From an optimization exercise on the open Yosys and OpenROAD flow, aimed at small area and a short achievable clock period; shortcuts taken in it are not production practice.
At most, simulation tests tie the RTL to the original design; equivalence was not proved.
Some runs may be left out. An edit can pass the tests and still lose a function that they never use.
Only the layout flow was run in runs 2 and 3; the RTL was not checked for function there.
No activity file was given, so power comes from the tool's default toggle rates.

==> run_1/critical_path.png <==
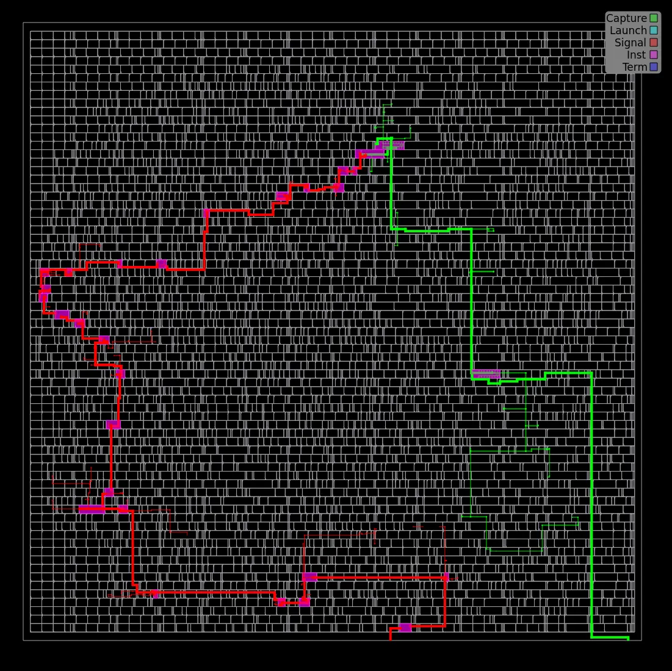
==> run_1/class_map.png <==
(3 px per µm)
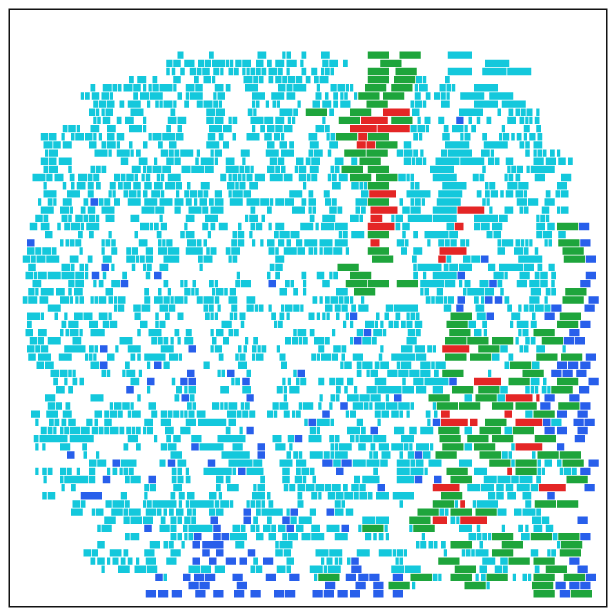
==> run_1/sizing.png <==
(3 px per µm)
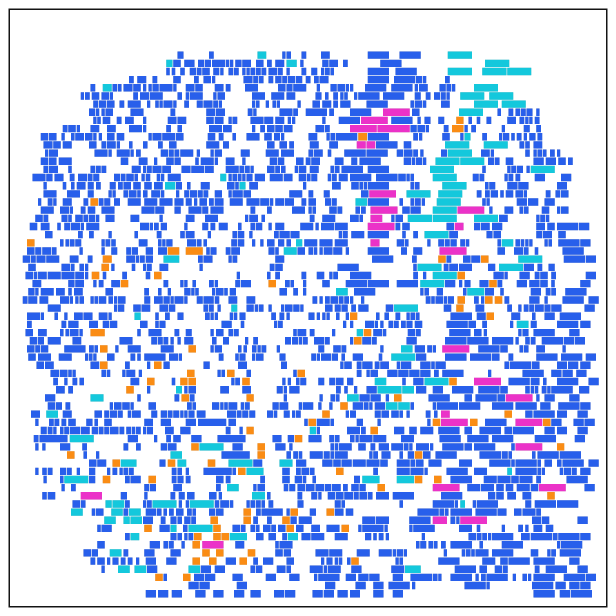
===== design/flow/run.sh =====
#!/bin/bash
# synth_recipe.tcl (not shown) runs the flow's synth.tcl, then flattens the netlist and writes it again
# the make line also repeats each setting of config.mk as NAME=value (left out here)
make -C /OpenROAD-flow-scripts/flow DESIGN_CONFIG=/design/flow/config.mk WORK_HOME=/design/flow/orfs CLKGATE_MAP_FILE= SYNTH_SCRIPT=/design/flow/synth_recipe.tcl finish

===== design/flow/config.mk =====
export PLATFORM = sky130hd
export DESIGN_NAME = FpAdd
export DESIGN_NICKNAME = FpAdd
export VERILOG_FILES = /design/flow/design.v
export SDC_FILE = /design/flow/constraint.sdc
export NUM_CORES = 4
export LEC_CHECK = 0
export CAP_MARGIN = 20
export CORE_MARGIN = 2
export CORE_UTILIZATION = 40
export SLEW_MARGIN = 20

===== design/flow/constraint.sdc =====
create_clock -name core_clock -period 10.0 [get_ports {iCLK}]
set_input_delay 2.0000 -clock core_clock [delete_from_list [all_inputs] [get_ports {iCLK}]]
set_output_delay 2.0000 -clock core_clock [all_outputs]
set_load 0.01 [all_outputs]

===== design/flow/design.v =====
module FpAdd (
    input             iCLK,
    input      [26:0] iA,
    input      [26:0] iB,
    output reg [26:0] oSum
);
    wire        A_s;
    wire [7:0]  A_e;
    wire [17:0] A_f;
    wire        B_s;
    wire [7:0]  B_e;
    wire [17:0] B_f;
    assign A_s = iA[26];
    assign A_e = iA[25:18];
    assign A_f = {1'b1, iA[17:1]};
    assign B_s = iB[26];
    assign B_e = iB[25:18];
    assign B_f = {1'b1, iB[17:1]};
    wire A_larger;
    wire [7:0]  exp_diff_A;
    wire [7:0]  exp_diff_B;
    wire [7:0]  larger_exp;
    wire [36:0] A_f_shifted;
    wire [36:0] B_f_shifted;
    assign exp_diff_A = B_e - A_e;  
    assign exp_diff_B = A_e - B_e;  
    assign larger_exp = (B_e > A_e) ? B_e : A_e;
    assign A_f_shifted = A_larger             ? {1'b0,  A_f, 18'b0} :
                         (exp_diff_A > 9'd35) ? 37'b0 :
                         ({1'b0, A_f, 18'b0} >> exp_diff_A);
    assign B_f_shifted = ~A_larger            ? {1'b0,  B_f, 18'b0} :
                         (exp_diff_B > 9'd35) ? 37'b0 :
                         ({1'b0, B_f, 18'b0} >> exp_diff_B);
    assign A_larger =    (A_e > B_e)                   ? 1'b1  :
                         ((A_e == B_e) && (A_f > B_f)) ? 1'b1  :
                         1'b0;
    wire [36:0] pre_sum;
    assign pre_sum = ((A_s^B_s) &  A_larger) ? A_f_shifted - B_f_shifted :
                     ((A_s^B_s) & ~A_larger) ? B_f_shifted - A_f_shifted :
                     A_f_shifted + B_f_shifted;
    reg  [36:0] buf_pre_sum;
    reg  [7:0]  buf_larger_exp;
    reg         buf_A_e_zero;
    reg         buf_B_e_zero;
    reg  [26:0] buf_A;
    reg  [26:0] buf_B;
    reg         buf_oSum_s;
    always @(posedge iCLK) begin
        buf_pre_sum    <= pre_sum;
        buf_larger_exp <= larger_exp;
        buf_A_e_zero   <= (A_e == 8'b0);
        buf_B_e_zero   <= (B_e == 8'b0);
        buf_A          <= iA;
        buf_B          <= iB;
        buf_oSum_s     <= A_larger ? A_s : B_s;
    end
    wire [36:0] pre_frac;
    assign pre_frac = buf_pre_sum;
    wire [17:0] oSum_f;
    wire [7:0]  shft_amt;
    assign shft_amt = pre_frac[36] ? 8'd0  : pre_frac[35] ? 8'd1  :
                      pre_frac[34] ? 8'd2  : pre_frac[33] ? 8'd3  :
                      pre_frac[32] ? 8'd4  : pre_frac[31] ? 8'd5  :
                      pre_frac[30] ? 8'd6  : pre_frac[29] ? 8'd7  :
                      pre_frac[28] ? 8'd8  : pre_frac[27] ? 8'd9  :
                      pre_frac[26] ? 8'd10 : pre_frac[25] ? 8'd11 :
                      pre_frac[24] ? 8'd12 : pre_frac[23] ? 8'd13 :
                      pre_frac[22] ? 8'd14 : pre_frac[21] ? 8'd15 :
                      pre_frac[20] ? 8'd16 : pre_frac[19] ? 8'd17 :
                      pre_frac[18] ? 8'd18 : pre_frac[17] ? 8'd19 :
                      pre_frac[16] ? 8'd20 : pre_frac[15] ? 8'd21 :
                      pre_frac[14] ? 8'd22 : pre_frac[13] ? 8'd23 :
                      pre_frac[12] ? 8'd24 : pre_frac[11] ? 8'd25 :
                      pre_frac[10] ? 8'd26 : pre_frac[9]  ? 8'd27 :
                      pre_frac[8]  ? 8'd28 : pre_frac[7]  ? 8'd29 :
                      pre_frac[6]  ? 8'd30 : pre_frac[5]  ? 8'd31 :
                      pre_frac[4]  ? 8'd32 : pre_frac[3]  ? 8'd33 :
                      pre_frac[2]  ? 8'd34 : pre_frac[1]  ? 8'd35 :
                      pre_frac[0]  ? 8'd36 : 8'd37;
    wire [53:0] pre_frac_shft, uflow_shift;
    assign pre_frac_shft = {pre_frac, 17'b0} << (shft_amt+1);  
	 assign uflow_shift = {pre_frac, 17'b0} << (shft_amt);  
    assign oSum_f = pre_frac_shft[53:36];
    wire [7:0] oSum_e;
    assign oSum_e = buf_larger_exp - shft_amt + 8'b1;
    wire underflow;
	 assign underflow = ~uflow_shift[53]; 
	 always @(posedge iCLK) begin
			oSum <= (buf_A_e_zero && buf_B_e_zero)    ? 27'b0 :
                  buf_A_e_zero                     ? buf_B :
                  buf_B_e_zero                     ? buf_A :
                  underflow                        ? 27'b0 :
                  (pre_frac == 0)                  ? 27'b0 :
                  {buf_oSum_s, oSum_e, oSum_f};
	 end  
endmodule

==> flow_summary.ini, run 1 <==
[outcome]
status = complete, no violations

[logic_synthesis]
synth_cell_type_count = 92
synth_compound_area_share_pct = 28.1
seq_area_frac_synth_pct = 17.0
synth.top_cell.area_share_pct = 17.0
ys_top_cells_by_count = 209 x nand2_1, 164 x nor2_1, 161 x a21oi_1, 135 x o21ai_0, 129 x dfxtp_1
ys_seq_elements = 129
ys_top_cells_by_area = dfxtp_1 17%, ha_1 9.2%, mux4_2 6.5%
netlist_instances = 1987
yosysMostFrequentCell = nand2_1
netlist_area_um2 = 15200
synth_ff_type = dfxtp_1
synth_area_leader_cell = dfxtp_1
synthSimpleGateAreaFrac_pct = 19.6
synth_top_family_by_area = compound AO/OA/AOI/OAI gates
yosys_warnings = 1
async_flop_share_pct = 0

[grt]
grt-ovfl-total = 0
grtUsageMet3_pct = 4.68
grt_usage_pct = 30.9
antenna_found_initial = 5
grt_use_met1_pct = 41.8
grt_first_pass_wirelength_mm = 92.2
grt_util_met2_pct = 49.7
busiest_layer = met2
grt_max_degree = 45

[worst_setup_path]
cp_slowest_cell = clkdlybuf4s50_1
arrival_ns = 9.69
cpMostUsedCell = a21o_1
worst_r2r_path_depth = 16
cp_max_fo = 9
crit_path_end_kind = register
crit_end = buf_pre_sum[33]
rr_endpoint = oSum[9]
crit_required_ns = 10.34
crit_type = input pin to register
r2r_start = buf_pre_sum[4]

[floorplan]
num_tap_cells = 511
rows = 71
die_area_um2 = 39500
start_util_pct = 40.4

[power]
seqPwrFrac_pct = 17.2
top_power_group = combinational cells
power_frac_comb_pct = 70.8
power.leakage_nw = 7.42
ir_worst_vdd_mv = 0.201
comb-power_w = 0.00350
p_total_w = 0.00495
sw_frac_of_total_pct = 48.9
pwr-share-clk_pct = 12.0
p_int_w = 0.00253

[clock_tree]
post_cts_buffers = 0
worst_skew_pair.late_latency_ns = 0.42
h-tree-depth = 4
cts_resized = 0
clock_path_buffers = 2
cts-root-buf = clkbuf_16
hold_buffers = 0
clkTransAtPathRegs_ns = 0.06

[hold_path]
min_from = buf_A[24]
hold_class = register to register

[placement]
dp_slack_ns = 0.339
placedCellCount = 2564
routabilityCongestion = 1.04
dp_hpwl_mm = 49.8
placed_area_um2 = 16900

[layout]
buf_share_pct = 8.44
n_all_inverters = 119
largest_reg_flops = 37
seq_share_pct = 14.8
drive_above_1_share_pct = 10.6
nNetsFinal = 2244
layout_commonest_cell = nand2_1
largest-register = buf_pre_sum
multi_input_area_share_pct = 67.3

[sta]
fin_crit_sh_pct = 93.5
setup_viol = 0
tightest_slew_ns = 0.958
hold_ws_ns = 0.428
final_hold_viol_count = 0
slew_headroom_pct = 36.0

[detailed_routing]
wl_mm = 60.8
ant_nets = 0
drtIter0Drc = 1600
via_count = 16000
via_per_inst = 6.17
drc = 0
dr_wl_met2_mm = 27.3
-- critical_path.png (at the start) --
Final Non-Filler Cells: 2596
Tmin final: 9.35 ns
Sum Neg Setup Slack: 0 ns
Core Util, Final: 46.6%
Worst Setup Slack, final: 0.650 ns

-- class_map.png (at the start) --
remaining buffers and delay cells: in blue, cells 166, share of their area 8.8%. remaining logic cells: in cyan, cells 1758, share of their area 73%. clock drivers and dummy loads: in red, cells 32, share of their area 3.4%. registers: in green, cells 129, share of their area 15%.

-- sizing.png (at the start) --
x3 and x4: in orange, cells 92, share 4.4%. x2: in cyan, cells 101, share 4.8%. x1 and smaller: in blue, cells 1865, share 89%. x6 and larger: in magenta, cells 27, share 1.3%.
Post-Layout Inst Area: 17500 µm²
area grow syn2layout: 15.2%
Non-Clock Buffer Count: 166

==> run_1/port_trees.png <==
(2 px per µm)
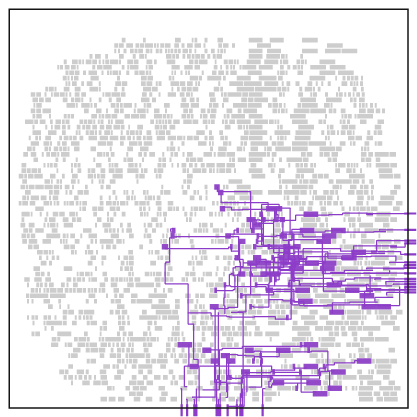

==> inputs of run 2 (changes only) <==
==> design/flow/design.v (replaced) <==
module FpAdd (
    input             iCLK,
    input      [26:0] iA,
    input      [26:0] iB,
    output reg [26:0] oSum
);
    wire        A_s = iA[26];
    wire [7:0]  A_e = iA[25:18];
    wire        B_s = iB[26];
    wire [7:0]  B_e = iB[25:18];
    wire A_larger = iA[25:1] > iB[25:1];
    wire [7:0]  L_e  = A_larger ? A_e : B_e;
    wire [7:0]  S_e  = A_larger ? B_e : A_e;
    wire [16:0] L_fr = A_larger ? iA[17:1] : iB[17:1];
    wire [16:0] S_fr = A_larger ? iB[17:1] : iA[17:1];
    wire        L_0  = A_larger ? iA[0] : iB[0];
    wire        L_s  = A_larger ? A_s : B_s;
    wire pass = (A_e == 8'd0) | (B_e == 8'd0);
    wire [8:0]  dAB = {1'b0, A_e} - {1'b0, B_e};
    wire [7:0]  dBA = B_e - A_e;
    wire [7:0]  d   = dAB[8] ? dBA : dAB[7:0];
    wire [17:0] s = {1'b1, S_fr};
    wire [19:0] W = pass ? 20'd0 : ({s, 2'b00} >> d);
    reg sticky;
    integer i;
    always @* begin
        sticky = 1'b0;
        for (i = 0; i < 18; i = i + 1)
            if ((i + 3 <= d) && (i + 18 >= d))
                sticky = sticky | s[i];
        if (d > 8'd35 || pass)
            sticky = 1'b0;
    end
    wire [20:0] Lw = {2'b01, L_fr, pass & L_0, 1'b0};
    wire [20:0] Sw = {1'b0, W};
    wire        sub = A_s ^ B_s;
    wire [20:0] Sx  = Sw ^ {21{sub}};
    wire        cin = sub & ~sticky;
    reg  [21:0] G, P, Gn, Pn;
    reg  [20:0] sum;
    integer k, m;
    always @* begin
        G = {Lw & Sx, cin};
        P = {Lw ^ Sx, 1'b0};
        for (k = 1; k < 22; k = k * 2) begin
            Gn = G; Pn = P;
            for (m = k; m < 22; m = m + 1) begin
                Gn[m] = G[m] | (P[m] & G[m-k]);
                Pn[m] = P[m] & P[m-k];
            end
            G = Gn; P = Pn;
        end
        sum = (Lw ^ Sx) ^ G[20:0];
    end
    reg [20:0] r_sum;
    reg [7:0]  r_e;
    reg        r_s;
    always @(posedge iCLK) begin
        r_sum <= sum;
        r_e   <= L_e;
        r_s   <= L_s;
    end
    reg [4:0] lz;
    integer j;
    always @* begin
        lz = 5'd21;
        for (j = 0; j < 21; j = j + 1)
            if (r_sum[j])
                lz = 5'd20 - j[4:0];
    end
    wire [20:0] norm  = r_sum << lz;
    wire [7:0]  e_out = r_e + 8'd1 - {3'd0, lz};
    wire        zero  = (r_e == 8'd0) | ~norm[20];
    always @(posedge iCLK)
        oSum <= zero ? 27'd0 : {r_s, e_out, norm[19:2]};
endmodule
--- a/design/flow/config.mk
+++ b/design/flow/config.mk
@@ -10,2 +10,3 @@
 export CORE_UTILIZATION = 40
+export SETUP_SLACK_MARGIN = 3
 export SLEW_MARGIN = 20
==> run_2/port_trees.png <==
(3 px per µm)
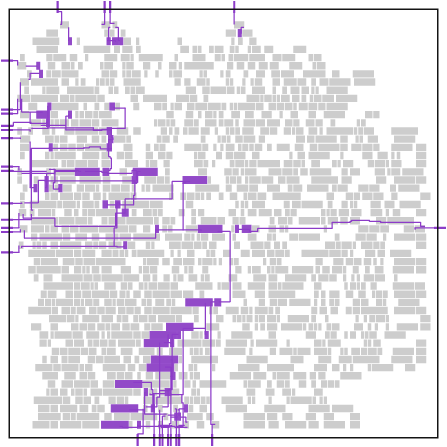
iB: in purple, bits 27, direction input, end cells 53, buffers 27, wire 1110 µm.
Port Buffers: 81
Ports: 82

==> run_2/critical_path.png <==
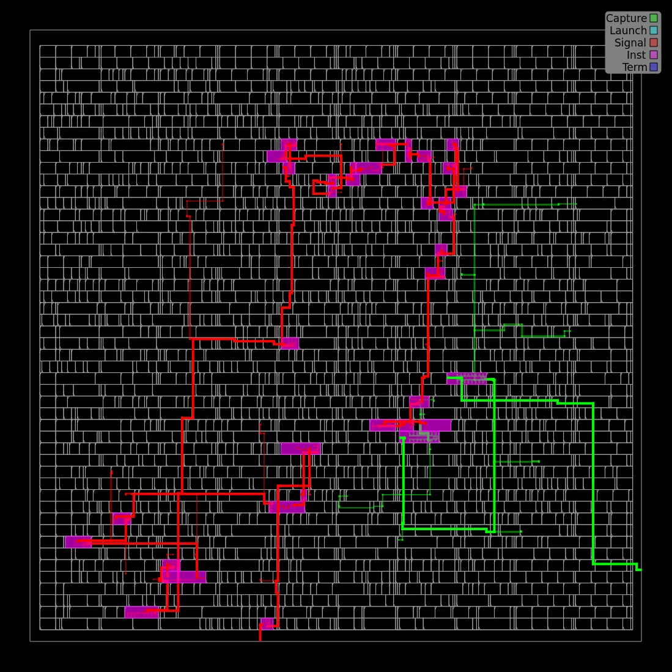
Worst Setup Slack, final: 2.83 ns
Tmin final: 7.17 ns
Core Util, Final: 60.2%
Final Non-Filler Cells: 1500

==> run_2/clock_nets.png <==
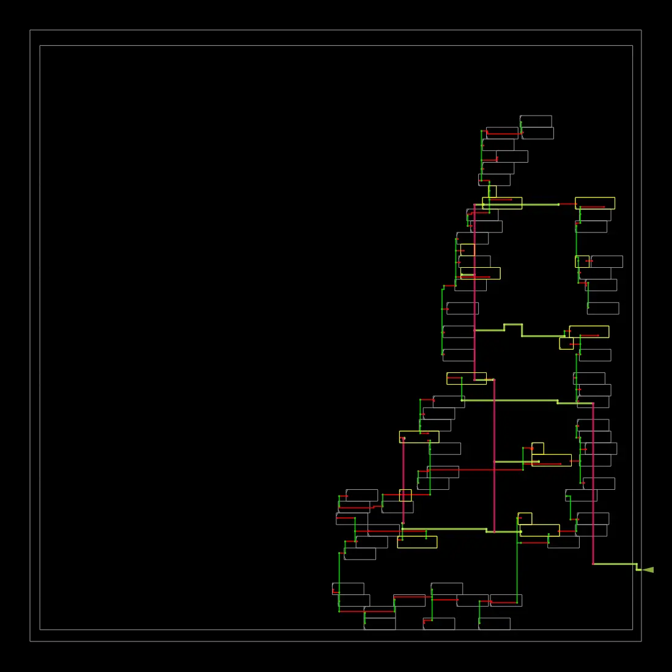
sequential cell count: 57
clock buffers: 9
P_clk: 0.000278 W
clock latency on the worst-skew pair: 0.34 ns
CTS sink count: 57

==> run 2 against run 1 <==
- clock-buffer cell count is 10 lower
- synthesized area is 49% lower
- largest cell class unchanged
- utilization is 14 points higher
- die area is 49% lower
- first-iteration DRC count is 43% lower
- global-route usage is 2.0 points lower
==> flow_summary.ini, run 2 <==
[grt]
grt_first_pass_wirelength_mm = 46.3
antenna_found_initial = 0
grt-ovfl-total = 0
grt_use_met1_pct = 35.9
busiest_layer = met2
grtUsageMet3_pct = 4.14
grt_usage_pct = 28.9
grt_pass1_vias = 8570
grt_max_degree = 31
grt_util_met2_pct = 48.3

[power]
comb-power_w = 0.00161
pwr-share-clk_pct = 12.1
p_total_w = 0.00230
p_int_w = 0.00124
p_switching_w = 0.00107
seq-power_w = 0.000409
power.leakage_nw = 4.66
powerDensity_nw_per_um2 = 204
sw_frac_of_total_pct = 46.3
ir_worst_vdd_mv = 0.107
top_power_group = combinational cells
power_frac_comb_pct = 70.1
seqPwrFrac_pct = 17.8

[logic_synthesis]
ys_top_cells_by_count = 118 x nand2_1, 79 x nor2_1, 75 x a21oi_1, 73 x o21ai_0, 71 x inv_1
ys_top_cells_by_area = dfxtp_1 15%, ha_1 11%, mux2i_1 6.0%
ys_seq_elements = 57
synthAdderAreaFrac_pct = 11.4
yosysMostFrequentCell = nand2_1
synth.top_cell.area_share_pct = 14.9
synth-edff-count = 0
synthSimpleGateAreaFrac_pct = 23.8
netlist_instances = 1064
yosys_warnings = 1
async_flop_share_pct = 0
yosys-mux-area-fraction_pct = 8.22
seq_area_frac_synth_pct = 14.9
synth_area_leader_cell = dfxtp_1
synth_cell_type_count = 82
netlist_area_um2 = 7650
synth_compound_area_share_pct = 29.7
avgSynthCellArea_um2 = 7.19
synth-xor-area-share_pct = 5.03
synth_top_family_by_area = compound AO/OA/AOI/OAI gates
synth_ff_type = dfxtp_1

[worst_setup_path]
crit_required_ns = 10.21
crit_start = iB[18]
cp.depth = 33
worst_r2r_path_depth = 13
rr_endpoint = oSum[25]
crit_end = r_sum[19]
r2r_start = r_sum[19]
crit_type = input pin to register
path_buf_inv = 4
crit_path_end_kind = register
arrival_ns = 7.38
r2r_slack_ns = 5.98
slowest_delay_ns = 0.39
startpoint_type = input pin
crit_family = compound AO/OA/AOI/OAI gates
cp_slowest_cell = a2111oi_4
cp_max_fo = 4

[layout]
final_cell_mix = 126 x buf_4, 111 x nand2_1, 72 x nor2_1, 59 x a21oi_1, 57 x dfxtp_1
fillCellCount = 1674
largest-register = oSum
top_regs = oSum x27, r_sum x21, r_e x8
num-multi-input-gates = 879
buf_share_pct = 18.6
clockNetworkAreaShare_pct = 2.48
layout_commonest_cell = buf_4
n_all_inverters = 73
multi_input_area_share_pct = 63.7
fin_area_um2 = 11300
multi_input_area_um2 = 7200
diodes = 0
largest_cell_class = multi-input combinational cells
largest_reg_flops = 27
num-nonclk-buffers = 241
synthToLayoutAreaGrowth_pct = 47.6
seq_share_pct = 10.1
nNetsFinal = 1384
seq_area_um2 = 1140
drive_above_1_share_pct = 32.5

[sta]
fin_worst_skew_ns = 0.00842
fin_crit_sh_pct = 71.7
finalSetupTns_ns = 0
drv_slew = 0
tightest_slew_ns = 0.885
hold_ws_ns = 0.414
clock.fmax_mhz = 140
slew_headroom_pct = 40.5
setup_viol = 0
grt_setup_unrepaired = true
final_hold_viol_count = 0

[floorplan]
core_um2 = 18800
dieWidth_um = 142
die_area_um2 = 20300
fp.dieH_um = 142
rows = 50
start_util_pct = 40.8
num_tap_cells = 234

[clock_tree]
clock_path_buffers = 2
cts-root-buf = clkbuf_16
cts_resized = 288
h-tree-depth = 3
cts_made_buffers = 9
post_cts_buffers = 100
hold_buffers = 0
clkTransAtPathRegs_ns = 0.06
cts_tree = done

[detailed_routing]
route.top_layer_used = met4
dr_wl_met2_mm = 14.4
drc = 0
via_per_inst = 6.25
drtIter0Drc = 916
wl_mm = 31.0
wl_per_cell_um = 20.7
met1Wirelength_mm = 12.3
ant_nets = 0
wl_met3_mm = 2.59
dr.pass1.iters = 5
via_count = 9381

[placement]
placedCellCount = 1345
dp_slack_ns = 1.01
dp_hpwl_mm = 21.6
routabilityCongestion = 0.993
placed_area_um2 = 8780

[hold_path]
holdPathStages = 2
hold_class = register to register
min_from = r_s
min_to = oSum[26]

[run]
cap_violations = 0

[outcome]
status = complete, no violations
==> run_2/ff_map.png <==
(3 px per µm)
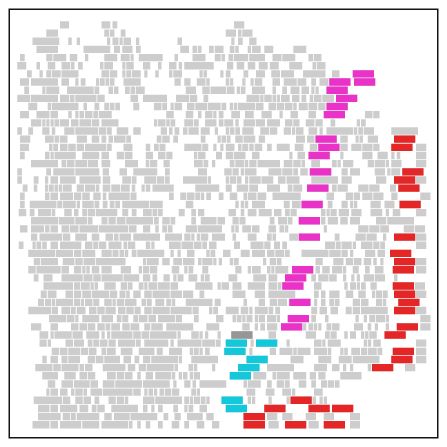

==> inputs of run 3 (changes only) <==
--- a/design/flow/design.v
+++ b/design/flow/design.v
@@ -36,20 +36,3 @@
     wire        sub = A_s ^ B_s;
-    wire [20:0] Sx  = Sw ^ {21{sub}};
-    wire        cin = sub & ~sticky;
-    reg  [21:0] G, P, Gn, Pn;
-    reg  [20:0] sum;
-    integer k, m;
-    always @* begin
-        G = {Lw & Sx, cin};
-        P = {Lw ^ Sx, 1'b0};
-        for (k = 1; k < 22; k = k * 2) begin
-            Gn = G; Pn = P;
-            for (m = k; m < 22; m = m + 1) begin
-                Gn[m] = G[m] | (P[m] & G[m-k]);
-                Pn[m] = P[m] & P[m-k];
-            end
-            G = Gn; P = Pn;
-        end
-        sum = (Lw ^ Sx) ^ G[20:0];
-    end
+    wire [20:0] sum = sub ? (Lw - Sw - {20'd0, sticky}) : (Lw + Sw);
     reg [20:0] r_sum;
==> run_3/ff_map.png <==
(3 px per µm)
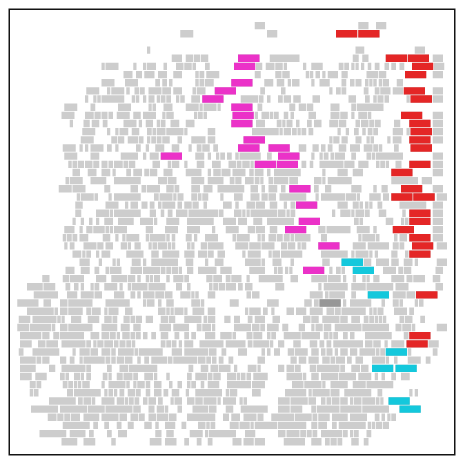
r_e: in cyan, flops 8, where lower right. oSum: in red, flops 27. r_sum: in magenta, flops 21.
Another 1 sequential cells are not colored.
sequential share of cell area: 10.0%
area occupied by registers: 1140 µm²
Seq group: 0.000397 W

==> run_3/sizing.png <==
(4 px per µm)
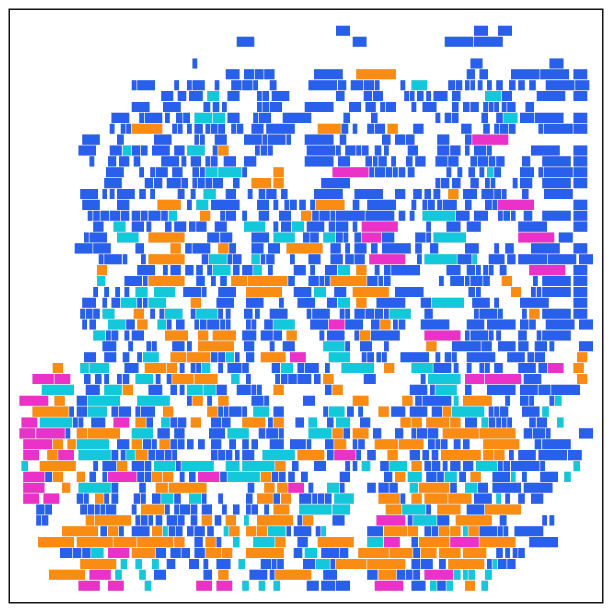
x1 and smaller: in blue, cells 924, share 72%. x3 and x4: in orange, cells 172, share 13%. x2: in cyan, cells 141, share 11%. x6 and larger: in magenta, cells 43, share 3.4%.
Non-Clock Buffer Count: 173
Post-Layout Inst Area: 11400 µm²
Worst Setup Slack, final: 3.04 ns

==> run_3/port_trees.png <==
(3 px per µm)
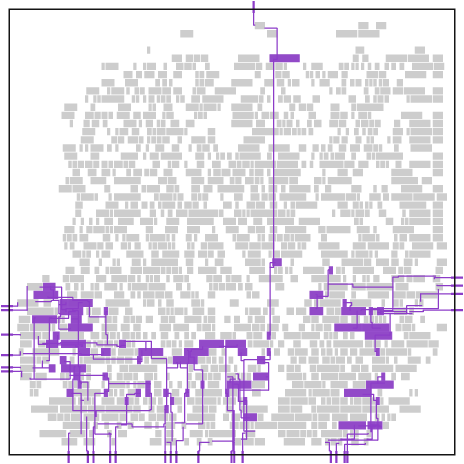
iB: in purple, bits 27, direction input, end cells 69, buffers 30, wire 1390 µm.

==> run 3 against run 2 <==
- clock-buffer cell count rose by 3
- clock power increased by 3%
- register-to-register slack worse by 0.17 ns
- maximum frequency up 2.9%
- sequential power fell by 3%
- sequential cell count did not move
- non-clock buffer count fell by 68
- critical path depth down 6
- total power fell by 7.3%
- utilization is 4.1 points lower
- die area increased by 8.1%
- largest power group unchanged
==> flow_summary.ini, run 3 <==
[outcome]
status = complete, no violations

[layout]
largest_reg_flops = 27
nNetsFinal = 1435
final-instance-count-excl-fill = 1550
synthToLayoutAreaGrowth_pct = 37.4
largest_cell_class = multi-input combinational cells
num-multi-input-gates = 930
n_all_inverters = 104
diodes = 0
multi_input_area_share_pct = 67.3
buf_share_pct = 13.5
fillCellCount = 1908
largest-register = oSum
top_regs = oSum x27, r_sum x21, r_e x8
nClkBuffers = 12
final_cell_mix = 115 x nand2_1, 85 x nor2_1, 84 x inv_1, 79 x buf_4, 76 x a21oi_1
multi_input_area_um2 = 7670
design.seq.count = 57

[logic_synthesis]
ys_seq_elements = 57
synth-xor-area-share_pct = 4.12
yosys_warnings = 1
netlist_instances = 1135
synth-edff-count = 0
synth_top_family_by_area = compound AO/OA/AOI/OAI gates
synth_ff_type = dfxtp_1
netlist_area_um2 = 8290
yosys-mux-area-fraction_pct = 8.93
synth_cell_type_count = 83
async_flop_share_pct = 0
synth.top_cell.area_share_pct = 15.1
yosysMostFrequentCell = nand2_1
avgSynthCellArea_um2 = 7.31
seq_area_frac_synth_pct = 13.8
synthSimpleGateAreaFrac_pct = 22.0
ys_top_cells_by_area = ha_1 15%, dfxtp_1 14%, a21oi_1 5.9%
ys_top_cells_by_count = 122 x nand2_1, 103 x inv_1, 100 x ha_1, 97 x a21oi_1, 91 x nor2_1

[clock_tree]
cts.sinks = 57
post_cts_buffers = 45
h-tree-depth = 3
worst_skew_pair.late_latency_ns = 0.33
cts_tree = done
cts_made_buffers = 9
clkTransAtPathRegs_ns = 0.05
hold_buffers = 0
cts-root-buf = clkbuf_16

[power]
power_frac_comb_pct = 68.0
powerDensity_nw_per_um2 = 187
seqPwrFrac_pct = 18.6
sw_frac_of_total_pct = 44.8
pg_clk_w = 0.000285
pwr-share-clk_pct = 13.4
p_int_w = 0.00118
power.leakage_nw = 4.77
comb-power_w = 0.00145

[placement]
dp_slack_ns = 0.678
routabilityCongestion = 0.940
dp_hpwl_mm = 20.7
numPortBuffers = 81
placedCellCount = 1452

[grt]
grt_max_degree = 26
antenna_found_initial = 0
grt_use_met1_pct = 33.7
grt_pass1_vias = 8376
grt-ovfl-total = 0
grt_util_met2_pct = 39.8
grt_usage_pct = 24.9

[worst_setup_path]
slowest_delay_ns = 0.49
worst_r2r_path_depth = 19
cpMostUsedCell = ha_4
startpoint_type = input pin
cp_slowest_cell = or4b_4
cp.depth = 27
crit_end = r_sum[18]
crit_required_ns = 10.21
cp_max_fo = 7
arrival_ns = 7.17
crit_start = iB[12]
crit_family = simple AND/OR/NAND/NOR gates

[sta]
grt_setup_unrepaired = true
final_hold_viol_count = 0
slew_headroom_pct = 46.7
final.min_clock_period_ns = 6.96
drv_slew = 0

[detailed_routing]
wl_per_cell_um = 18.4
wl_mm = 28.6
via_per_inst = 5.91
ant_nets = 0
wl_met3_mm = 2.09
met1Wirelength_mm = 12.2
drtIter0Drc = 761
dr_wl_met2_mm = 13.2

[floorplan]
io_pins = 82
die_area_um2 = 21900
fp.dieH_um = 148
num_tap_cells = 270
core_um2 = 20300
dieWidth_um = 148
rows = 52

[hold_path]
hold_class = register to register
min_to = oSum[26]
min_from = r_s
holdPathStages = 2
==> run_3/clock_nets.png <==
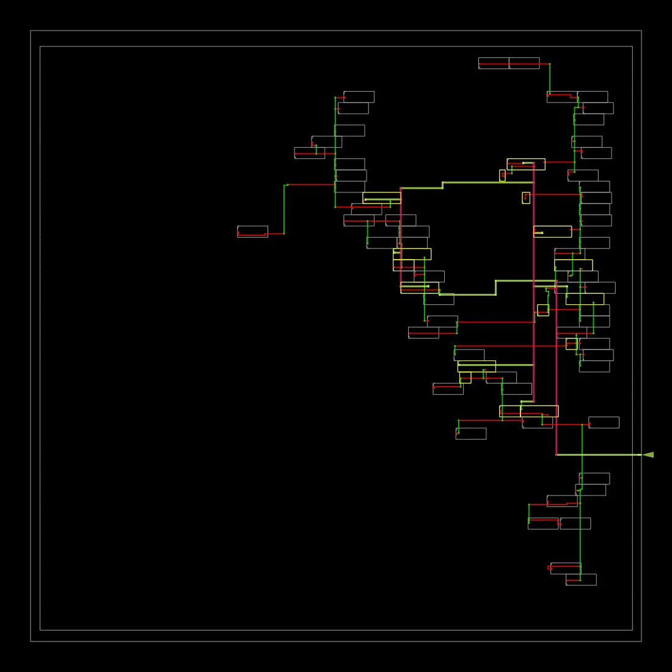

==> inputs of run 4 (changes only) <==
--- a/design/flow/design.v
+++ b/design/flow/design.v
@@ -18,5 +18,3 @@
     wire pass = (A_e == 8'd0) | (B_e == 8'd0);
-    wire [8:0]  dAB = {1'b0, A_e} - {1'b0, B_e};
-    wire [7:0]  dBA = B_e - A_e;
-    wire [7:0]  d   = dAB[8] ? dBA : dAB[7:0];
+    wire [7:0]  d = L_e - S_e;
     wire [17:0] s = {1'b1, S_fr};
--- a/design/flow/config.mk
+++ b/design/flow/config.mk
@@ -10,3 +10,2 @@
 export CORE_UTILIZATION = 40
-export SETUP_SLACK_MARGIN = 3
 export SLEW_MARGIN = 20
==> run_4/clock_nets.png <==
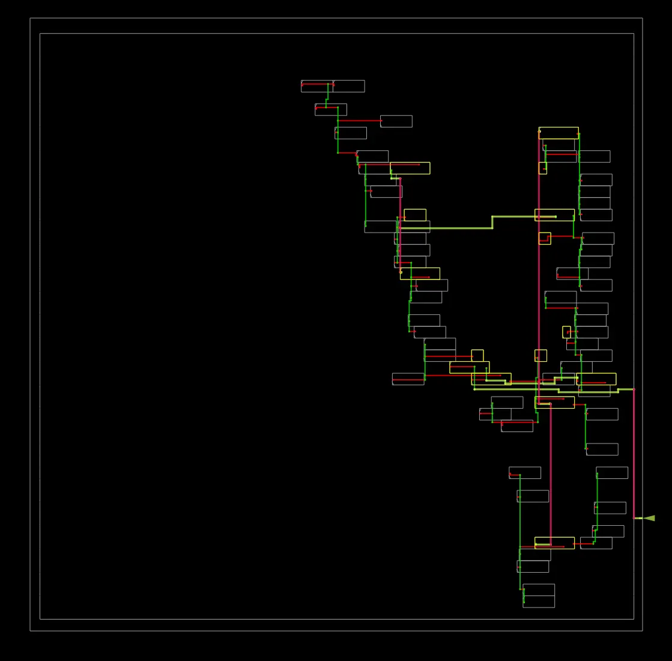
clock skew: 0.00708 ns
P_clk: 0.000271 W

==> run_4/ff_map.png <==
(3 px per µm)
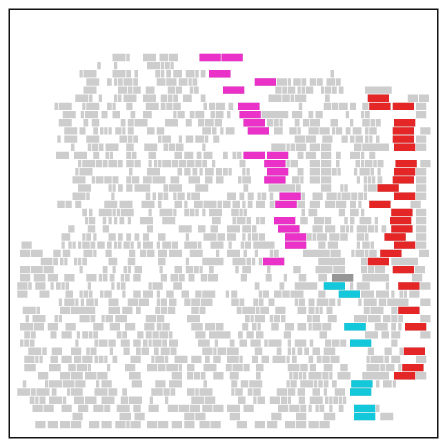
r_e: in cyan, flops 8, where lower right. oSum: in red, flops 27. r_sum: in magenta, flops 21.
Another 1 sequential cells are not colored.
sequential share of cell area: 12.4%
Seq group: 0.000364 W
Core Util, Final: 49.1%

==> run 4 against run 3 <==
- non-clock buffer count fell by 53
- sequential cell count did not move
- global-route usage fell by 2.6 points
- clock skew fell by 0.0027 ns
- wire length fell by 22%
- largest cell class unchanged
- clock-buffer cell count fell by 2
- maximum frequency fell by 26%
- critical endpoint is now r_sum[20]
- worst setup slack got worse by 2.4 ns
- die area fell by 7.5%
- first-iteration DRC count fell by 10%
==> flow_summary.ini, run 4 <==
[logic_synthesis]
synth_area_leader_cell = ha_1
netlist_instances = 1025
avgSynthCellArea_um2 = 7.46
synth.top_cell.area_share_pct = 15.0
synth_cell_type_count = 75
seq_area_frac_synth_pct = 14.9
synth_ff_type = dfxtp_1
synthAdderAreaFrac_pct = 16.0
ys_top_cells_by_count = 99 x nand2_1, 92 x ha_1, 87 x inv_1, 85 x nor2_1, 78 x mux2i_1
synthSimpleGateAreaFrac_pct = 21.4
synth_compound_area_share_pct = 22.6
yosysMostFrequentCell = nand2_1
yosys-mux-area-fraction_pct = 14.5
synth-xor-area-share_pct = 4.12

[layout]
largest_cell_class = multi-input combinational cells
num-multi-input-gates = 838
buf_share_pct = 12.1
synthToLayoutAreaGrowth_pct = 20.5
nNetsFinal = 1266
n_all_inverters = 90
clockNetworkAreaShare_pct = 2.94
num-nonclk-buffers = 120
multi_input_area_share_pct = 65.7
top_regs = oSum x27, r_sum x21, r_e x8
nClkBuffers = 10
fillCellCount = 1883
largest_reg_flops = 27
layout_commonest_cell = nand2_1
seq_area_um2 = 1140

[power]
power_frac_comb_pct = 60.1
powerDensity_nw_per_um2 = 172
comb-power_w = 0.000955
top_power_group = combinational cells
seqPwrFrac_pct = 22.9
p_total_w = 0.00159
power.leakage_nw = 4.19

[worst_setup_path]
crit_type = input pin to register
crit_family = simple AND/OR/NAND/NOR gates
cpMostUsedCell = ha_1
r2r_start = r_sum[18]
cp_max_fo = 14
rr_endpoint = oSum[24]
path_buf_inv = 4
crit_end = r_sum[20]
arrival_ns = 9.61
crit_path_end_kind = register
worst_r2r_path_depth = 11
r2r_slack_ns = 5.59
crit_required_ns = 10.20
crit_start = iB[24]

[grt]
grt_util_met2_pct = 35.6
grt_usage_pct = 22.3
grtUsageMet3_pct = 2.59
grt_pass1_vias = 7076

[sta]
grt_setup_unrepaired = false
final.min_clock_period_ns = 9.41
drv_slew = 0
hold_ws_ns = 0.445
slew_headroom_pct = 33.9
finalSetupTns_ns = 0
fin_crit_sh_pct = 94.1
setup_viol = 0

[hold_path]
min_from = r_s
holdPathStages = 1

[placement]
dp_slack_ns = 0.126
dp_hpwl_mm = 18.5
placed_area_um2 = 8920

[detailed_routing]
wl_mm = 22.3
met1Wirelength_mm = 10.7
via_count = 7560
route.top_layer_used = met4
wl_per_cell_um = 16.4
dr_wl_met2_mm = 9.67
drtIter0Drc = 682

[floorplan]
num_tap_cells = 234
start_util_pct = 40.8
dieWidth_um = 142
rows = 50
fp.dieH_um = 142

[clock_tree]
cts-root-buf = clkbuf_16
hold_buffers = 0
cts_resized = 0
clock_path_buffers = 2
h-tree-depth = 3
cts_tree = done

[outcome]
status = complete, no violations
==> run_4/critical_path.png <==
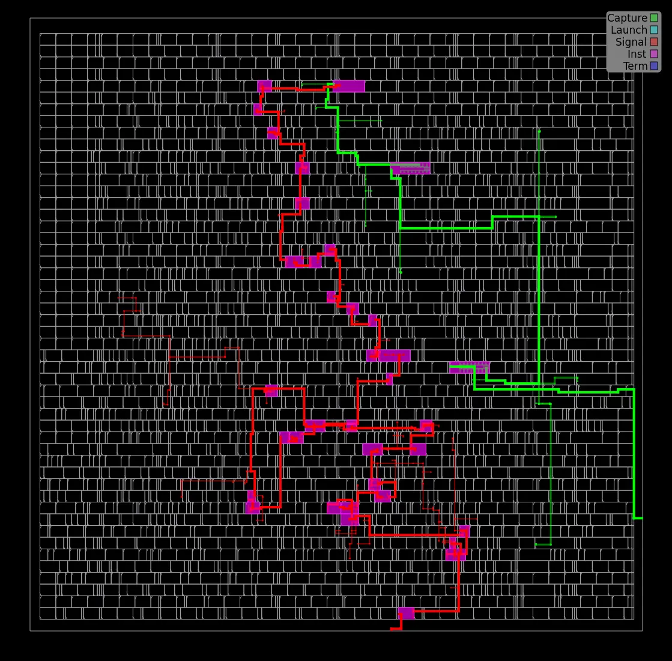
Worst Setup Slack, final: 0.590 ns
Final Non-Filler Cells: 1354

==> run_4/port_trees.png <==
(3 px per µm)
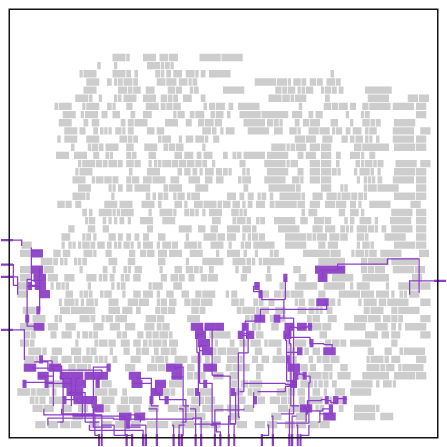

==> inputs of run 5 (changes only) <==
==> design/flow/design.v (replaced) <==
module FpAdd (
    input             iCLK,
    input      [26:0] iA,
    input      [26:0] iB,
    output reg [26:0] oSum
);
    wire [20:0] Lw, Sw;
    wire        sticky, sub;
    wire [7:0]  L_e;
    wire        L_s;
    FpAdd_s1 u_s1 (.iA(iA), .iB(iB), .Lw(Lw), .Sw(Sw), .sticky(sticky),
                   .sub(sub), .L_e(L_e), .L_s(L_s));
    reg [18:0] r_L;
    reg [19:0] r_S;
    reg        r_sticky;
    reg        r_sub;
    reg [7:0]  r_e;
    reg        r_s;
    always @(posedge iCLK) begin
        r_L      <= Lw[18:0];
        r_S      <= Sw[19:0];
        r_sticky <= sticky;
        r_sub    <= sub;
        r_e      <= L_e;
        r_s      <= L_s;
    end
    wire [20:0] sum;
    FpAdd_addsub u_add (.a({2'b01, r_L}), .b({1'b0, r_S}), .sub(r_sub),
                        .borrow(r_sticky), .s(sum));
    wire [26:0] res;
    FpAdd_s2 u_s2 (.r_sum(sum), .r_e(r_e), .r_s(r_s), .res(res));
    always @(posedge iCLK)
        oSum <= res;
endmodule
module FpAdd_s1 (
    input  [26:0] iA,
    input  [26:0] iB,
    output [20:0] Lw,
    output [20:0] Sw,
    output        sticky,
    output        sub,
    output [7:0]  L_e,
    output        L_s
);
    wire        A_s = iA[26];
    wire [7:0]  A_e = iA[25:18];
    wire        B_s = iB[26];
    wire [7:0]  B_e = iB[25:18];
    wire A_larger = iA[25:1] > iB[25:1];
    assign L_e = A_larger ? A_e : B_e;
    assign L_s = A_larger ? A_s : B_s;
    wire [16:0] L_fr = A_larger ? iA[17:1] : iB[17:1];
    wire        L_0  = A_larger ? iA[0] : iB[0];
    wire pass = (A_e == 8'd0) | (B_e == 8'd0);
    wire [8:0]  dAB  = {1'b0, A_e} - {1'b0, B_e};
    wire [7:0]  dBA  = B_e - A_e;
    wire        A_lt = dAB[8];
    wire [7:0]  d    = A_lt ? dBA : dAB[7:0];
    wire        tie  = (A_e == B_e);
    wire [16:0] Y_fr = A_lt ? iA[17:1] : iB[17:1];
    wire [19:0] Ysh;
    FpAdd_align u_al (.f(Y_fr), .d(d), .w(Ysh));
    wire [19:0] W = pass ? 20'd0 :
                    (tie & ~A_larger) ? {1'b1, iA[17:1], 2'b00} : Ysh;
    wire [4:0] tzA, tzB;
    FpAdd_ctz u_tzA (.f(iA[17:1]), .tz(tzA));
    FpAdd_ctz u_tzB (.f(iB[17:1]), .tz(tzB));
    wire [4:0] tzY  = A_lt ? tzA : tzB;
    wire       nzY1 = |Y_fr[16:1];
    assign     sticky = ~pass & (
                   (d >= 8'd3 && d <= 8'd18) ? ({3'd0, tzY} + 8'd3 <= d) :
                   (d == 8'd19)              ? nzY1 :
                   (d >= 8'd20 && d <= 8'd35));
    assign Lw  = {2'b01, L_fr, pass & L_0, 1'b0};
    assign Sw  = {1'b0, W};
    assign sub = A_s ^ B_s;
endmodule
module FpAdd_align (
    input  [16:0] f,
    input  [7:0]  d,
    output [19:0] w
);
    assign w = (d >= 8'd20) ? 20'd0 : ({1'b1, f, 2'b00} >> d[4:0]);
endmodule
module FpAdd_ctz (
    input  [16:0] f,
    output reg [4:0] tz
);
    integer i;
    always @* begin
        tz = 5'd17;
        for (i = 16; i >= 0; i = i - 1)
            if (f[i])
                tz = i[4:0];
    end
endmodule
module FpAdd_addsub (
    input  [20:0] a,
    input  [20:0] b,
    input         sub,
    input         borrow,
    output [20:0] s
);
    wire [20:0] y = b ^ {21{sub}};
    wire [20:0] p = a ^ y;
    reg  [20:0] G, P, Gn, Pn;
    integer k, m;
    always @* begin
        G = a & y;
        P = p;
        for (k = 1; k < 21; k = k * 2) begin
            Gn = G; Pn = P;
            for (m = k; m < 21; m = m + 1) begin
                Gn[m] = G[m] | (P[m] & G[m-k]);
                Pn[m] = P[m] & P[m-k];
            end
            G = Gn; P = Pn;
        end
    end
    wire        cin = sub & ~borrow;
    wire [20:0] c = {G[19:0] | (P[19:0] & {20{cin}}), cin};
    assign s = p ^ c;
endmodule
module FpAdd_s2 (
    input  [20:0] r_sum,
    input  [7:0]  r_e,
    input         r_s,
    output [26:0] res
);
    reg [4:0] lz;
    integer j;
    always @* begin
        lz = 5'd21;
        for (j = 0; j < 21; j = j + 1)
            if (r_sum[j])
                lz = 5'd20 - j[4:0];
    end
    wire [20:0] norm  = r_sum << lz;
    wire [7:0]  e_out = r_e + 8'd1 - {3'd0, lz};
    wire        zero  = (r_e == 8'd0) | ~norm[20];
    assign res = zero ? 27'd0 : {r_s, e_out, norm[19:2]};
endmodule
--- a/design/flow/config.mk
+++ b/design/flow/config.mk
@@ -11 +11,2 @@
 export SLEW_MARGIN = 20
+export SYNTH_HIERARCHICAL = 1
==> run_5/port_trees.png <==
(3 px per µm)
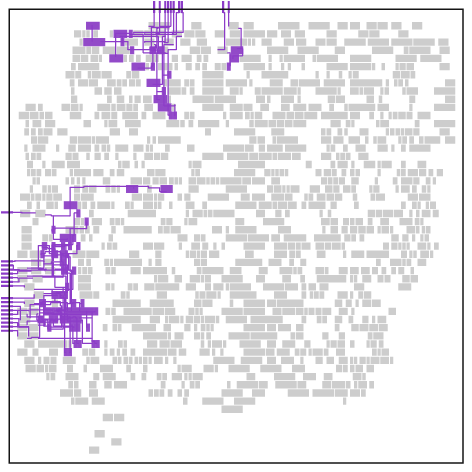
iB: in purple, bits 27, direction input, end cells 67, buffers 27, wire 1170 µm.

==> run_5/critical_path.png <==
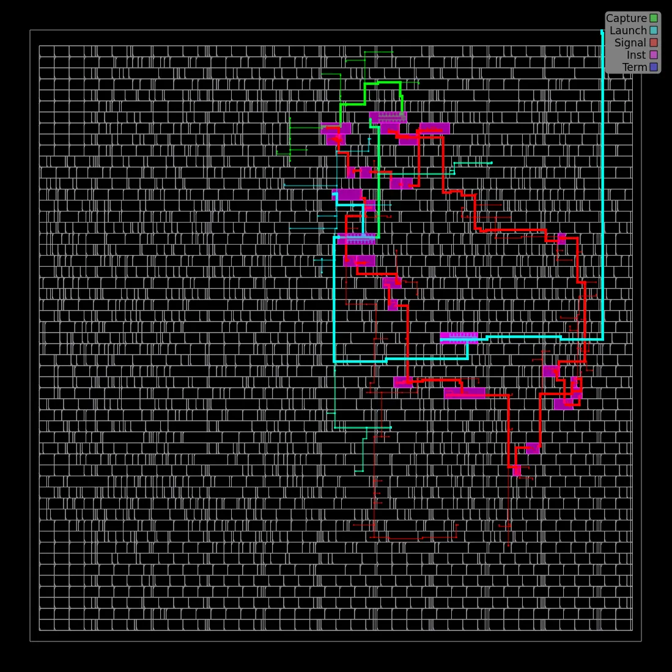
Worst Setup Slack, final: 3.61 ns
Core Util, Final: 46.5%
Tmin final: 6.39 ns
Final Non-Filler Cells: 1424

==> run 5 against run 4 <==
- still clean
- sequential share of layout area is 3.4 points higher
- global-route usage is 0.28 points lower
- sequential power is 16% higher
- wire length is 12% higher
- clock-buffer cell count is 1 lower
- sequential cell count is 20 higher
- largest power group unchanged
==> flow_summary.ini, run 5 <==
[detailed_routing]
route.top_layer_used = met4
dr_wl_met2_mm = 11.7
wl_mm = 25.0
via_count = 8232
ant_nets = 0
via_per_inst = 5.78
met1Wirelength_mm = 11.5
dr.pass1.iters = 7

[hold_path]
hold_class = register to register
min_from = r_s
min_to = oSum[26]
holdPathStages = 2

[placement]
dp_slack_ns = 3.50
dp_hpwl_mm = 19.8
numPortBuffers = 81
placedCellCount = 1408

[floorplan]
dieWidth_um = 151
die_area_um2 = 22700
fp.dieH_um = 151
core_um2 = 21100
rows = 53
start_util_pct = 40.9

[power]
sw_frac_of_total_pct = 47.0
seq-power_w = 0.000424
power_frac_comb_pct = 68.0
comb-power_w = 0.00166
power.leakage_nw = 4.07
seqPwrFrac_pct = 17.3

[sta]
hold_ws_ns = 0.408
slew_headroom_pct = 38.4
setup_viol = 0
drv_slew = 0
fin_worst_skew_ns = 0.00813
finalSetupTns_ns = 0
grt_setup_unrepaired = false
clock.fmax_mhz = 156

[layout]
n_all_inverters = 77
nClkBuffers = 9
drive_above_1_share_pct = 8.01
largest-register = oSum
largest_reg_flops = 27
layout_commonest_cell = nor2_1
top_regs = oSum x27, r_S x20, r_L x19
nNetsFinal = 1276
num-nonclk-buffers = 91
diodes = 0
seq_area_um2 = 1540
seq_share_pct = 15.7
num-multi-input-gates = 888
fin_area_um2 = 9800

[clock_tree]
hold_buffers = 0
cts_made_buffers = 9
cts.sinks = 77
clkTransAtPathRegs_ns = 0.06
cts_resized = 0
cts_tree = done

[worst_setup_path]
crit_type = register to register
slowest_delay_ns = 0.75
r2r_slack_ns = 3.61
r2r_start = r_sub
crit_end = oSum[25]
arrival_ns = 6.59
crit_family = compound AO/OA/AOI/OAI gates
crit_start = r_sub
startpoint_type = register
cp.depth = 23
cp_max_fo = 23

[grt]
grt_util_met2_pct = 35.9
grt-ovfl-total = 0
grt_use_met1_pct = 29.5
grt_max_degree = 45
grt_pass1_vias = 7821
antenna_found_initial = 0

[run]
cap_violations = 0

[logic_synthesis]
yosys_warnings = 10
avgSynthCellArea_um2 = 7.82
netlist_area_um2 = 8620

[outcome]
status = complete, no violations
==> run_5/ff_map.png <==
(3 px per µm)
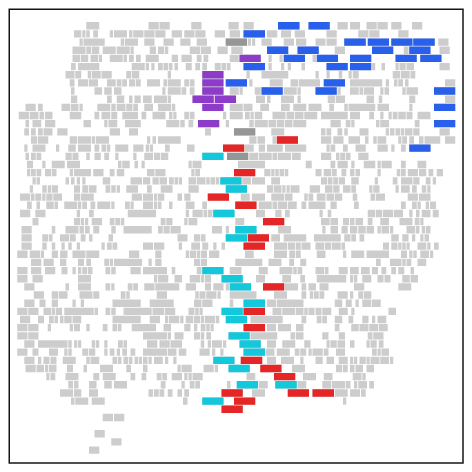
r_e: in purple, flops 8, where top center. r_L: in red, flops 19. oSum: in blue, flops 27. r_S: in cyan, flops 20.

==> run_5/sizing.png <==
(4 px per µm)
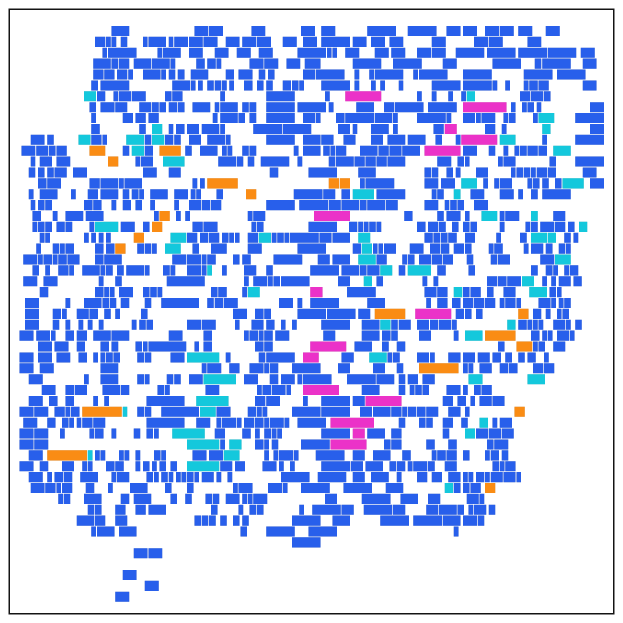

==> inputs of run 6 (changes only) <==
==> design/flow/design.v (replaced) <==
module FpAdd (
    input             iCLK,
    input      [26:0] iA,
    input      [26:0] iB,
    output reg [26:0] oSum
);
    wire [20:0] p, g;
    wire        cin;
    wire [7:0]  e1;
    wire        L_s;
    FpAdd_s1 u_s1 (.iA(iA), .iB(iB), .p(p), .g(g), .cin(cin), .e1(e1),
                   .L_s(L_s));
    reg [20:0] r_p;
    reg [19:1] r_g;
    reg        r_cin;
    reg [7:0]  r_e1;
    reg        r_s;
    always @(posedge iCLK) begin
        r_p   <= p;
        r_g   <= g[19:1];
        r_cin <= cin;
        r_e1  <= e1;
        r_s   <= L_s;
    end
    wire [26:0] res;
    FpAdd_s2 u_s2 (.p(r_p), .g({1'b0, r_g, 1'b0}), .cin(r_cin), .e1(r_e1),
                   .sgn(r_s), .res(res));
    always @(posedge iCLK)
        oSum <= res;
endmodule
module FpAdd_s1 (
    input  [26:0] iA,
    input  [26:0] iB,
    output [20:0] p,      
    output [20:0] g,      
    output        cin,    
    output [7:0]  e1,     
    output        L_s     
);
    wire        A_s = iA[26];
    wire [7:0]  A_e = iA[25:18];
    wire        B_s = iB[26];
    wire [7:0]  B_e = iB[25:18];
    wire A_larger = iA[25:1] > iB[25:1];
    assign L_s = A_larger ? A_s : B_s;
    wire [16:0] L_fr = A_larger ? iA[17:1] : iB[17:1];
    wire        L_0  = A_larger ? iA[0] : iB[0];
    wire pass = (A_e == 8'd0) | (B_e == 8'd0);
    wire [8:0]  dAB  = {1'b0, A_e} - {1'b0, B_e};
    wire [7:0]  dBA  = B_e - A_e;
    wire        A_lt = dAB[8];
    wire [7:0]  d    = A_lt ? dBA : dAB[7:0];
    wire        tie  = (A_e == B_e);
    assign e1 = (A_lt ? B_e : A_e) + 8'd1;
    wire [16:0] Y_fr = A_lt ? iA[17:1] : iB[17:1];
    wire [19:0] Ysh;
    FpAdd_align u_al (.f(Y_fr), .d(d), .w(Ysh));
    wire [19:0] W = pass ? 20'd0 :
                    (tie & ~A_larger) ? {1'b1, iA[17:1], 2'b00} : Ysh;
    wire [4:0] tzA, tzB;
    FpAdd_ctz u_tzA (.f(iA[17:1]), .tz(tzA));
    FpAdd_ctz u_tzB (.f(iB[17:1]), .tz(tzB));
    wire [4:0] tzY  = A_lt ? tzA : tzB;
    wire       nzY1 = |Y_fr[16:1];
    wire       sticky = ~pass & (
                   (d >= 8'd3 && d <= 8'd18) ? ({3'd0, tzY} + 8'd3 <= d) :
                   (d == 8'd19)              ? nzY1 :
                   (d >= 8'd20 && d <= 8'd35));
    wire [20:0] Lw  = {2'b01, L_fr, pass & L_0, 1'b0};
    wire        sub = A_s ^ B_s;
    wire [20:0] y   = {1'b0, W} ^ {21{sub}};
    assign p   = Lw ^ y;
    assign g   = Lw & y;
    assign cin = sub & ~sticky;
endmodule
module FpAdd_align (
    input  [16:0] f,
    input  [7:0]  d,
    output [19:0] w
);
    assign w = (d >= 8'd20) ? 20'd0 : ({1'b1, f, 2'b00} >> d[4:0]);
endmodule
module FpAdd_ctz (
    input  [16:0] f,
    output reg [4:0] tz
);
    integer i;
    always @* begin
        tz = 5'd17;
        for (i = 16; i >= 0; i = i - 1)
            if (f[i])
                tz = i[4:0];
    end
endmodule
module FpAdd_s2 (
    input  [20:0] p,
    input  [20:0] g,
    input         cin,
    input  [7:0]  e1,
    input         sgn,
    output [26:0] res
);
    reg  [20:0] G, P, Gn, Pn;
    integer k, m;
    always @* begin
        G = g;
        P = p;
        for (k = 1; k < 21; k = k * 2) begin
            Gn = G; Pn = P;
            for (m = k; m < 21; m = m + 1) begin
                Gn[m] = G[m] | (P[m] & G[m-k]);
                Pn[m] = P[m] & P[m-k];
            end
            G = Gn; P = Pn;
        end
    end
    wire [20:0] c   = {G[19:0] | (P[19:0] & {20{cin}}), cin};
    wire [20:0] sum = p ^ c;
    reg [4:0] lz;
    integer j;
    always @* begin
        lz = 5'd21;
        for (j = 0; j < 21; j = j + 1)
            if (sum[j])
                lz = 5'd20 - j[4:0];
    end
    wire [20:0] norm  = sum << lz;
    wire [7:0]  e_out = e1 - {3'd0, lz};
    wire        zero  = (e1 == 8'd1) | ~norm[20];
    assign res = zero ? 27'd0 : {sgn, e_out, norm[19:2]};
endmodule
--- a/design/flow/config.mk
+++ b/design/flow/config.mk
@@ -11,2 +11 @@
 export SLEW_MARGIN = 20
-export SYNTH_HIERARCHICAL = 1
==> run_6/sizing.png <==
(4 px per µm)
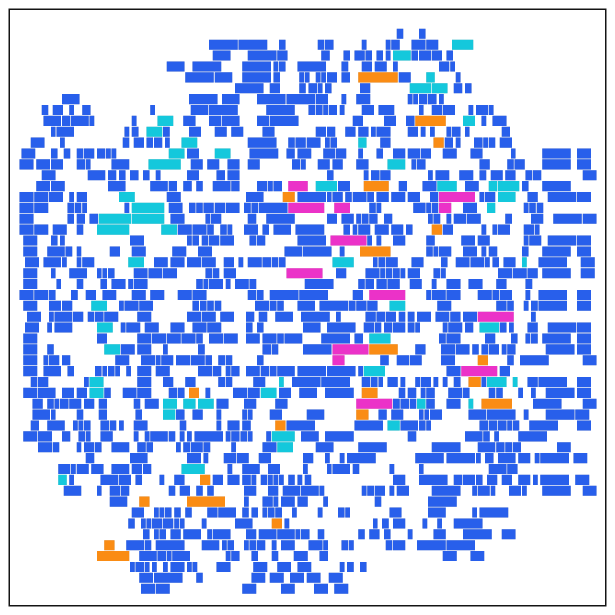
x1 and smaller: in blue, cells 1021, share 92%. x2: in cyan, cells 53, share 4.8%. x6 and larger: in magenta, cells 13, share 1.2%. x3 and x4: in orange, cells 21, share 1.9%.

==> run_6/clock_nets.png <==
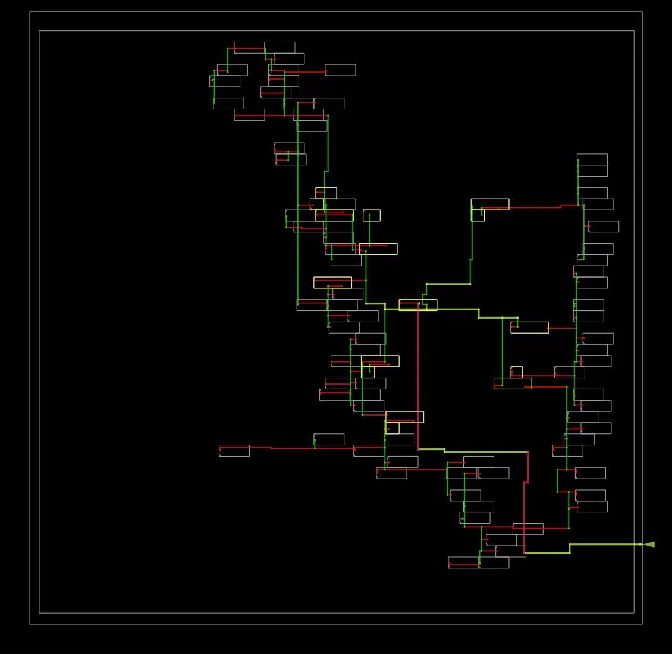
clock latency on the worst-skew pair: 0.33 ns
clock skew: 0.0102 ns

==> run 6 against run 5 <==
- clock power shrank 13%
- critical path type is now input pin to register
- cell count fell by 3.2%
- synthesized cell count fell by 4.6%
- critical endpoint is now r_cin
- highest routed layer unchanged
- largest power group unchanged
==> flow_summary.ini, run 6 <==
[outcome]
status = complete, no violations

[worst_setup_path]
r2r_slack_ns = 5.18
crit_required_ns = 10.25
crit_start = iA[18]
rr_endpoint = oSum[25]
cpMostUsedCell = o21ai_0
startpoint_type = input pin
r2r_start = r_p[2]
slowest_delay_ns = 0.67
arrival_ns = 6.95
crit_path_end_kind = register
cp.depth = 23
crit_end = r_cin

[layout]
clockNetworkAreaShare_pct = 3.02
largest_cell_class = multi-input combinational cells
buf_share_pct = 8.97
final_cell_mix = 92 x mux2i_1, 81 x clkdlybuf4s50_1, 77 x dfxtp_1, 72 x nand2_1, 71 x inv_1
synthToLayoutAreaGrowth_pct = 15.8
nClkBuffers = 10
largest-register = oSum
num-nonclk-buffers = 89
multi_input_area_um2 = 6380
fin_area_um2 = 9710
seq_area_um2 = 1540

[logic_synthesis]
synthSimpleGateAreaFrac_pct = 19.0
avgSynthCellArea_um2 = 7.98
synth_compound_area_share_pct = 25.8
netlist_instances = 1051
yosysMostFrequentCell = mux2i_1
synth_area_leader_cell = dfxtp_1
synth_cell_type_count = 91
yosys-mux-area-fraction_pct = 15.1
async_flop_share_pct = 0
ys_top_cells_by_area = dfxtp_1 18%, mux2i_1 11%, ha_1 9.6%
synth_top_family_by_area = compound AO/OA/AOI/OAI gates
seq_area_frac_synth_pct = 18.4

[power]
pg_clk_w = 0.000311
power.leakage_nw = 4.00
power_frac_comb_pct = 61.1
p_switching_w = 0.000913
sw_frac_of_total_pct = 44.4
p_int_w = 0.00114
top_power_group = combinational cells
seqPwrFrac_pct = 23.7

[sta]
grt_setup_unrepaired = false
clock.fmax_mhz = 149
drv_slew = 0
tightest_slew_ns = 1.12
fin_crit_sh_pct = 66.9
finalSetupTns_ns = 0
setup_viol = 0

[placement]
numPortBuffers = 81
dp_slack_ns = 3.06

[detailed_routing]
dr_wl_met2_mm = 10.9
drc = 0
drtIter0Drc = 496
route.top_layer_used = met4
wl_met3_um = 756
wl_per_cell_um = 17.3

[grt]
grt_use_met1_pct = 29.6
grtUsageMet3_pct = 1.96
antenna_found_initial = 0

[floorplan]
io_pins = 82

[hold_path]
min_from = r_s
min_to = oSum[26]

[clock_tree]
cts_made_buffers = 9
cts-root-buf = clkbuf_16
clock_path_buffers = 2
clkTransAtPathRegs_ns = 0.07
cts.sinks = 77
cts_tree = done
post_cts_buffers = 0

[run]
cap_violations = 0
==> run_6/class_map.png <==
(4 px per µm)
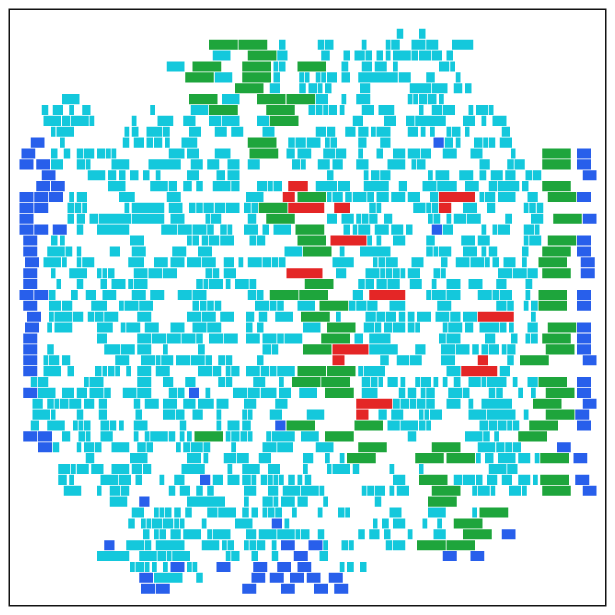
remaining buffers and delay cells: in blue, cells 89, share of their area 9.3%. remaining logic cells: in cyan, cells 926, share of their area 71%. registers: in green, cells 77, share of their area 16%. clock drivers and dummy loads: in red, cells 16, share of their area 3.1%.

==> run_6/critical_path.png <==
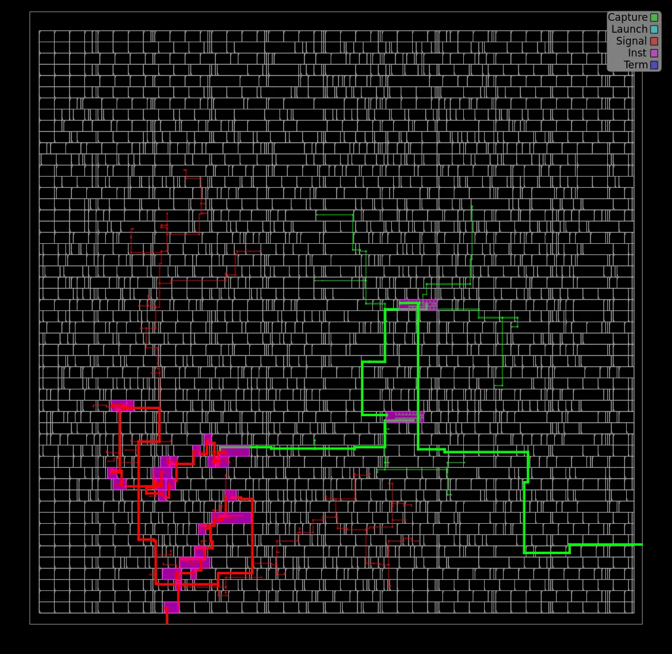

==> inputs of run 7 (changes only) <==
--- a/design/flow/design.v
+++ b/design/flow/design.v
@@ -6,3 +6,4 @@
 );
-    wire [20:0] p, g;
+    wire [17:0] L;
+    wire [20:0] y;
     wire        cin;
@@ -10,6 +11,6 @@
     wire        L_s;
-    FpAdd_s1 u_s1 (.iA(iA), .iB(iB), .p(p), .g(g), .cin(cin), .e1(e1),
+    FpAdd_s1 u_s1 (.iA(iA), .iB(iB), .L(L), .y(y), .cin(cin), .e1(e1),
                    .L_s(L_s));
-    reg [20:0] r_p;
-    reg [19:1] r_g;
+    reg [17:0] r_L;
+    reg [20:0] r_y;
     reg        r_cin;
@@ -18,4 +19,4 @@
     always @(posedge iCLK) begin
-        r_p   <= p;
-        r_g   <= g[19:1];
+        r_L   <= L;
+        r_y   <= y;
         r_cin <= cin;
@@ -24,4 +25,5 @@
     end
+    wire [20:0] Lw = {2'b01, r_L, 1'b0};
     wire [26:0] res;
-    FpAdd_s2 u_s2 (.p(r_p), .g({1'b0, r_g, 1'b0}), .cin(r_cin), .e1(r_e1),
+    FpAdd_s2 u_s2 (.p(Lw ^ r_y), .g(Lw & r_y), .cin(r_cin), .e1(r_e1),
                    .sgn(r_s), .res(res));
@@ -33,4 +35,4 @@
     input  [26:0] iB,
-    output [20:0] p,      
-    output [20:0] g,      
+    output [17:0] L,      
+    output [20:0] y,      
     output        cin,    
@@ -59,16 +61,15 @@
                     (tie & ~A_larger) ? {1'b1, iA[17:1], 2'b00} : Ysh;
-    wire [4:0] tzA, tzB;
-    FpAdd_ctz u_tzA (.f(iA[17:1]), .tz(tzA));
-    FpAdd_ctz u_tzB (.f(iB[17:1]), .tz(tzB));
-    wire [4:0] tzY  = A_lt ? tzA : tzB;
-    wire       nzY1 = |Y_fr[16:1];
-    wire       sticky = ~pass & (
-                   (d >= 8'd3 && d <= 8'd18) ? ({3'd0, tzY} + 8'd3 <= d) :
-                   (d == 8'd19)              ? nzY1 :
-                   (d >= 8'd20 && d <= 8'd35));
-    wire [20:0] Lw  = {2'b01, L_fr, pass & L_0, 1'b0};
+    wire        d_hi = |d[7:5];
+    reg  [15:0] M;
+    integer i;
+    always @*
+        for (i = 0; i < 16; i = i + 1)
+            M[i] = ~d_hi & (d[4:0] >= i + 3) & (d[4:0] <= 5'd18);
+    wire sticky = ~pass & (
+                      |(Y_fr[15:0] & M) |
+                      (~d_hi & d[4:0] == 5'd19 & |Y_fr[16:1]) |
+                      (d >= 8'd20 && d <= 8'd35));
     wire        sub = A_s ^ B_s;
-    wire [20:0] y   = {1'b0, W} ^ {21{sub}};
-    assign p   = Lw ^ y;
-    assign g   = Lw & y;
+    assign L   = {L_fr, pass & L_0};
+    assign y   = {1'b0, W} ^ {21{sub}};
     assign cin = sub & ~sticky;
@@ -81,14 +82,2 @@
     assign w = (d >= 8'd20) ? 20'd0 : ({1'b1, f, 2'b00} >> d[4:0]);
-endmodule
-module FpAdd_ctz (
-    input  [16:0] f,
-    output reg [4:0] tz
-);
-    integer i;
-    always @* begin
-        tz = 5'd17;
-        for (i = 16; i >= 0; i = i - 1)
-            if (f[i])
-                tz = i[4:0];
-    end
 endmodule
==> run_7/critical_path.png <==
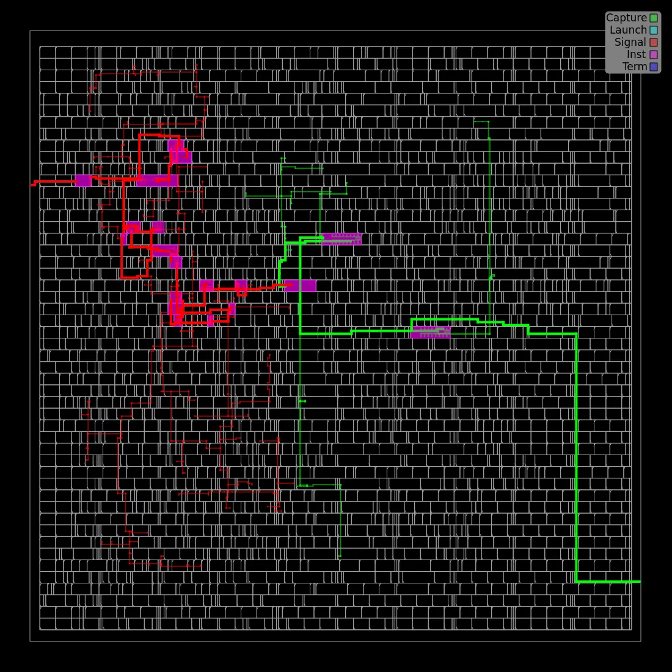
Core Util, Final: 47.9%
Tmin final: 6.54 ns
Final Non-Filler Cells: 1247

==> run_7/clock_nets.png <==
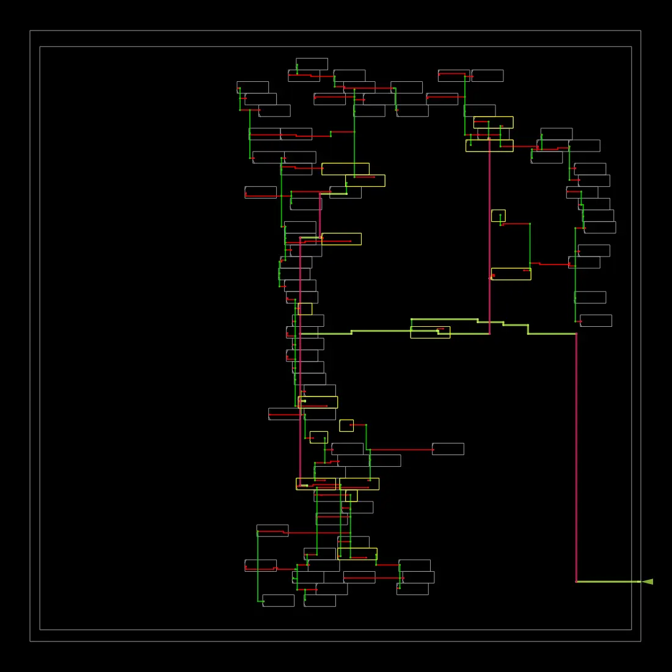
CTS sink count: 76
clock skew: 0.00900 ns

==> run_7/ff_map.png <==
(3 px per µm)
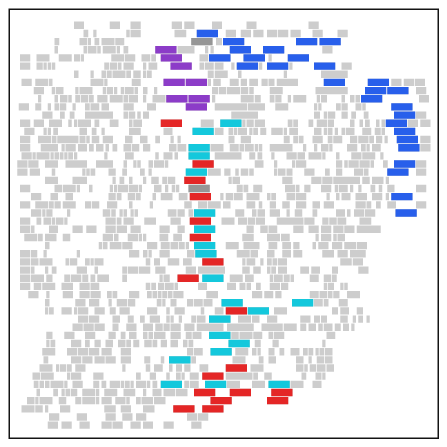
oSum: in blue, flops 27, where upper right. r_L: in red, flops 18. r_y: in cyan, flops 21. r_e1: in purple, flops 8, where top center.

==> run 7 against run 6 <==
- critical path type unchanged
- non-clock buffer count rose by 1
- first-iteration DRC count fell by 13%
- combinational power barely moved
- largest power group unchanged
- largest cell class unchanged
==> flow_summary.ini, run 7 <==
[layout]
seq_share_pct = 16.9
num-nonclk-buffers = 90
nNetsFinal = 1123
n_all_inverters = 65
multi_input_area_um2 = 5720
fillCellCount = 1914
synthToLayoutAreaGrowth_pct = 17.2
num-multi-input-gates = 766
layout_commonest_cell = mux2i_1
largest_cell_class = multi-input combinational cells
top_regs = oSum x27, r_y x21, r_L x18
fin_area_um2 = 8990
buf_share_pct = 9.77
seq_area_um2 = 1520
largest_reg_flops = 27
clockNetworkAreaShare_pct = 3.67
final_cell_mix = 105 x mux2i_1, 81 x clkdlybuf4s50_1, 76 x dfxtp_1, 74 x nor2_1, 67 x nand2_1
diodes = 0
multi_input_area_share_pct = 63.7
nClkBuffers = 9
drive_above_1_share_pct = 7.60
largest-register = oSum

[sta]
drv_slew = 0
finalSetupTns_ns = 0
timing.final.ws_setup_ns = 3.46
setup_viol = 0
hold_ws_ns = 0.436
slew_headroom_pct = 32.5
grt_setup_unrepaired = false

[grt]
grt_util_met2_pct = 34.8
grt_usage_pct = 21.0
grtUsageMet3_pct = 1.99
grt_pass1_vias = 6754
grt-ovfl-total = 0
grt_max_degree = 63
busiest_layer = met2
grt_first_pass_wirelength_mm = 34.4

[detailed_routing]
drc = 0
drtIter0Drc = 432
met1Wirelength_mm = 9.95
dr.pass1.iters = 6
ant_nets = 0
via_per_inst = 5.63
wl_mm = 21.0
dr_wl_met2_mm = 9.73
wl_per_cell_um = 16.8

[logic_synthesis]
seq_area_frac_synth_pct = 19.8
netlist_area_um2 = 7670
synth_area_leader_cell = dfxtp_1
synth_ff_type = dfxtp_1
yosys-mux-area-fraction_pct = 17.4
yosysMostFrequentCell = mux2i_1
synth_cell_type_count = 81
ys_top_cells_by_area = dfxtp_1 20%, mux2i_1 14%, ha_1 9.3%
synth_top_family_by_area = compound AO/OA/AOI/OAI gates
ys_top_cells_by_count = 106 x mux2i_1, 76 x dfxtp_1, 74 x nor2_1, 67 x nand2_1, 66 x a21oi_1
async_flop_share_pct = 0
synth.top_cell.area_share_pct = 19.8
synth_compound_area_share_pct = 23.5
synth-xor-area-share_pct = 5.82

[clock_tree]
cts_tree = done
cts-root-buf = clkbuf_16
post_cts_buffers = 0
clkTransAtPathRegs_ns = 0.06
cts_resized = 0
worst_skew_pair.late_latency_ns = 0.34
cts_made_buffers = 9

[run]
cap_violations = 0

[power]
sw_frac_of_total_pct = 42.6
seq-power_w = 0.000425
powerDensity_nw_per_um2 = 228
p_int_w = 0.00118
power_frac_comb_pct = 61.9
comb-power_w = 0.00127
pwr-share-clk_pct = 17.4
power.leakage_nw = 3.85
pg_clk_w = 0.000357

[worst_setup_path]
rr_endpoint = oSum[25]
cp_max_fo = 62
arrival_ns = 6.82
crit_family = compound AO/OA/AOI/OAI gates
crit_type = input pin to register
worst_r2r_path_depth = 19
path_buf_inv = 4
cp_slowest_cell = buf_4
crit_end = r_cin
slowest_delay_ns = 0.61
crit_start = iA[22]

[floorplan]
core_um2 = 18800
die_area_um2 = 20300
num_tap_cells = 234
rows = 50
io_pins = 82

[placement]
placedCellCount = 1231
routabilityCongestion = 0.900
numPortBuffers = 81
dp_slack_ns = 3.20

[hold_path]
min_from = r_s
min_to = oSum[26]

[outcome]
status = complete, no violations
==> run_7/port_trees.png <==
(3 px per µm)
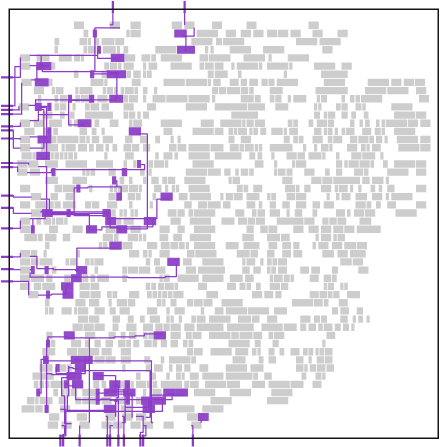

==> inputs of run 8 (changes only) <==
==> design/flow/flow/run.sh (new file) <==
#!/bin/bash
# Standard ORFS layout; the port buffers are buf_2 cells instead of the
# delay-buffer cell buffer_ports picks by default.
export BUFFER_PORTS_ARGS="-buffer_cell sky130_fd_sc_hd__buf_2"
bash standard.sh > standard.log 2>&1
==> design/flow/standard.sh (new file) <==
#!/bin/bash
# synth_recipe.tcl (not shown) runs the flow's synth.tcl, then flattens the netlist and writes it again
# the make line also repeats each setting of config.mk as NAME=value (left out here)
make -C /OpenROAD-flow-scripts/flow DESIGN_CONFIG=/design/flow/config.mk WORK_HOME=/design/flow/orfs CLKGATE_MAP_FILE= SYNTH_SCRIPT=/design/flow/synth_recipe.tcl "${@:-finish}"
removed: design/flow/run.sh
==> run_8/port_trees.png <==
(3 px per µm)
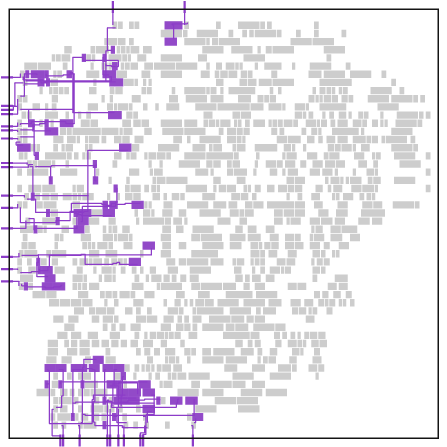
iB: in purple, bits 27, direction input, end cells 76, buffers 27, wire 1190 µm.

==> run_8/ff_map.png <==
(3 px per µm)
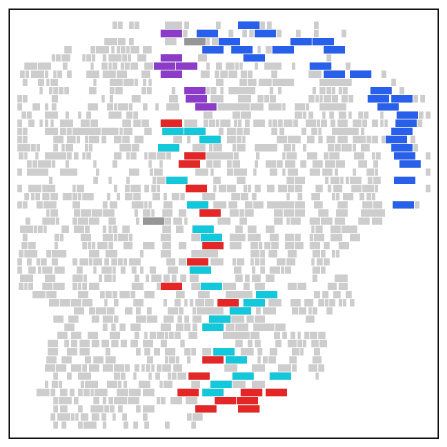
r_L: in red, flops 18. r_e1: in purple, flops 8, where top center. r_y: in cyan, flops 21. oSum: in blue, flops 27, where upper right.
Another 2 sequential cells are not colored.
Core Util, Final: 45.7%
Seq group: 0.000423 W
sequential share of cell area: 17.7%

==> run 8 against run 7 <==
- clock power hardly changed
- wire length about the same
- synthesized cell count unchanged
- combinational power is 4% lower
- maximum frequency increased by 2.2%
- non-clock buffer count is the same
- synthesized area is the same
- clock-buffer cell count is the same
- critical path depth is 3 higher
- sequential power about the same
- via count rose by 0.27%
- sequential cell count unchanged
- largest power group unchanged
==> flow_summary.ini, run 8 <==
[grt]
grt_first_pass_wirelength_mm = 34.3
grtUsageMet3_pct = 1.99
grt_max_degree = 38
grt_util_met2_pct = 34.5
antenna_found_initial = 0
grt_pass1_vias = 6699
grt_use_met1_pct = 28.2
grt_usage_pct = 20.9

[sta]
fin_crit_sh_pct = 64.0
final.min_clock_period_ns = 6.40
hold_ws_ns = 0.439
tightest_slew_ns = 0.999
finalSetupTns_ns = 0
fin_worst_skew_ns = 0.00852
slew_headroom_pct = 33.1
drv_slew = 0
clock.fmax_mhz = 156

[logic_synthesis]
synthAdderAreaFrac_pct = 10.1
synthSimpleGateAreaFrac_pct = 17.1
ys_top_cells_by_area = dfxtp_1 20%, mux2i_1 14%, ha_1 9.3%
synth-xor-area-share_pct = 5.82
synth-edff-count = 0
ys_seq_elements = 76
synth.top_cell.area_share_pct = 19.8
seq_area_frac_synth_pct = 19.8
synth_top_family_by_area = compound AO/OA/AOI/OAI gates
yosysMostFrequentCell = mux2i_1
netlist_instances = 956
synth_cell_type_count = 81
synth_ff_type = dfxtp_1
avgSynthCellArea_um2 = 8.02

[layout]
multi_input_area_um2 = 5720
top_regs = oSum x27, r_y x21, r_L x18
buf_share_pct = 5.51
nClkBuffers = 9
seq_area_um2 = 1520
n_all_inverters = 65
diodes = 0
largest_cell_class = multi-input combinational cells
largest-register = oSum
layout_commonest_cell = mux2i_1
clockNetworkAreaShare_pct = 3.85
num-multi-input-gates = 766
final-instance-count-excl-fill = 1247
drive_above_1_share_pct = 15.6
final_cell_mix = 105 x mux2i_1, 81 x buf_2, 76 x dfxtp_1, 74 x nor2_1, 67 x nand2_1

[floorplan]
dieWidth_um = 142
fp.dieH_um = 142
die_area_um2 = 20300
io_pins = 82
start_util_pct = 40.9

[outcome]
status = complete, no violations

[worst_setup_path]
rr_endpoint = oSum[25]
crit_type = input pin to register
arrival_ns = 6.68
path_buf_inv = 5
startpoint_type = input pin
worst_r2r_path_depth = 19
crit_path_end_kind = register
crit_family = compound AO/OA/AOI/OAI gates
cp_slowest_cell = o221ai_4
cp_max_fo = 37

[hold_path]
min_from = r_s
min_to = oSum[26]
holdPathStages = 1

[power]
p_switching_w = 0.000877
p_int_w = 0.00112
sw_frac_of_total_pct = 44.0
power_frac_comb_pct = 61.0
pg_clk_w = 0.000355
powerDensity_nw_per_um2 = 232
comb-power_w = 0.00122
seqPwrFrac_pct = 21.2

[detailed_routing]
via_per_inst = 5.65
wl_met3_um = 820
wl_mm = 21.0
dr_wl_met2_mm = 9.56
route.top_layer_used = met4

[clock_tree]
cts_resized = 0
post_cts_buffers = 0
hold_buffers = 0

[placement]
placed_area_um2 = 8250
placedCellCount = 1231
numPortBuffers = 81
==> run_8/sizing.png <==
(4 px per µm)
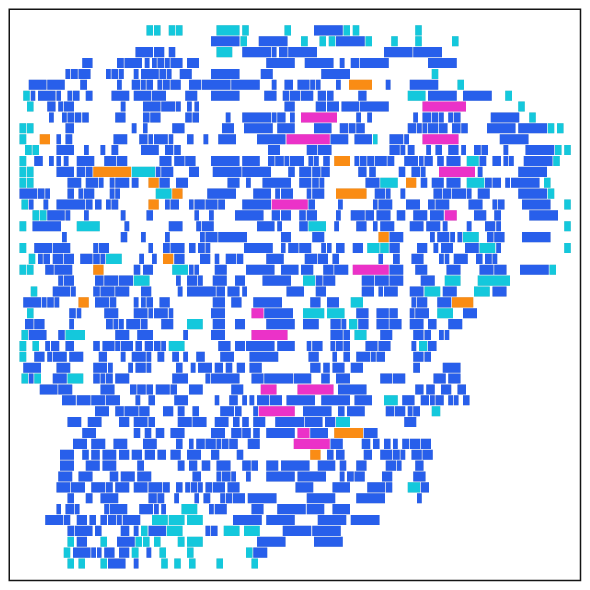
x2: in cyan, cells 127, share 13%. x1 and smaller: in blue, cells 855, share 84%. x3 and x4: in orange, cells 16, share 1.6%. x6 and larger: in magenta, cells 15, share 1.5%.
Worst Setup Slack, final: 3.60 ns
Post-Layout Inst Area: 8580 µm²
area grow syn2layout: 11.9%
Non-Clock Buffer Count: 90

==> run_8/class_map.png <==
(4 px per µm)
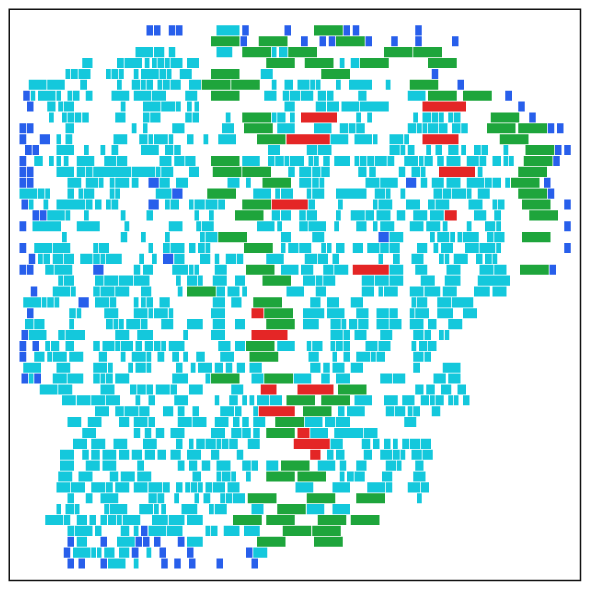

==> inputs of run 9 (changes only) <==
--- a/design/flow/config.mk
+++ b/design/flow/config.mk
@@ -10,2 +10,3 @@
 export CORE_UTILIZATION = 40
+export SETUP_SLACK_MARGIN = 3.8
 export SLEW_MARGIN = 20
==> run_9/class_map.png <==
(4 px per µm)
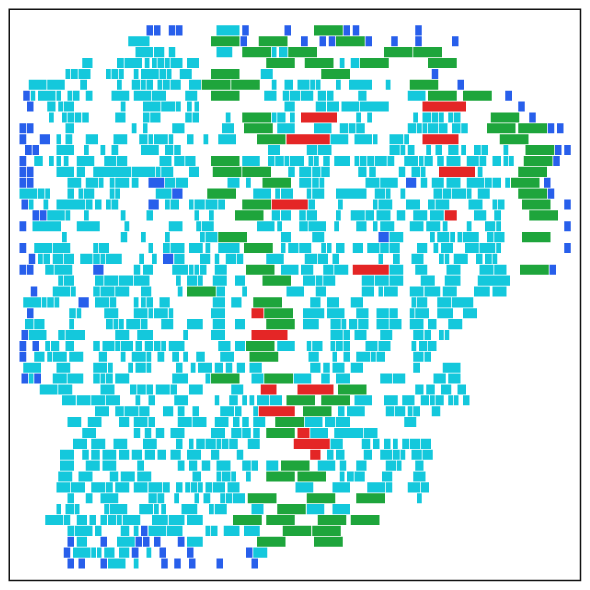
registers: in green, cells 76, share of their area 18%. clock drivers and dummy loads: in red, cells 16, share of their area 4.0%. remaining buffers and delay cells: in blue, cells 90, share of their area 5.7%. remaining logic cells: in cyan, cells 832, share of their area 72%.
Post-Layout Inst Area: 8620 µm²
core area: 18800 µm²
sequential share of cell area: 17.7%
# rows: 50
Core Util, Final: 45.9%

==> run_9/ff_map.png <==
(3 px per µm)
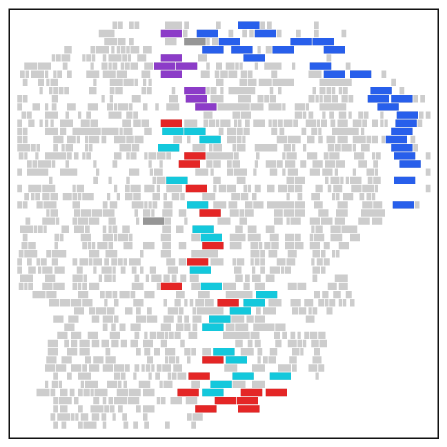
r_e1: in purple, flops 8, where top center. oSum: in blue, flops 27, where upper right. r_y: in cyan, flops 21. r_L: in red, flops 18.
Another 2 sequential cells are not colored.
area occupied by registers: 1520 µm²

==> run_9/clock_nets.png <==
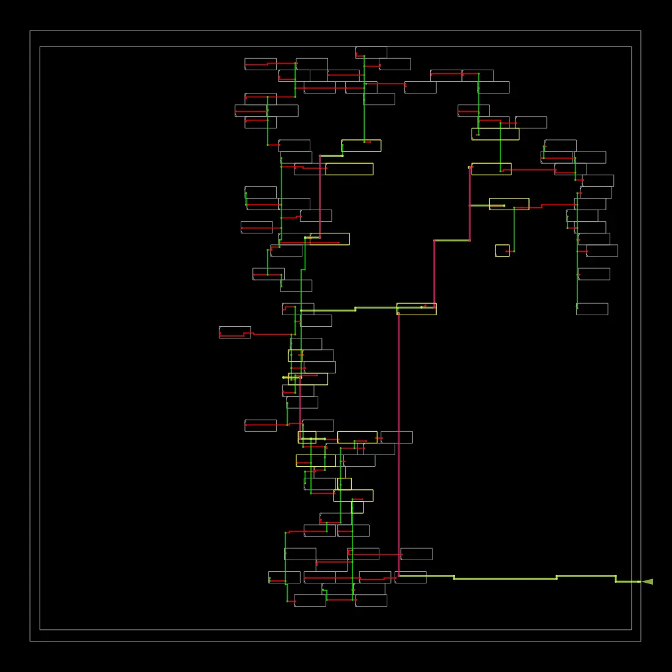
clock latency on the worst-skew pair: 0.34 ns
P_clk: 0.000356 W
sequential cell count: 76

==> run 9 against run 8 <==
- sequential cell count did not move
- synthesized area did not move
- synthesized cell count did not move
- die area did not move
- clock-buffer cell count did not move
- hold slack did not move
- sequential share of layout area fell by 0.069 points
==> flow_summary.ini, run 9 <==
[logic_synthesis]
ys_top_cells_by_count = 106 x mux2i_1, 76 x dfxtp_1, 74 x nor2_1, 67 x nand2_1, 66 x a21oi_1
ys_top_cells_by_area = dfxtp_1 20%, mux2i_1 14%, ha_1 9.3%
synth_top_family_by_area = compound AO/OA/AOI/OAI gates
yosys_warnings = 3
yosysMostFrequentCell = mux2i_1
synthAdderAreaFrac_pct = 10.1
synthSimpleGateAreaFrac_pct = 17.1
seq_area_frac_synth_pct = 19.8
synth_compound_area_share_pct = 23.5
netlist_area_um2 = 7670
synth-edff-count = 0
avgSynthCellArea_um2 = 8.02
async_flop_share_pct = 0
synth.top_cell.area_share_pct = 19.8
netlist_instances = 956
synth_ff_type = dfxtp_1
synth-xor-area-share_pct = 5.82
yosys-mux-area-fraction_pct = 17.4
synth_cell_type_count = 81
ys_seq_elements = 76
synth_area_leader_cell = dfxtp_1

[grt]
grt-ovfl-total = 0
grt_first_pass_wirelength_mm = 34.5
grt_usage_pct = 21.1
grt_pass1_vias = 6733
antenna_found_initial = 0
grt_max_degree = 38
grt_util_met2_pct = 34.8
grtUsageMet3_pct = 2.02
busiest_layer = met2
grt_use_met1_pct = 28.1

[worst_setup_path]
crit_end = r_cin
crit_path_end_kind = register
cp_slowest_cell = fa_1
crit_required_ns = 10.28
crit_chain = buf_2 -> inv_1 -> ha_1 -> inv_1 -> fa_1 -> a21o_1 -> a21oi_2 -> o221ai_4 -> buf_6 -> mux2i_2 -> buf_4 -> and2_1 -> nor2_1 -> a211oi_1 -> o21ai_1 -> o31a_1 -> a2111o_1 -> a221o_1 -> a221oi_1 -> o21a_1
crit_start = iA[18]
crit_family = compound AO/OA/AOI/OAI gates
slowest_delay_ns = 0.39
r2r_start = r_y[5]
startpoint_type = input pin
cpMostUsedCell = inv_1
arrival_ns = 6.41
path_buf_inv = 5
cp_max_fo = 37
worst_r2r_path_depth = 19
rr_endpoint = oSum[25]
crit_type = input pin to register
r2r_slack_ns = 4.86
cp.depth = 20

[sta]
fin_worst_skew_ns = 0.00829
final.min_clock_period_ns = 6.14
timing.final.ws_setup_ns = 3.86
clock.fmax_mhz = 163
final_hold_viol_count = 0
tightest_slew_ns = 1.01
grt_setup_unrepaired = true
hold_ws_ns = 0.439
fin_crit_sh_pct = 61.4
setup_viol = 0
drv_slew = 0
slew_headroom_pct = 32.1
finalSetupTns_ns = 0

[detailed_routing]
drc = 0
route.top_layer_used = met4
ant_nets = 0
drtIter0Drc = 358
via_per_inst = 5.66
met1Wirelength_mm = 9.98
wl_mm = 21.1
wl_met3_um = 848
via_count = 7068
dr.pass1.iters = 5
wl_per_cell_um = 16.9
dr_wl_met2_mm = 9.68

[placement]
placedCellCount = 1231
dp_slack_ns = 3.29
placed_area_um2 = 8250
routabilityCongestion = 0.942
numPortBuffers = 81
dp_hpwl_mm = 16.8

[layout]
n_all_inverters = 65
nNetsFinal = 1124
largest_cell_class = multi-input combinational cells
layout_commonest_cell = mux2i_1
buf_share_pct = 5.53
nClkBuffers = 9
drive_above_1_share_pct = 16.0
fillCellCount = 1906
diodes = 0
final-instance-count-excl-fill = 1248
multi_input_area_share_pct = 66.7
num-multi-input-gates = 767
multi_input_area_um2 = 5750
num-nonclk-buffers = 90
clockNetworkAreaShare_pct = 3.83
top_regs = oSum x27, r_y x21, r_L x18
largest-register = oSum
synthToLayoutAreaGrowth_pct = 12.4
final_cell_mix = 105 x mux2i_1, 81 x buf_2, 76 x dfxtp_1, 74 x nor2_1, 67 x nand2_1
largest_reg_flops = 27

[power]
sw_frac_of_total_pct = 44.0
power_frac_comb_pct = 61.0
top_power_group = combinational cells
powerDensity_nw_per_um2 = 232
seq-power_w = 0.000423
seqPwrFrac_pct = 21.2
power.leakage_nw = 3.86
p_switching_w = 0.000878
pwr-share-clk_pct = 17.8
comb-power_w = 0.00122
p_total_w = 0.00200
ir_worst_vdd_mv = 0.102
p_int_w = 0.00112

[clock_tree]
hold_buffers = 0
post_cts_buffers = 0
clock_path_buffers = 2
cts_made_buffers = 9
clkTransAtPathRegs_ns = 0.07
h-tree-depth = 3
cts_tree = done
cts.sinks = 76
cts_resized = 2
cts-root-buf = clkbuf_16

[floorplan]
fp.dieH_um = 142
io_pins = 82
dieWidth_um = 142
die_area_um2 = 20300
start_util_pct = 40.9
num_tap_cells = 234

[hold_path]
hold_class = register to register
min_from = r_s
holdPathStages = 1
min_to = oSum[26]

[run]
cap_violations = 0

[outcome]
status = complete, no violations
==> run_9/port_trees.png <==
(3 px per µm)
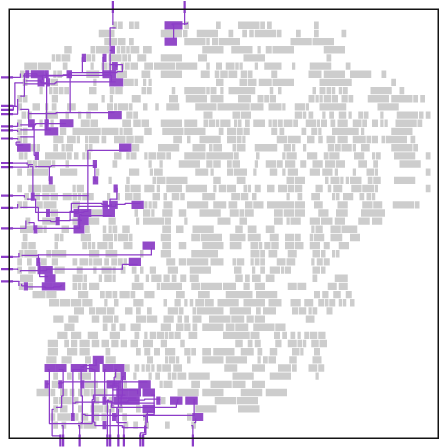

==> inputs of run 10 (changes only) <==
--- a/design/flow/config.mk
+++ b/design/flow/config.mk
@@ -10,3 +10,3 @@
 export CORE_UTILIZATION = 40
-export SETUP_SLACK_MARGIN = 3.8
+export SETUP_SLACK_MARGIN = 4.5
 export SLEW_MARGIN = 20
==> run_10/port_trees.png <==
(3 px per µm)
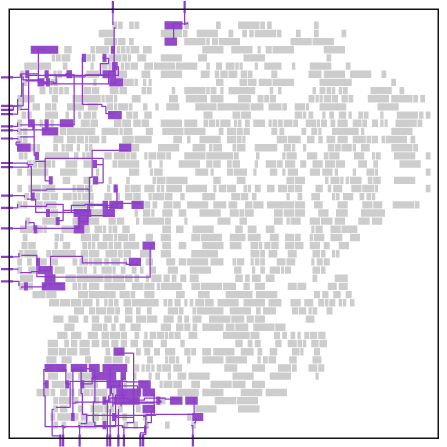
iB: in purple, bits 27, direction input, end cells 76, buffers 27, wire 1240 µm.

==> run_10/critical_path.png <==
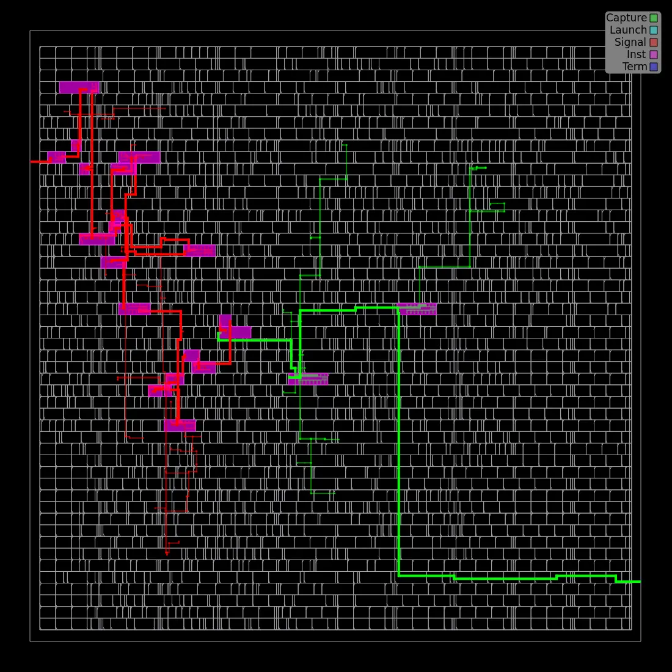
Worst Setup Slack, final: 4.59 ns
Final Non-Filler Cells: 1283
Tmin final: 5.41 ns
Core Util, Final: 48.7%

==> run_10/sizing.png <==
(4 px per µm)
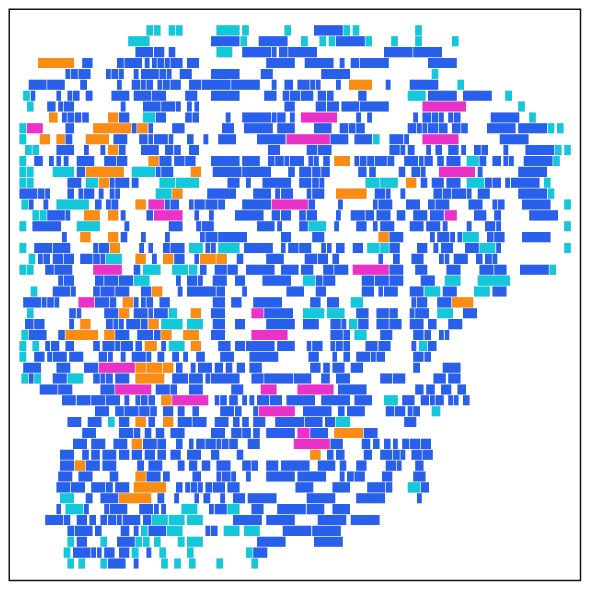
x2: in cyan, cells 143, share 14%. x3 and x4: in orange, cells 56, share 5.3%. x1 and smaller: in blue, cells 827, share 79%. x6 and larger: in magenta, cells 23, share 2.2%.
Non-Clock Buffer Count: 124
Post-Layout Inst Area: 9140 µm²

==> run 10 against run 9 <==
- synthesized area unchanged
- wire length increased by 5.1%
- clock-buffer cell count unchanged
- critical path type unchanged
- largest cell class unchanged
- still clean
==> flow_summary.ini, run 10 <==
[outcome]
status = complete, no violations

[clock_tree]
cts-root-buf = clkbuf_16
cts_tree = done
post_cts_buffers = 4
clock_path_buffers = 2
cts.sinks = 76
h-tree-depth = 3
hold_buffers = 0
cts_resized = 16
clkTransAtPathRegs_ns = 0.06

[grt]
grt_util_met2_pct = 35.0
grt_max_degree = 38
grt_use_met1_pct = 28.5
grt_pass1_vias = 6745
busiest_layer = met2
grt-ovfl-total = 0
grt_usage_pct = 21.2
grtUsageMet3_pct = 1.99
grt_first_pass_wirelength_mm = 34.7

[logic_synthesis]
synth_top_family_by_area = compound AO/OA/AOI/OAI gates
yosys_warnings = 3
ys_seq_elements = 76
synth-edff-count = 0
netlist_area_um2 = 7670
synthSimpleGateAreaFrac_pct = 17.1
netlist_instances = 956
synth.top_cell.area_share_pct = 19.8
synth_ff_type = dfxtp_1
ys_top_cells_by_count = 106 x mux2i_1, 76 x dfxtp_1, 74 x nor2_1, 67 x nand2_1, 66 x a21oi_1
ys_top_cells_by_area = dfxtp_1 20%, mux2i_1 14%, ha_1 9.3%
synth_cell_type_count = 81
synthAdderAreaFrac_pct = 10.1
synth-xor-area-share_pct = 5.82
synth_compound_area_share_pct = 23.5

[layout]
multi_input_area_um2 = 5920
synthToLayoutAreaGrowth_pct = 19.1
nClkBuffers = 9
design.seq.count = 76
largest_cell_class = multi-input combinational cells
seq_area_um2 = 1520
buf_share_pct = 8.94
n_all_inverters = 65
largest-register = oSum
layout_commonest_cell = mux2i_1
clockNetworkAreaShare_pct = 3.62
seq_share_pct = 16.7
final_cell_mix = 103 x mux2i_1, 81 x buf_2, 76 x dfxtp_1, 70 x nor2_1, 66 x nand2_1
num-multi-input-gates = 768

[power]
sw_frac_of_total_pct = 43.7
seqPwrFrac_pct = 20.4
top_power_group = combinational cells
power.leakage_nw = 4.07
powerDensity_nw_per_um2 = 227
p_total_w = 0.00207
p_switching_w = 0.000905
p_int_w = 0.00117
seq-power_w = 0.000423

[detailed_routing]
met1Wirelength_mm = 10.1
wl_per_cell_um = 17.3
via_count = 7302
wl_met3_mm = 1.09
dr.pass1.iters = 5
dr_wl_met2_mm = 10.2
drtIter0Drc = 461
route.top_layer_used = met4
wl_mm = 22.2
drc = 0

[hold_path]
min_from = r_s
hold_class = register to register

[worst_setup_path]
crit_chain = buf_6 -> inv_4 -> ha_4 -> inv_4 -> fa_2 -> a21o_1 -> a21oi_4 -> o221ai_4 -> buf_12 -> a21oi_2 -> xnor2_2 -> buf_12 -> a211oi_4 -> o21ai_1 -> o31a_1 -> a2111o_1 -> a221o_1 -> a221oi_2 -> o21a_1
r2r_slack_ns = 4.99
crit_required_ns = 10.28
rr_endpoint = oSum[25]
cp_max_fo = 11
arrival_ns = 5.69
r2r_start = r_L[1]
crit_family = compound AO/OA/AOI/OAI gates
startpoint_type = input pin
path_buf_inv = 5
crit_end = r_cin
cp_slowest_cell = fa_2
crit_type = input pin to register

[sta]
drv_slew = 0
slew_headroom_pct = 32.4
tightest_slew_ns = 1.01
final_hold_viol_count = 0
grt_setup_unrepaired = false
fin_worst_skew_ns = 0.00821

[floorplan]
num_tap_cells = 234
fp.dieH_um = 142
die_area_um2 = 20300
start_util_pct = 40.9
core_um2 = 18800
rows = 50

[placement]
placed_area_um2 = 8250
routabilityCongestion = 0.942
placedCellCount = 1231

[run]
cap_violations = 0
==> run_10/class_map.png <==
(4 px per µm)
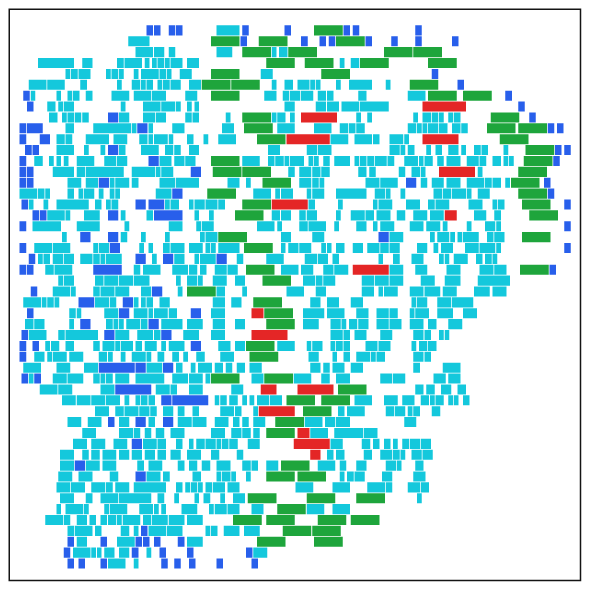

==> inputs of run 11 (changes only) <==
--- a/design/flow/config.mk
+++ b/design/flow/config.mk
@@ -7,2 +7,3 @@
 export LEC_CHECK = 0
+export ABC_AREA = 1
 export CAP_MARGIN = 20
==> run_11/class_map.png <==
(4 px per µm)
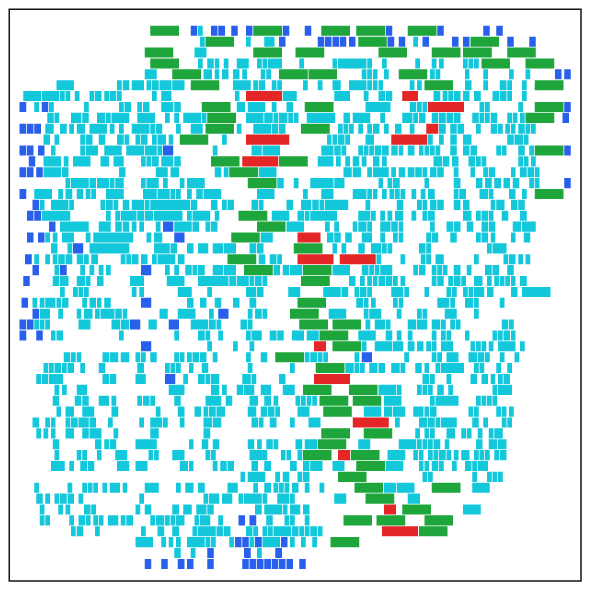
remaining logic cells: in cyan, cells 1126, share of their area 72%. remaining buffers and delay cells: in blue, cells 93, share of their area 5.9%. registers: in green, cells 76, share of their area 18%. clock drivers and dummy loads: in red, cells 16, share of their area 3.8%.
sequential share of cell area: 17.4%
Core Util, Final: 46.6%
Post-Layout Inst Area: 8750 µm²

==> run_11/critical_path.png <==
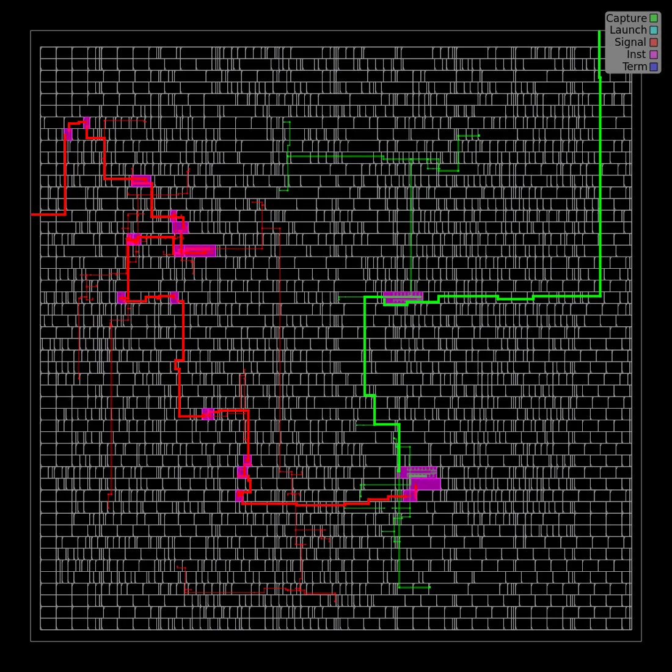
Tmin final: 5.25 ns
Final Non-Filler Cells: 1545
Worst Setup Slack, final: 4.75 ns

==> run 11 against run 10 <==
- still clean on timing, DRC and antenna
- clock power fell by 5%
- via count increased by 13%
- cell count up 20%
- worst setup slack gained 0.16 ns
- hold slack got worse by 0.020 ns
- wire length up 12%
- total power rose by 0.41%
- combinational power is essentially flat
- synthesized area is 0.15% higher
- first-iteration DRC count grew 13%
- die area up 0.14%
- register-to-register slack better by 0.07 ns
- critical path type unchanged
- largest cell class unchanged
==> flow_summary.ini, run 11 <==
[power]
top_power_group = combinational cells
powerDensity_nw_per_um2 = 238
sw_frac_of_total_pct = 50.4
seqPwrFrac_pct = 20.5
power_frac_comb_pct = 63.3
seq-power_w = 0.000426

[logic_synthesis]
async_flop_share_pct = 0
yosys-mux-area-fraction_pct = 0.782
netlist_area_um2 = 7680
yosysMostFrequentCell = nand2_1
ys_seq_elements = 76
seq_area_frac_synth_pct = 19.8
synthAdderAreaFrac_pct = 10.1
netlist_instances = 1236
synth.top_cell.area_share_pct = 19.8
ys_top_cells_by_area = dfxtp_1 20%, nand2_1 16%, ha_1 9.3%
synth_area_leader_cell = dfxtp_1

[sta]
fin_worst_skew_ns = 0.0117
clock.fmax_mhz = 191
drv_slew = 0
final_hold_viol_count = 0
fin_crit_sh_pct = 52.5

[detailed_routing]
wl_mm = 24.9
met1Wirelength_mm = 11.1

[worst_setup_path]
crit_required_ns = 10.19
startpoint_type = input pin
crit_type = input pin to register
crit_end = r_y[0]
worst_r2r_path_depth = 26
crit_start = iA[22]
slowest_delay_ns = 0.46
rr_endpoint = oSum[25]

[clock_tree]
post_cts_buffers = 7
worst_skew_pair.late_latency_ns = 0.34
cts_tree = done
cts_made_buffers = 9
cts.sinks = 76
cts_resized = 14
clkTransAtPathRegs_ns = 0.07
h-tree-depth = 3

[placement]
dp_hpwl_mm = 19.9
numPortBuffers = 81
dp_slack_ns = 3.14
placed_area_um2 = 8200
routabilityCongestion = 1.04

[layout]
largest_reg_flops = 27
synthToLayoutAreaGrowth_pct = 14.0
num-multi-input-gates = 943
n_all_inverters = 183
buf_share_pct = 5.66
num-nonclk-buffers = 93
largest_cell_class = multi-input combinational cells

[grt]
busiest_layer = met2
grt_max_degree = 59
grt_util_met2_pct = 41.4
grt-ovfl-total = 0
grt_usage_pct = 24.4
grt_pass1_vias = 7671

[hold_path]
min_from = r_s
min_to = oSum[26]

[floorplan]
die_area_um2 = 20300
start_util_pct = 40.9
io_pins = 82

[outcome]
status = complete, no violations
==> run_11/sizing.png <==
(4 px per µm)
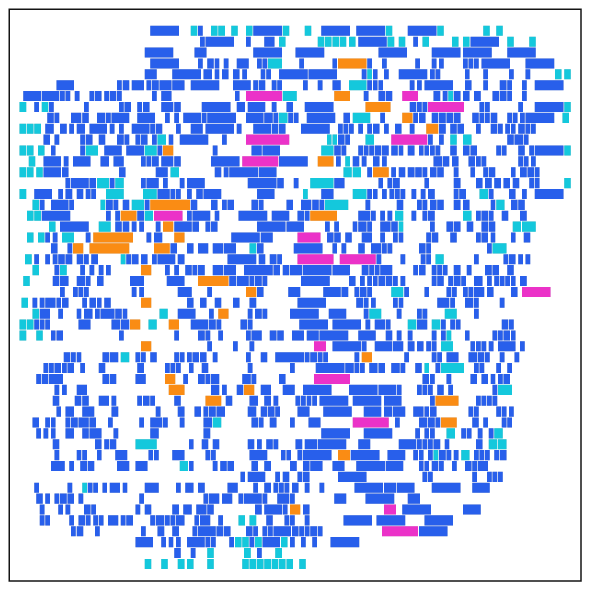
x6 and larger: in magenta, cells 16, share 1.2%. x3 and x4: in orange, cells 34, share 2.6%. x1 and smaller: in blue, cells 1113, share 85%. x2: in cyan, cells 148, share 11%.

==> run_11/ff_map.png <==
(3 px per µm)
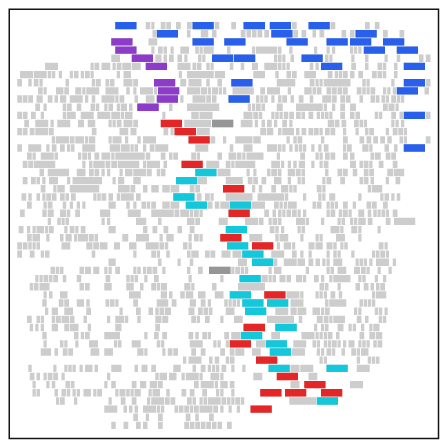

==> inputs of run 12 (changes only) <==
--- a/design/flow/config.mk
+++ b/design/flow/config.mk
@@ -11,3 +11,3 @@
 export CORE_UTILIZATION = 40
-export SETUP_SLACK_MARGIN = 4.5
+export SETUP_SLACK_MARGIN = 5.0
 export SLEW_MARGIN = 20
==> run_12/ff_map.png <==
(3 px per µm)
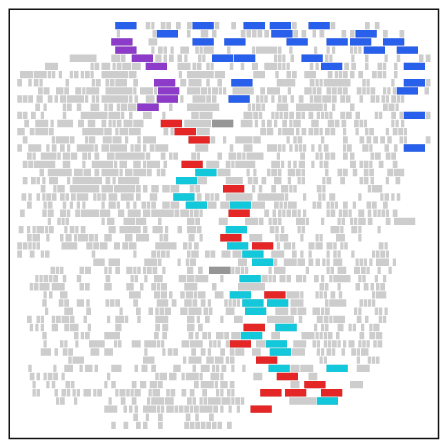
oSum: in blue, flops 27. r_y: in cyan, flops 21. r_e1: in purple, flops 8. r_L: in red, flops 18.

==> run_12/clock_nets.png <==
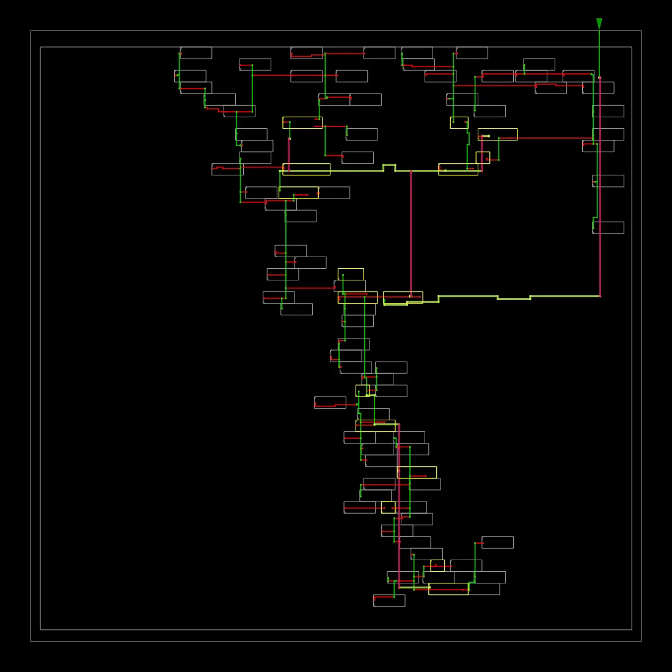
P_clk: 0.000338 W
Num CTS Buffers: 9
clock skew: 0.0115 ns

==> run 12 against run 11 <==
- wire length increased by 5.6%
- total power is 3.6% higher
- synthesized cell count unchanged
- critical path type unchanged
- via count is 3.1% higher
- still clean on timing, DRC and antenna
- largest power group unchanged
- global-route usage is 0.81 points higher
- largest cell class unchanged
- utilization increased by 2.9 points
- sequential share of layout area shrank 1.0 points
- critical endpoint is now r_cin
- sequential cell count unchanged
- first-iteration DRC count is 4.2% higher
==> flow_summary.ini, run 12 <==
[outcome]
status = complete, no violations

[placement]
dp_slack_ns = 3.14
dp_hpwl_mm = 19.9
placedCellCount = 1514
placed_area_um2 = 8200
routabilityCongestion = 1.04

[layout]
largest_cell_class = multi-input combinational cells
multi_input_area_share_pct = 61.9
final_cell_mix = 314 x nand2_1, 153 x inv_1, 112 x nand3_1, 81 x buf_2, 80 x o21ai_0
num-multi-input-gates = 946
largest-register = oSum
nNetsFinal = 1448
n_all_inverters = 183
nClkBuffers = 9
clockNetworkAreaShare_pct = 3.41

[logic_synthesis]
yosys_warnings = 3
seq_area_frac_synth_pct = 19.8
synth_top_family_by_area = simple AND/OR/NAND/NOR gates
netlist_instances = 1236
synth_ff_type = dfxtp_1
netlist_area_um2 = 7680
ys_top_cells_by_count = 326 x nand2_1, 166 x inv_1, 115 x nand3_1, 107 x o21ai_0, 77 x nor2_1
async_flop_share_pct = 0
synth_cell_type_count = 59
ys_seq_elements = 76
synth_area_leader_cell = dfxtp_1
yosysMostFrequentCell = nand2_1
yosys-mux-area-fraction_pct = 0.782
synthAdderAreaFrac_pct = 10.1

[power]
ir_worst_vdd_mv = 0.0860
comb-power_w = 0.00139
powerDensity_nw_per_um2 = 232
power_frac_comb_pct = 64.6
pwr-share-clk_pct = 15.7

[grt]
grt-ovfl-total = 0
grtUsageMet3_pct = 2.79
busiest_layer = met2
grt_usage_pct = 25.2
grt_util_met2_pct = 42.5
grt_use_met1_pct = 33.2
grt_max_degree = 30
grt_pass1_vias = 7834

[worst_setup_path]
cp_slowest_cell = xnor2_1
slowest_delay_ns = 0.53
crit_end = r_cin
crit_chain = buf_2 -> inv_2 -> ha_2 -> inv_2 -> fa_2 -> nand3_4 -> nand2_4 -> nand2_8 -> nand2_8 -> inv_8 -> nand2_2 -> o21ai_4 -> o22ai_4 -> xnor2_1 -> nand2_2 -> buf_4 -> a311oi_2 -> nor2_1 -> nand2_1 -> a21oi_1
crit_family = simple AND/OR/NAND/NOR gates
crit_type = input pin to register
crit_start = iA[18]
path_buf_inv = 5

[sta]
finalSetupTns_ns = 0
setup_viol = 0
tightest_slew_ns = 0.899
grt_setup_unrepaired = false
drv_slew = 0
final.min_clock_period_ns = 4.90
clock.fmax_mhz = 204

[floorplan]
fp.dieH_um = 143
dieWidth_um = 143
die_area_um2 = 20300

[clock_tree]
cts_resized = 44
worst_skew_pair.late_latency_ns = 0.34
cts_tree = done
cts.sinks = 76
clock_path_buffers = 2

[detailed_routing]
met1Wirelength_mm = 11.4
wl_met3_mm = 1.44
route.top_layer_used = met4

[hold_path]
hold_class = register to register
==> run_12/sizing.png <==
(4 px per µm)
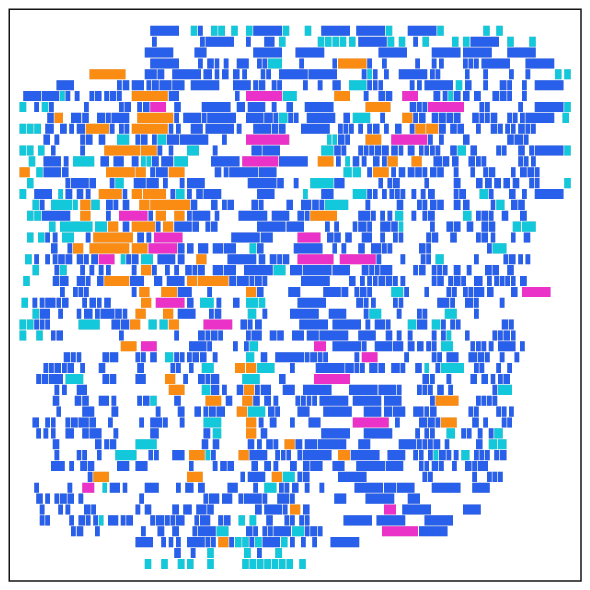
x3 and x4: in orange, cells 75, share 5.6%. x2: in cyan, cells 173, share 13%. x6 and larger: in magenta, cells 25, share 1.9%. x1 and smaller: in blue, cells 1065, share 80%.
Post-Layout Inst Area: 9310 µm²
area grow syn2layout: 21.2%
Worst Setup Slack, final: 5.10 ns
Non-Clock Buffer Count: 117


==> screenshots <==
Sequential cells colored by netlist name.
picture 1
(3 px per µm)
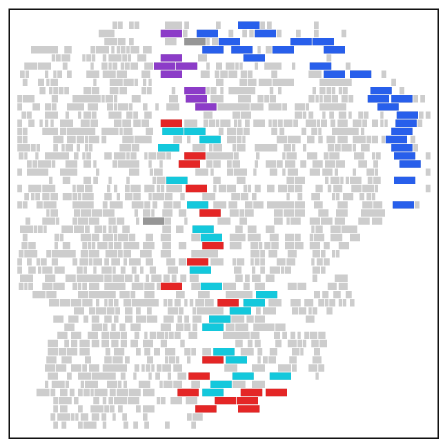
picture 2
(3 px per µm)
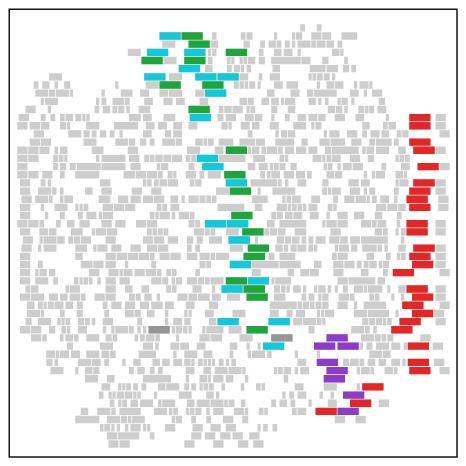
picture 3
(2 px per µm)
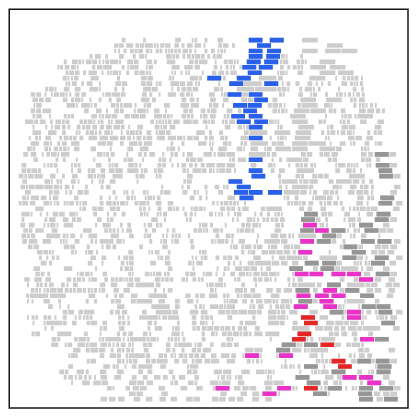
Run 6 is picture 2.
Run 1 is picture 3.
Run 10 is picture 1.


## Gallery

Sizing map.
(4 px per µm)
image #1
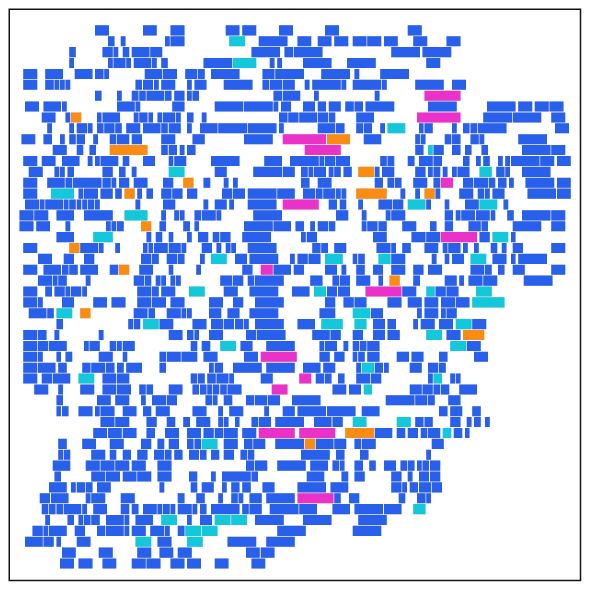
image #2
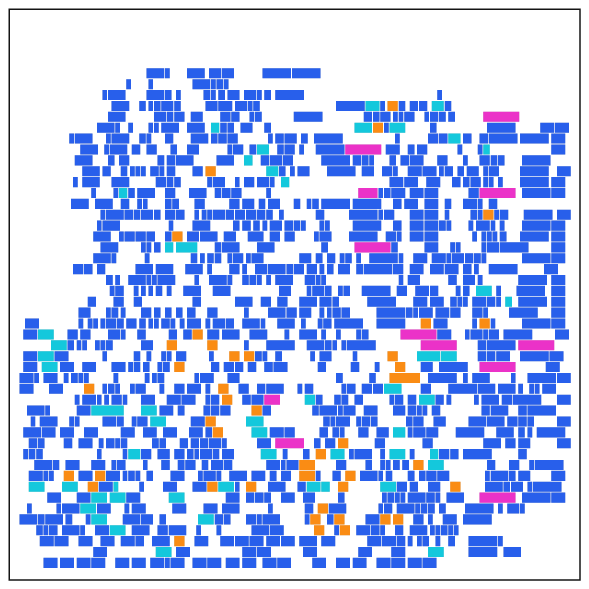
image #3
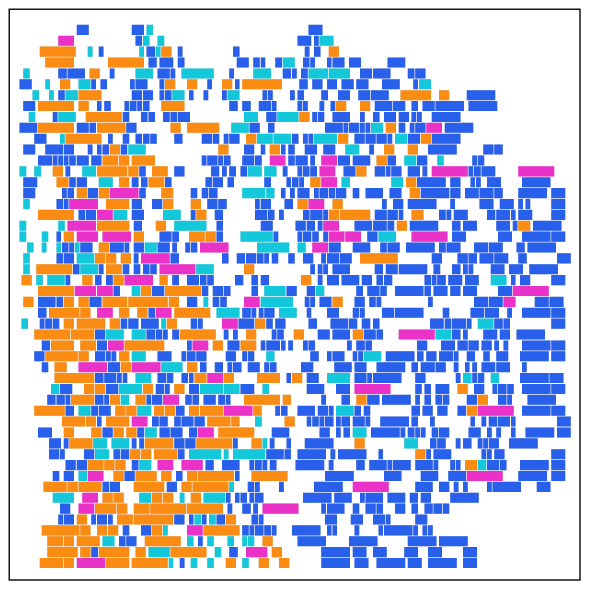
For run 7, see image #1.
For run 2, see image #3.
For run 4, see image #2.

Key to image #2:
x2: in cyan, cells 53, share 4.7%. x6 and larger: in magenta, cells 12, share 1.1%. x3 and x4: in orange, cells 43, share 3.8%. x1 and smaller: in blue, cells 1012, share 90%.

[what the ideal ports hide]
In the flow no input, the clock included, has a driving cell. The finished layouts below were timed again as built, in two steps. Step 1: set_driving_cell puts a clkbuf_16 on iCLK and a buf_2 on each other input, an assumption about the parent block. Step 2 moves the port delays by t, midway between the first and last clock arrival at a register: inputs arrive t later, outputs are due t later. That takes back most of the time a late clock gives input paths. a / b / c = no drivers / after step 1 / after step 2; a / b = the first two.
run | t, ns | setup slack, ns | latest minus earliest clock arrival (ns)
run 1 | 0.463 | 0.650 / 0.672 / 0.209 | 0.013 / 0.012
run 2 | 0.367 | 2.833 / 2.844 / 2.476 | 0.009 / 0.009
run 3 | 0.368 | 3.038 / 3.019 / 2.651 | 0.010 / 0.010
run 4 | 0.365 | 0.590 / 0.601 / 0.236 | 0.007 / 0.007
run 5 | 0.375 | 3.609 / 3.609 / 3.443 | 0.008 / 0.008
run 6 | 0.370 | 3.307 / 3.328 / 2.958 | 0.010 / 0.010
run 7 | 0.377 | 3.460 / 3.474 / 3.098 | 0.009 / 0.009
run 8 | 0.377 | 3.599 / 3.621 / 3.244 | 0.008 / 0.009
run 9 | 0.378 | 3.865 / 3.889 / 3.511 | 0.008 / 0.008
run 10 | 0.379 | 4.594 / 4.606 / 4.227 | 0.009 / 0.008
run 11 | 0.380 | 4.755 / 4.758 / 4.379 | 0.012 / 0.011
run 12 | 0.380 | 5.104 / 5.125 / 4.745 | 0.012 / 0.011
After both steps setup and hold are still met in every run listed. The setup slack of run 1, which loses most, moves by +0.022 ns with the drivers and by -0.441 ns with both steps.
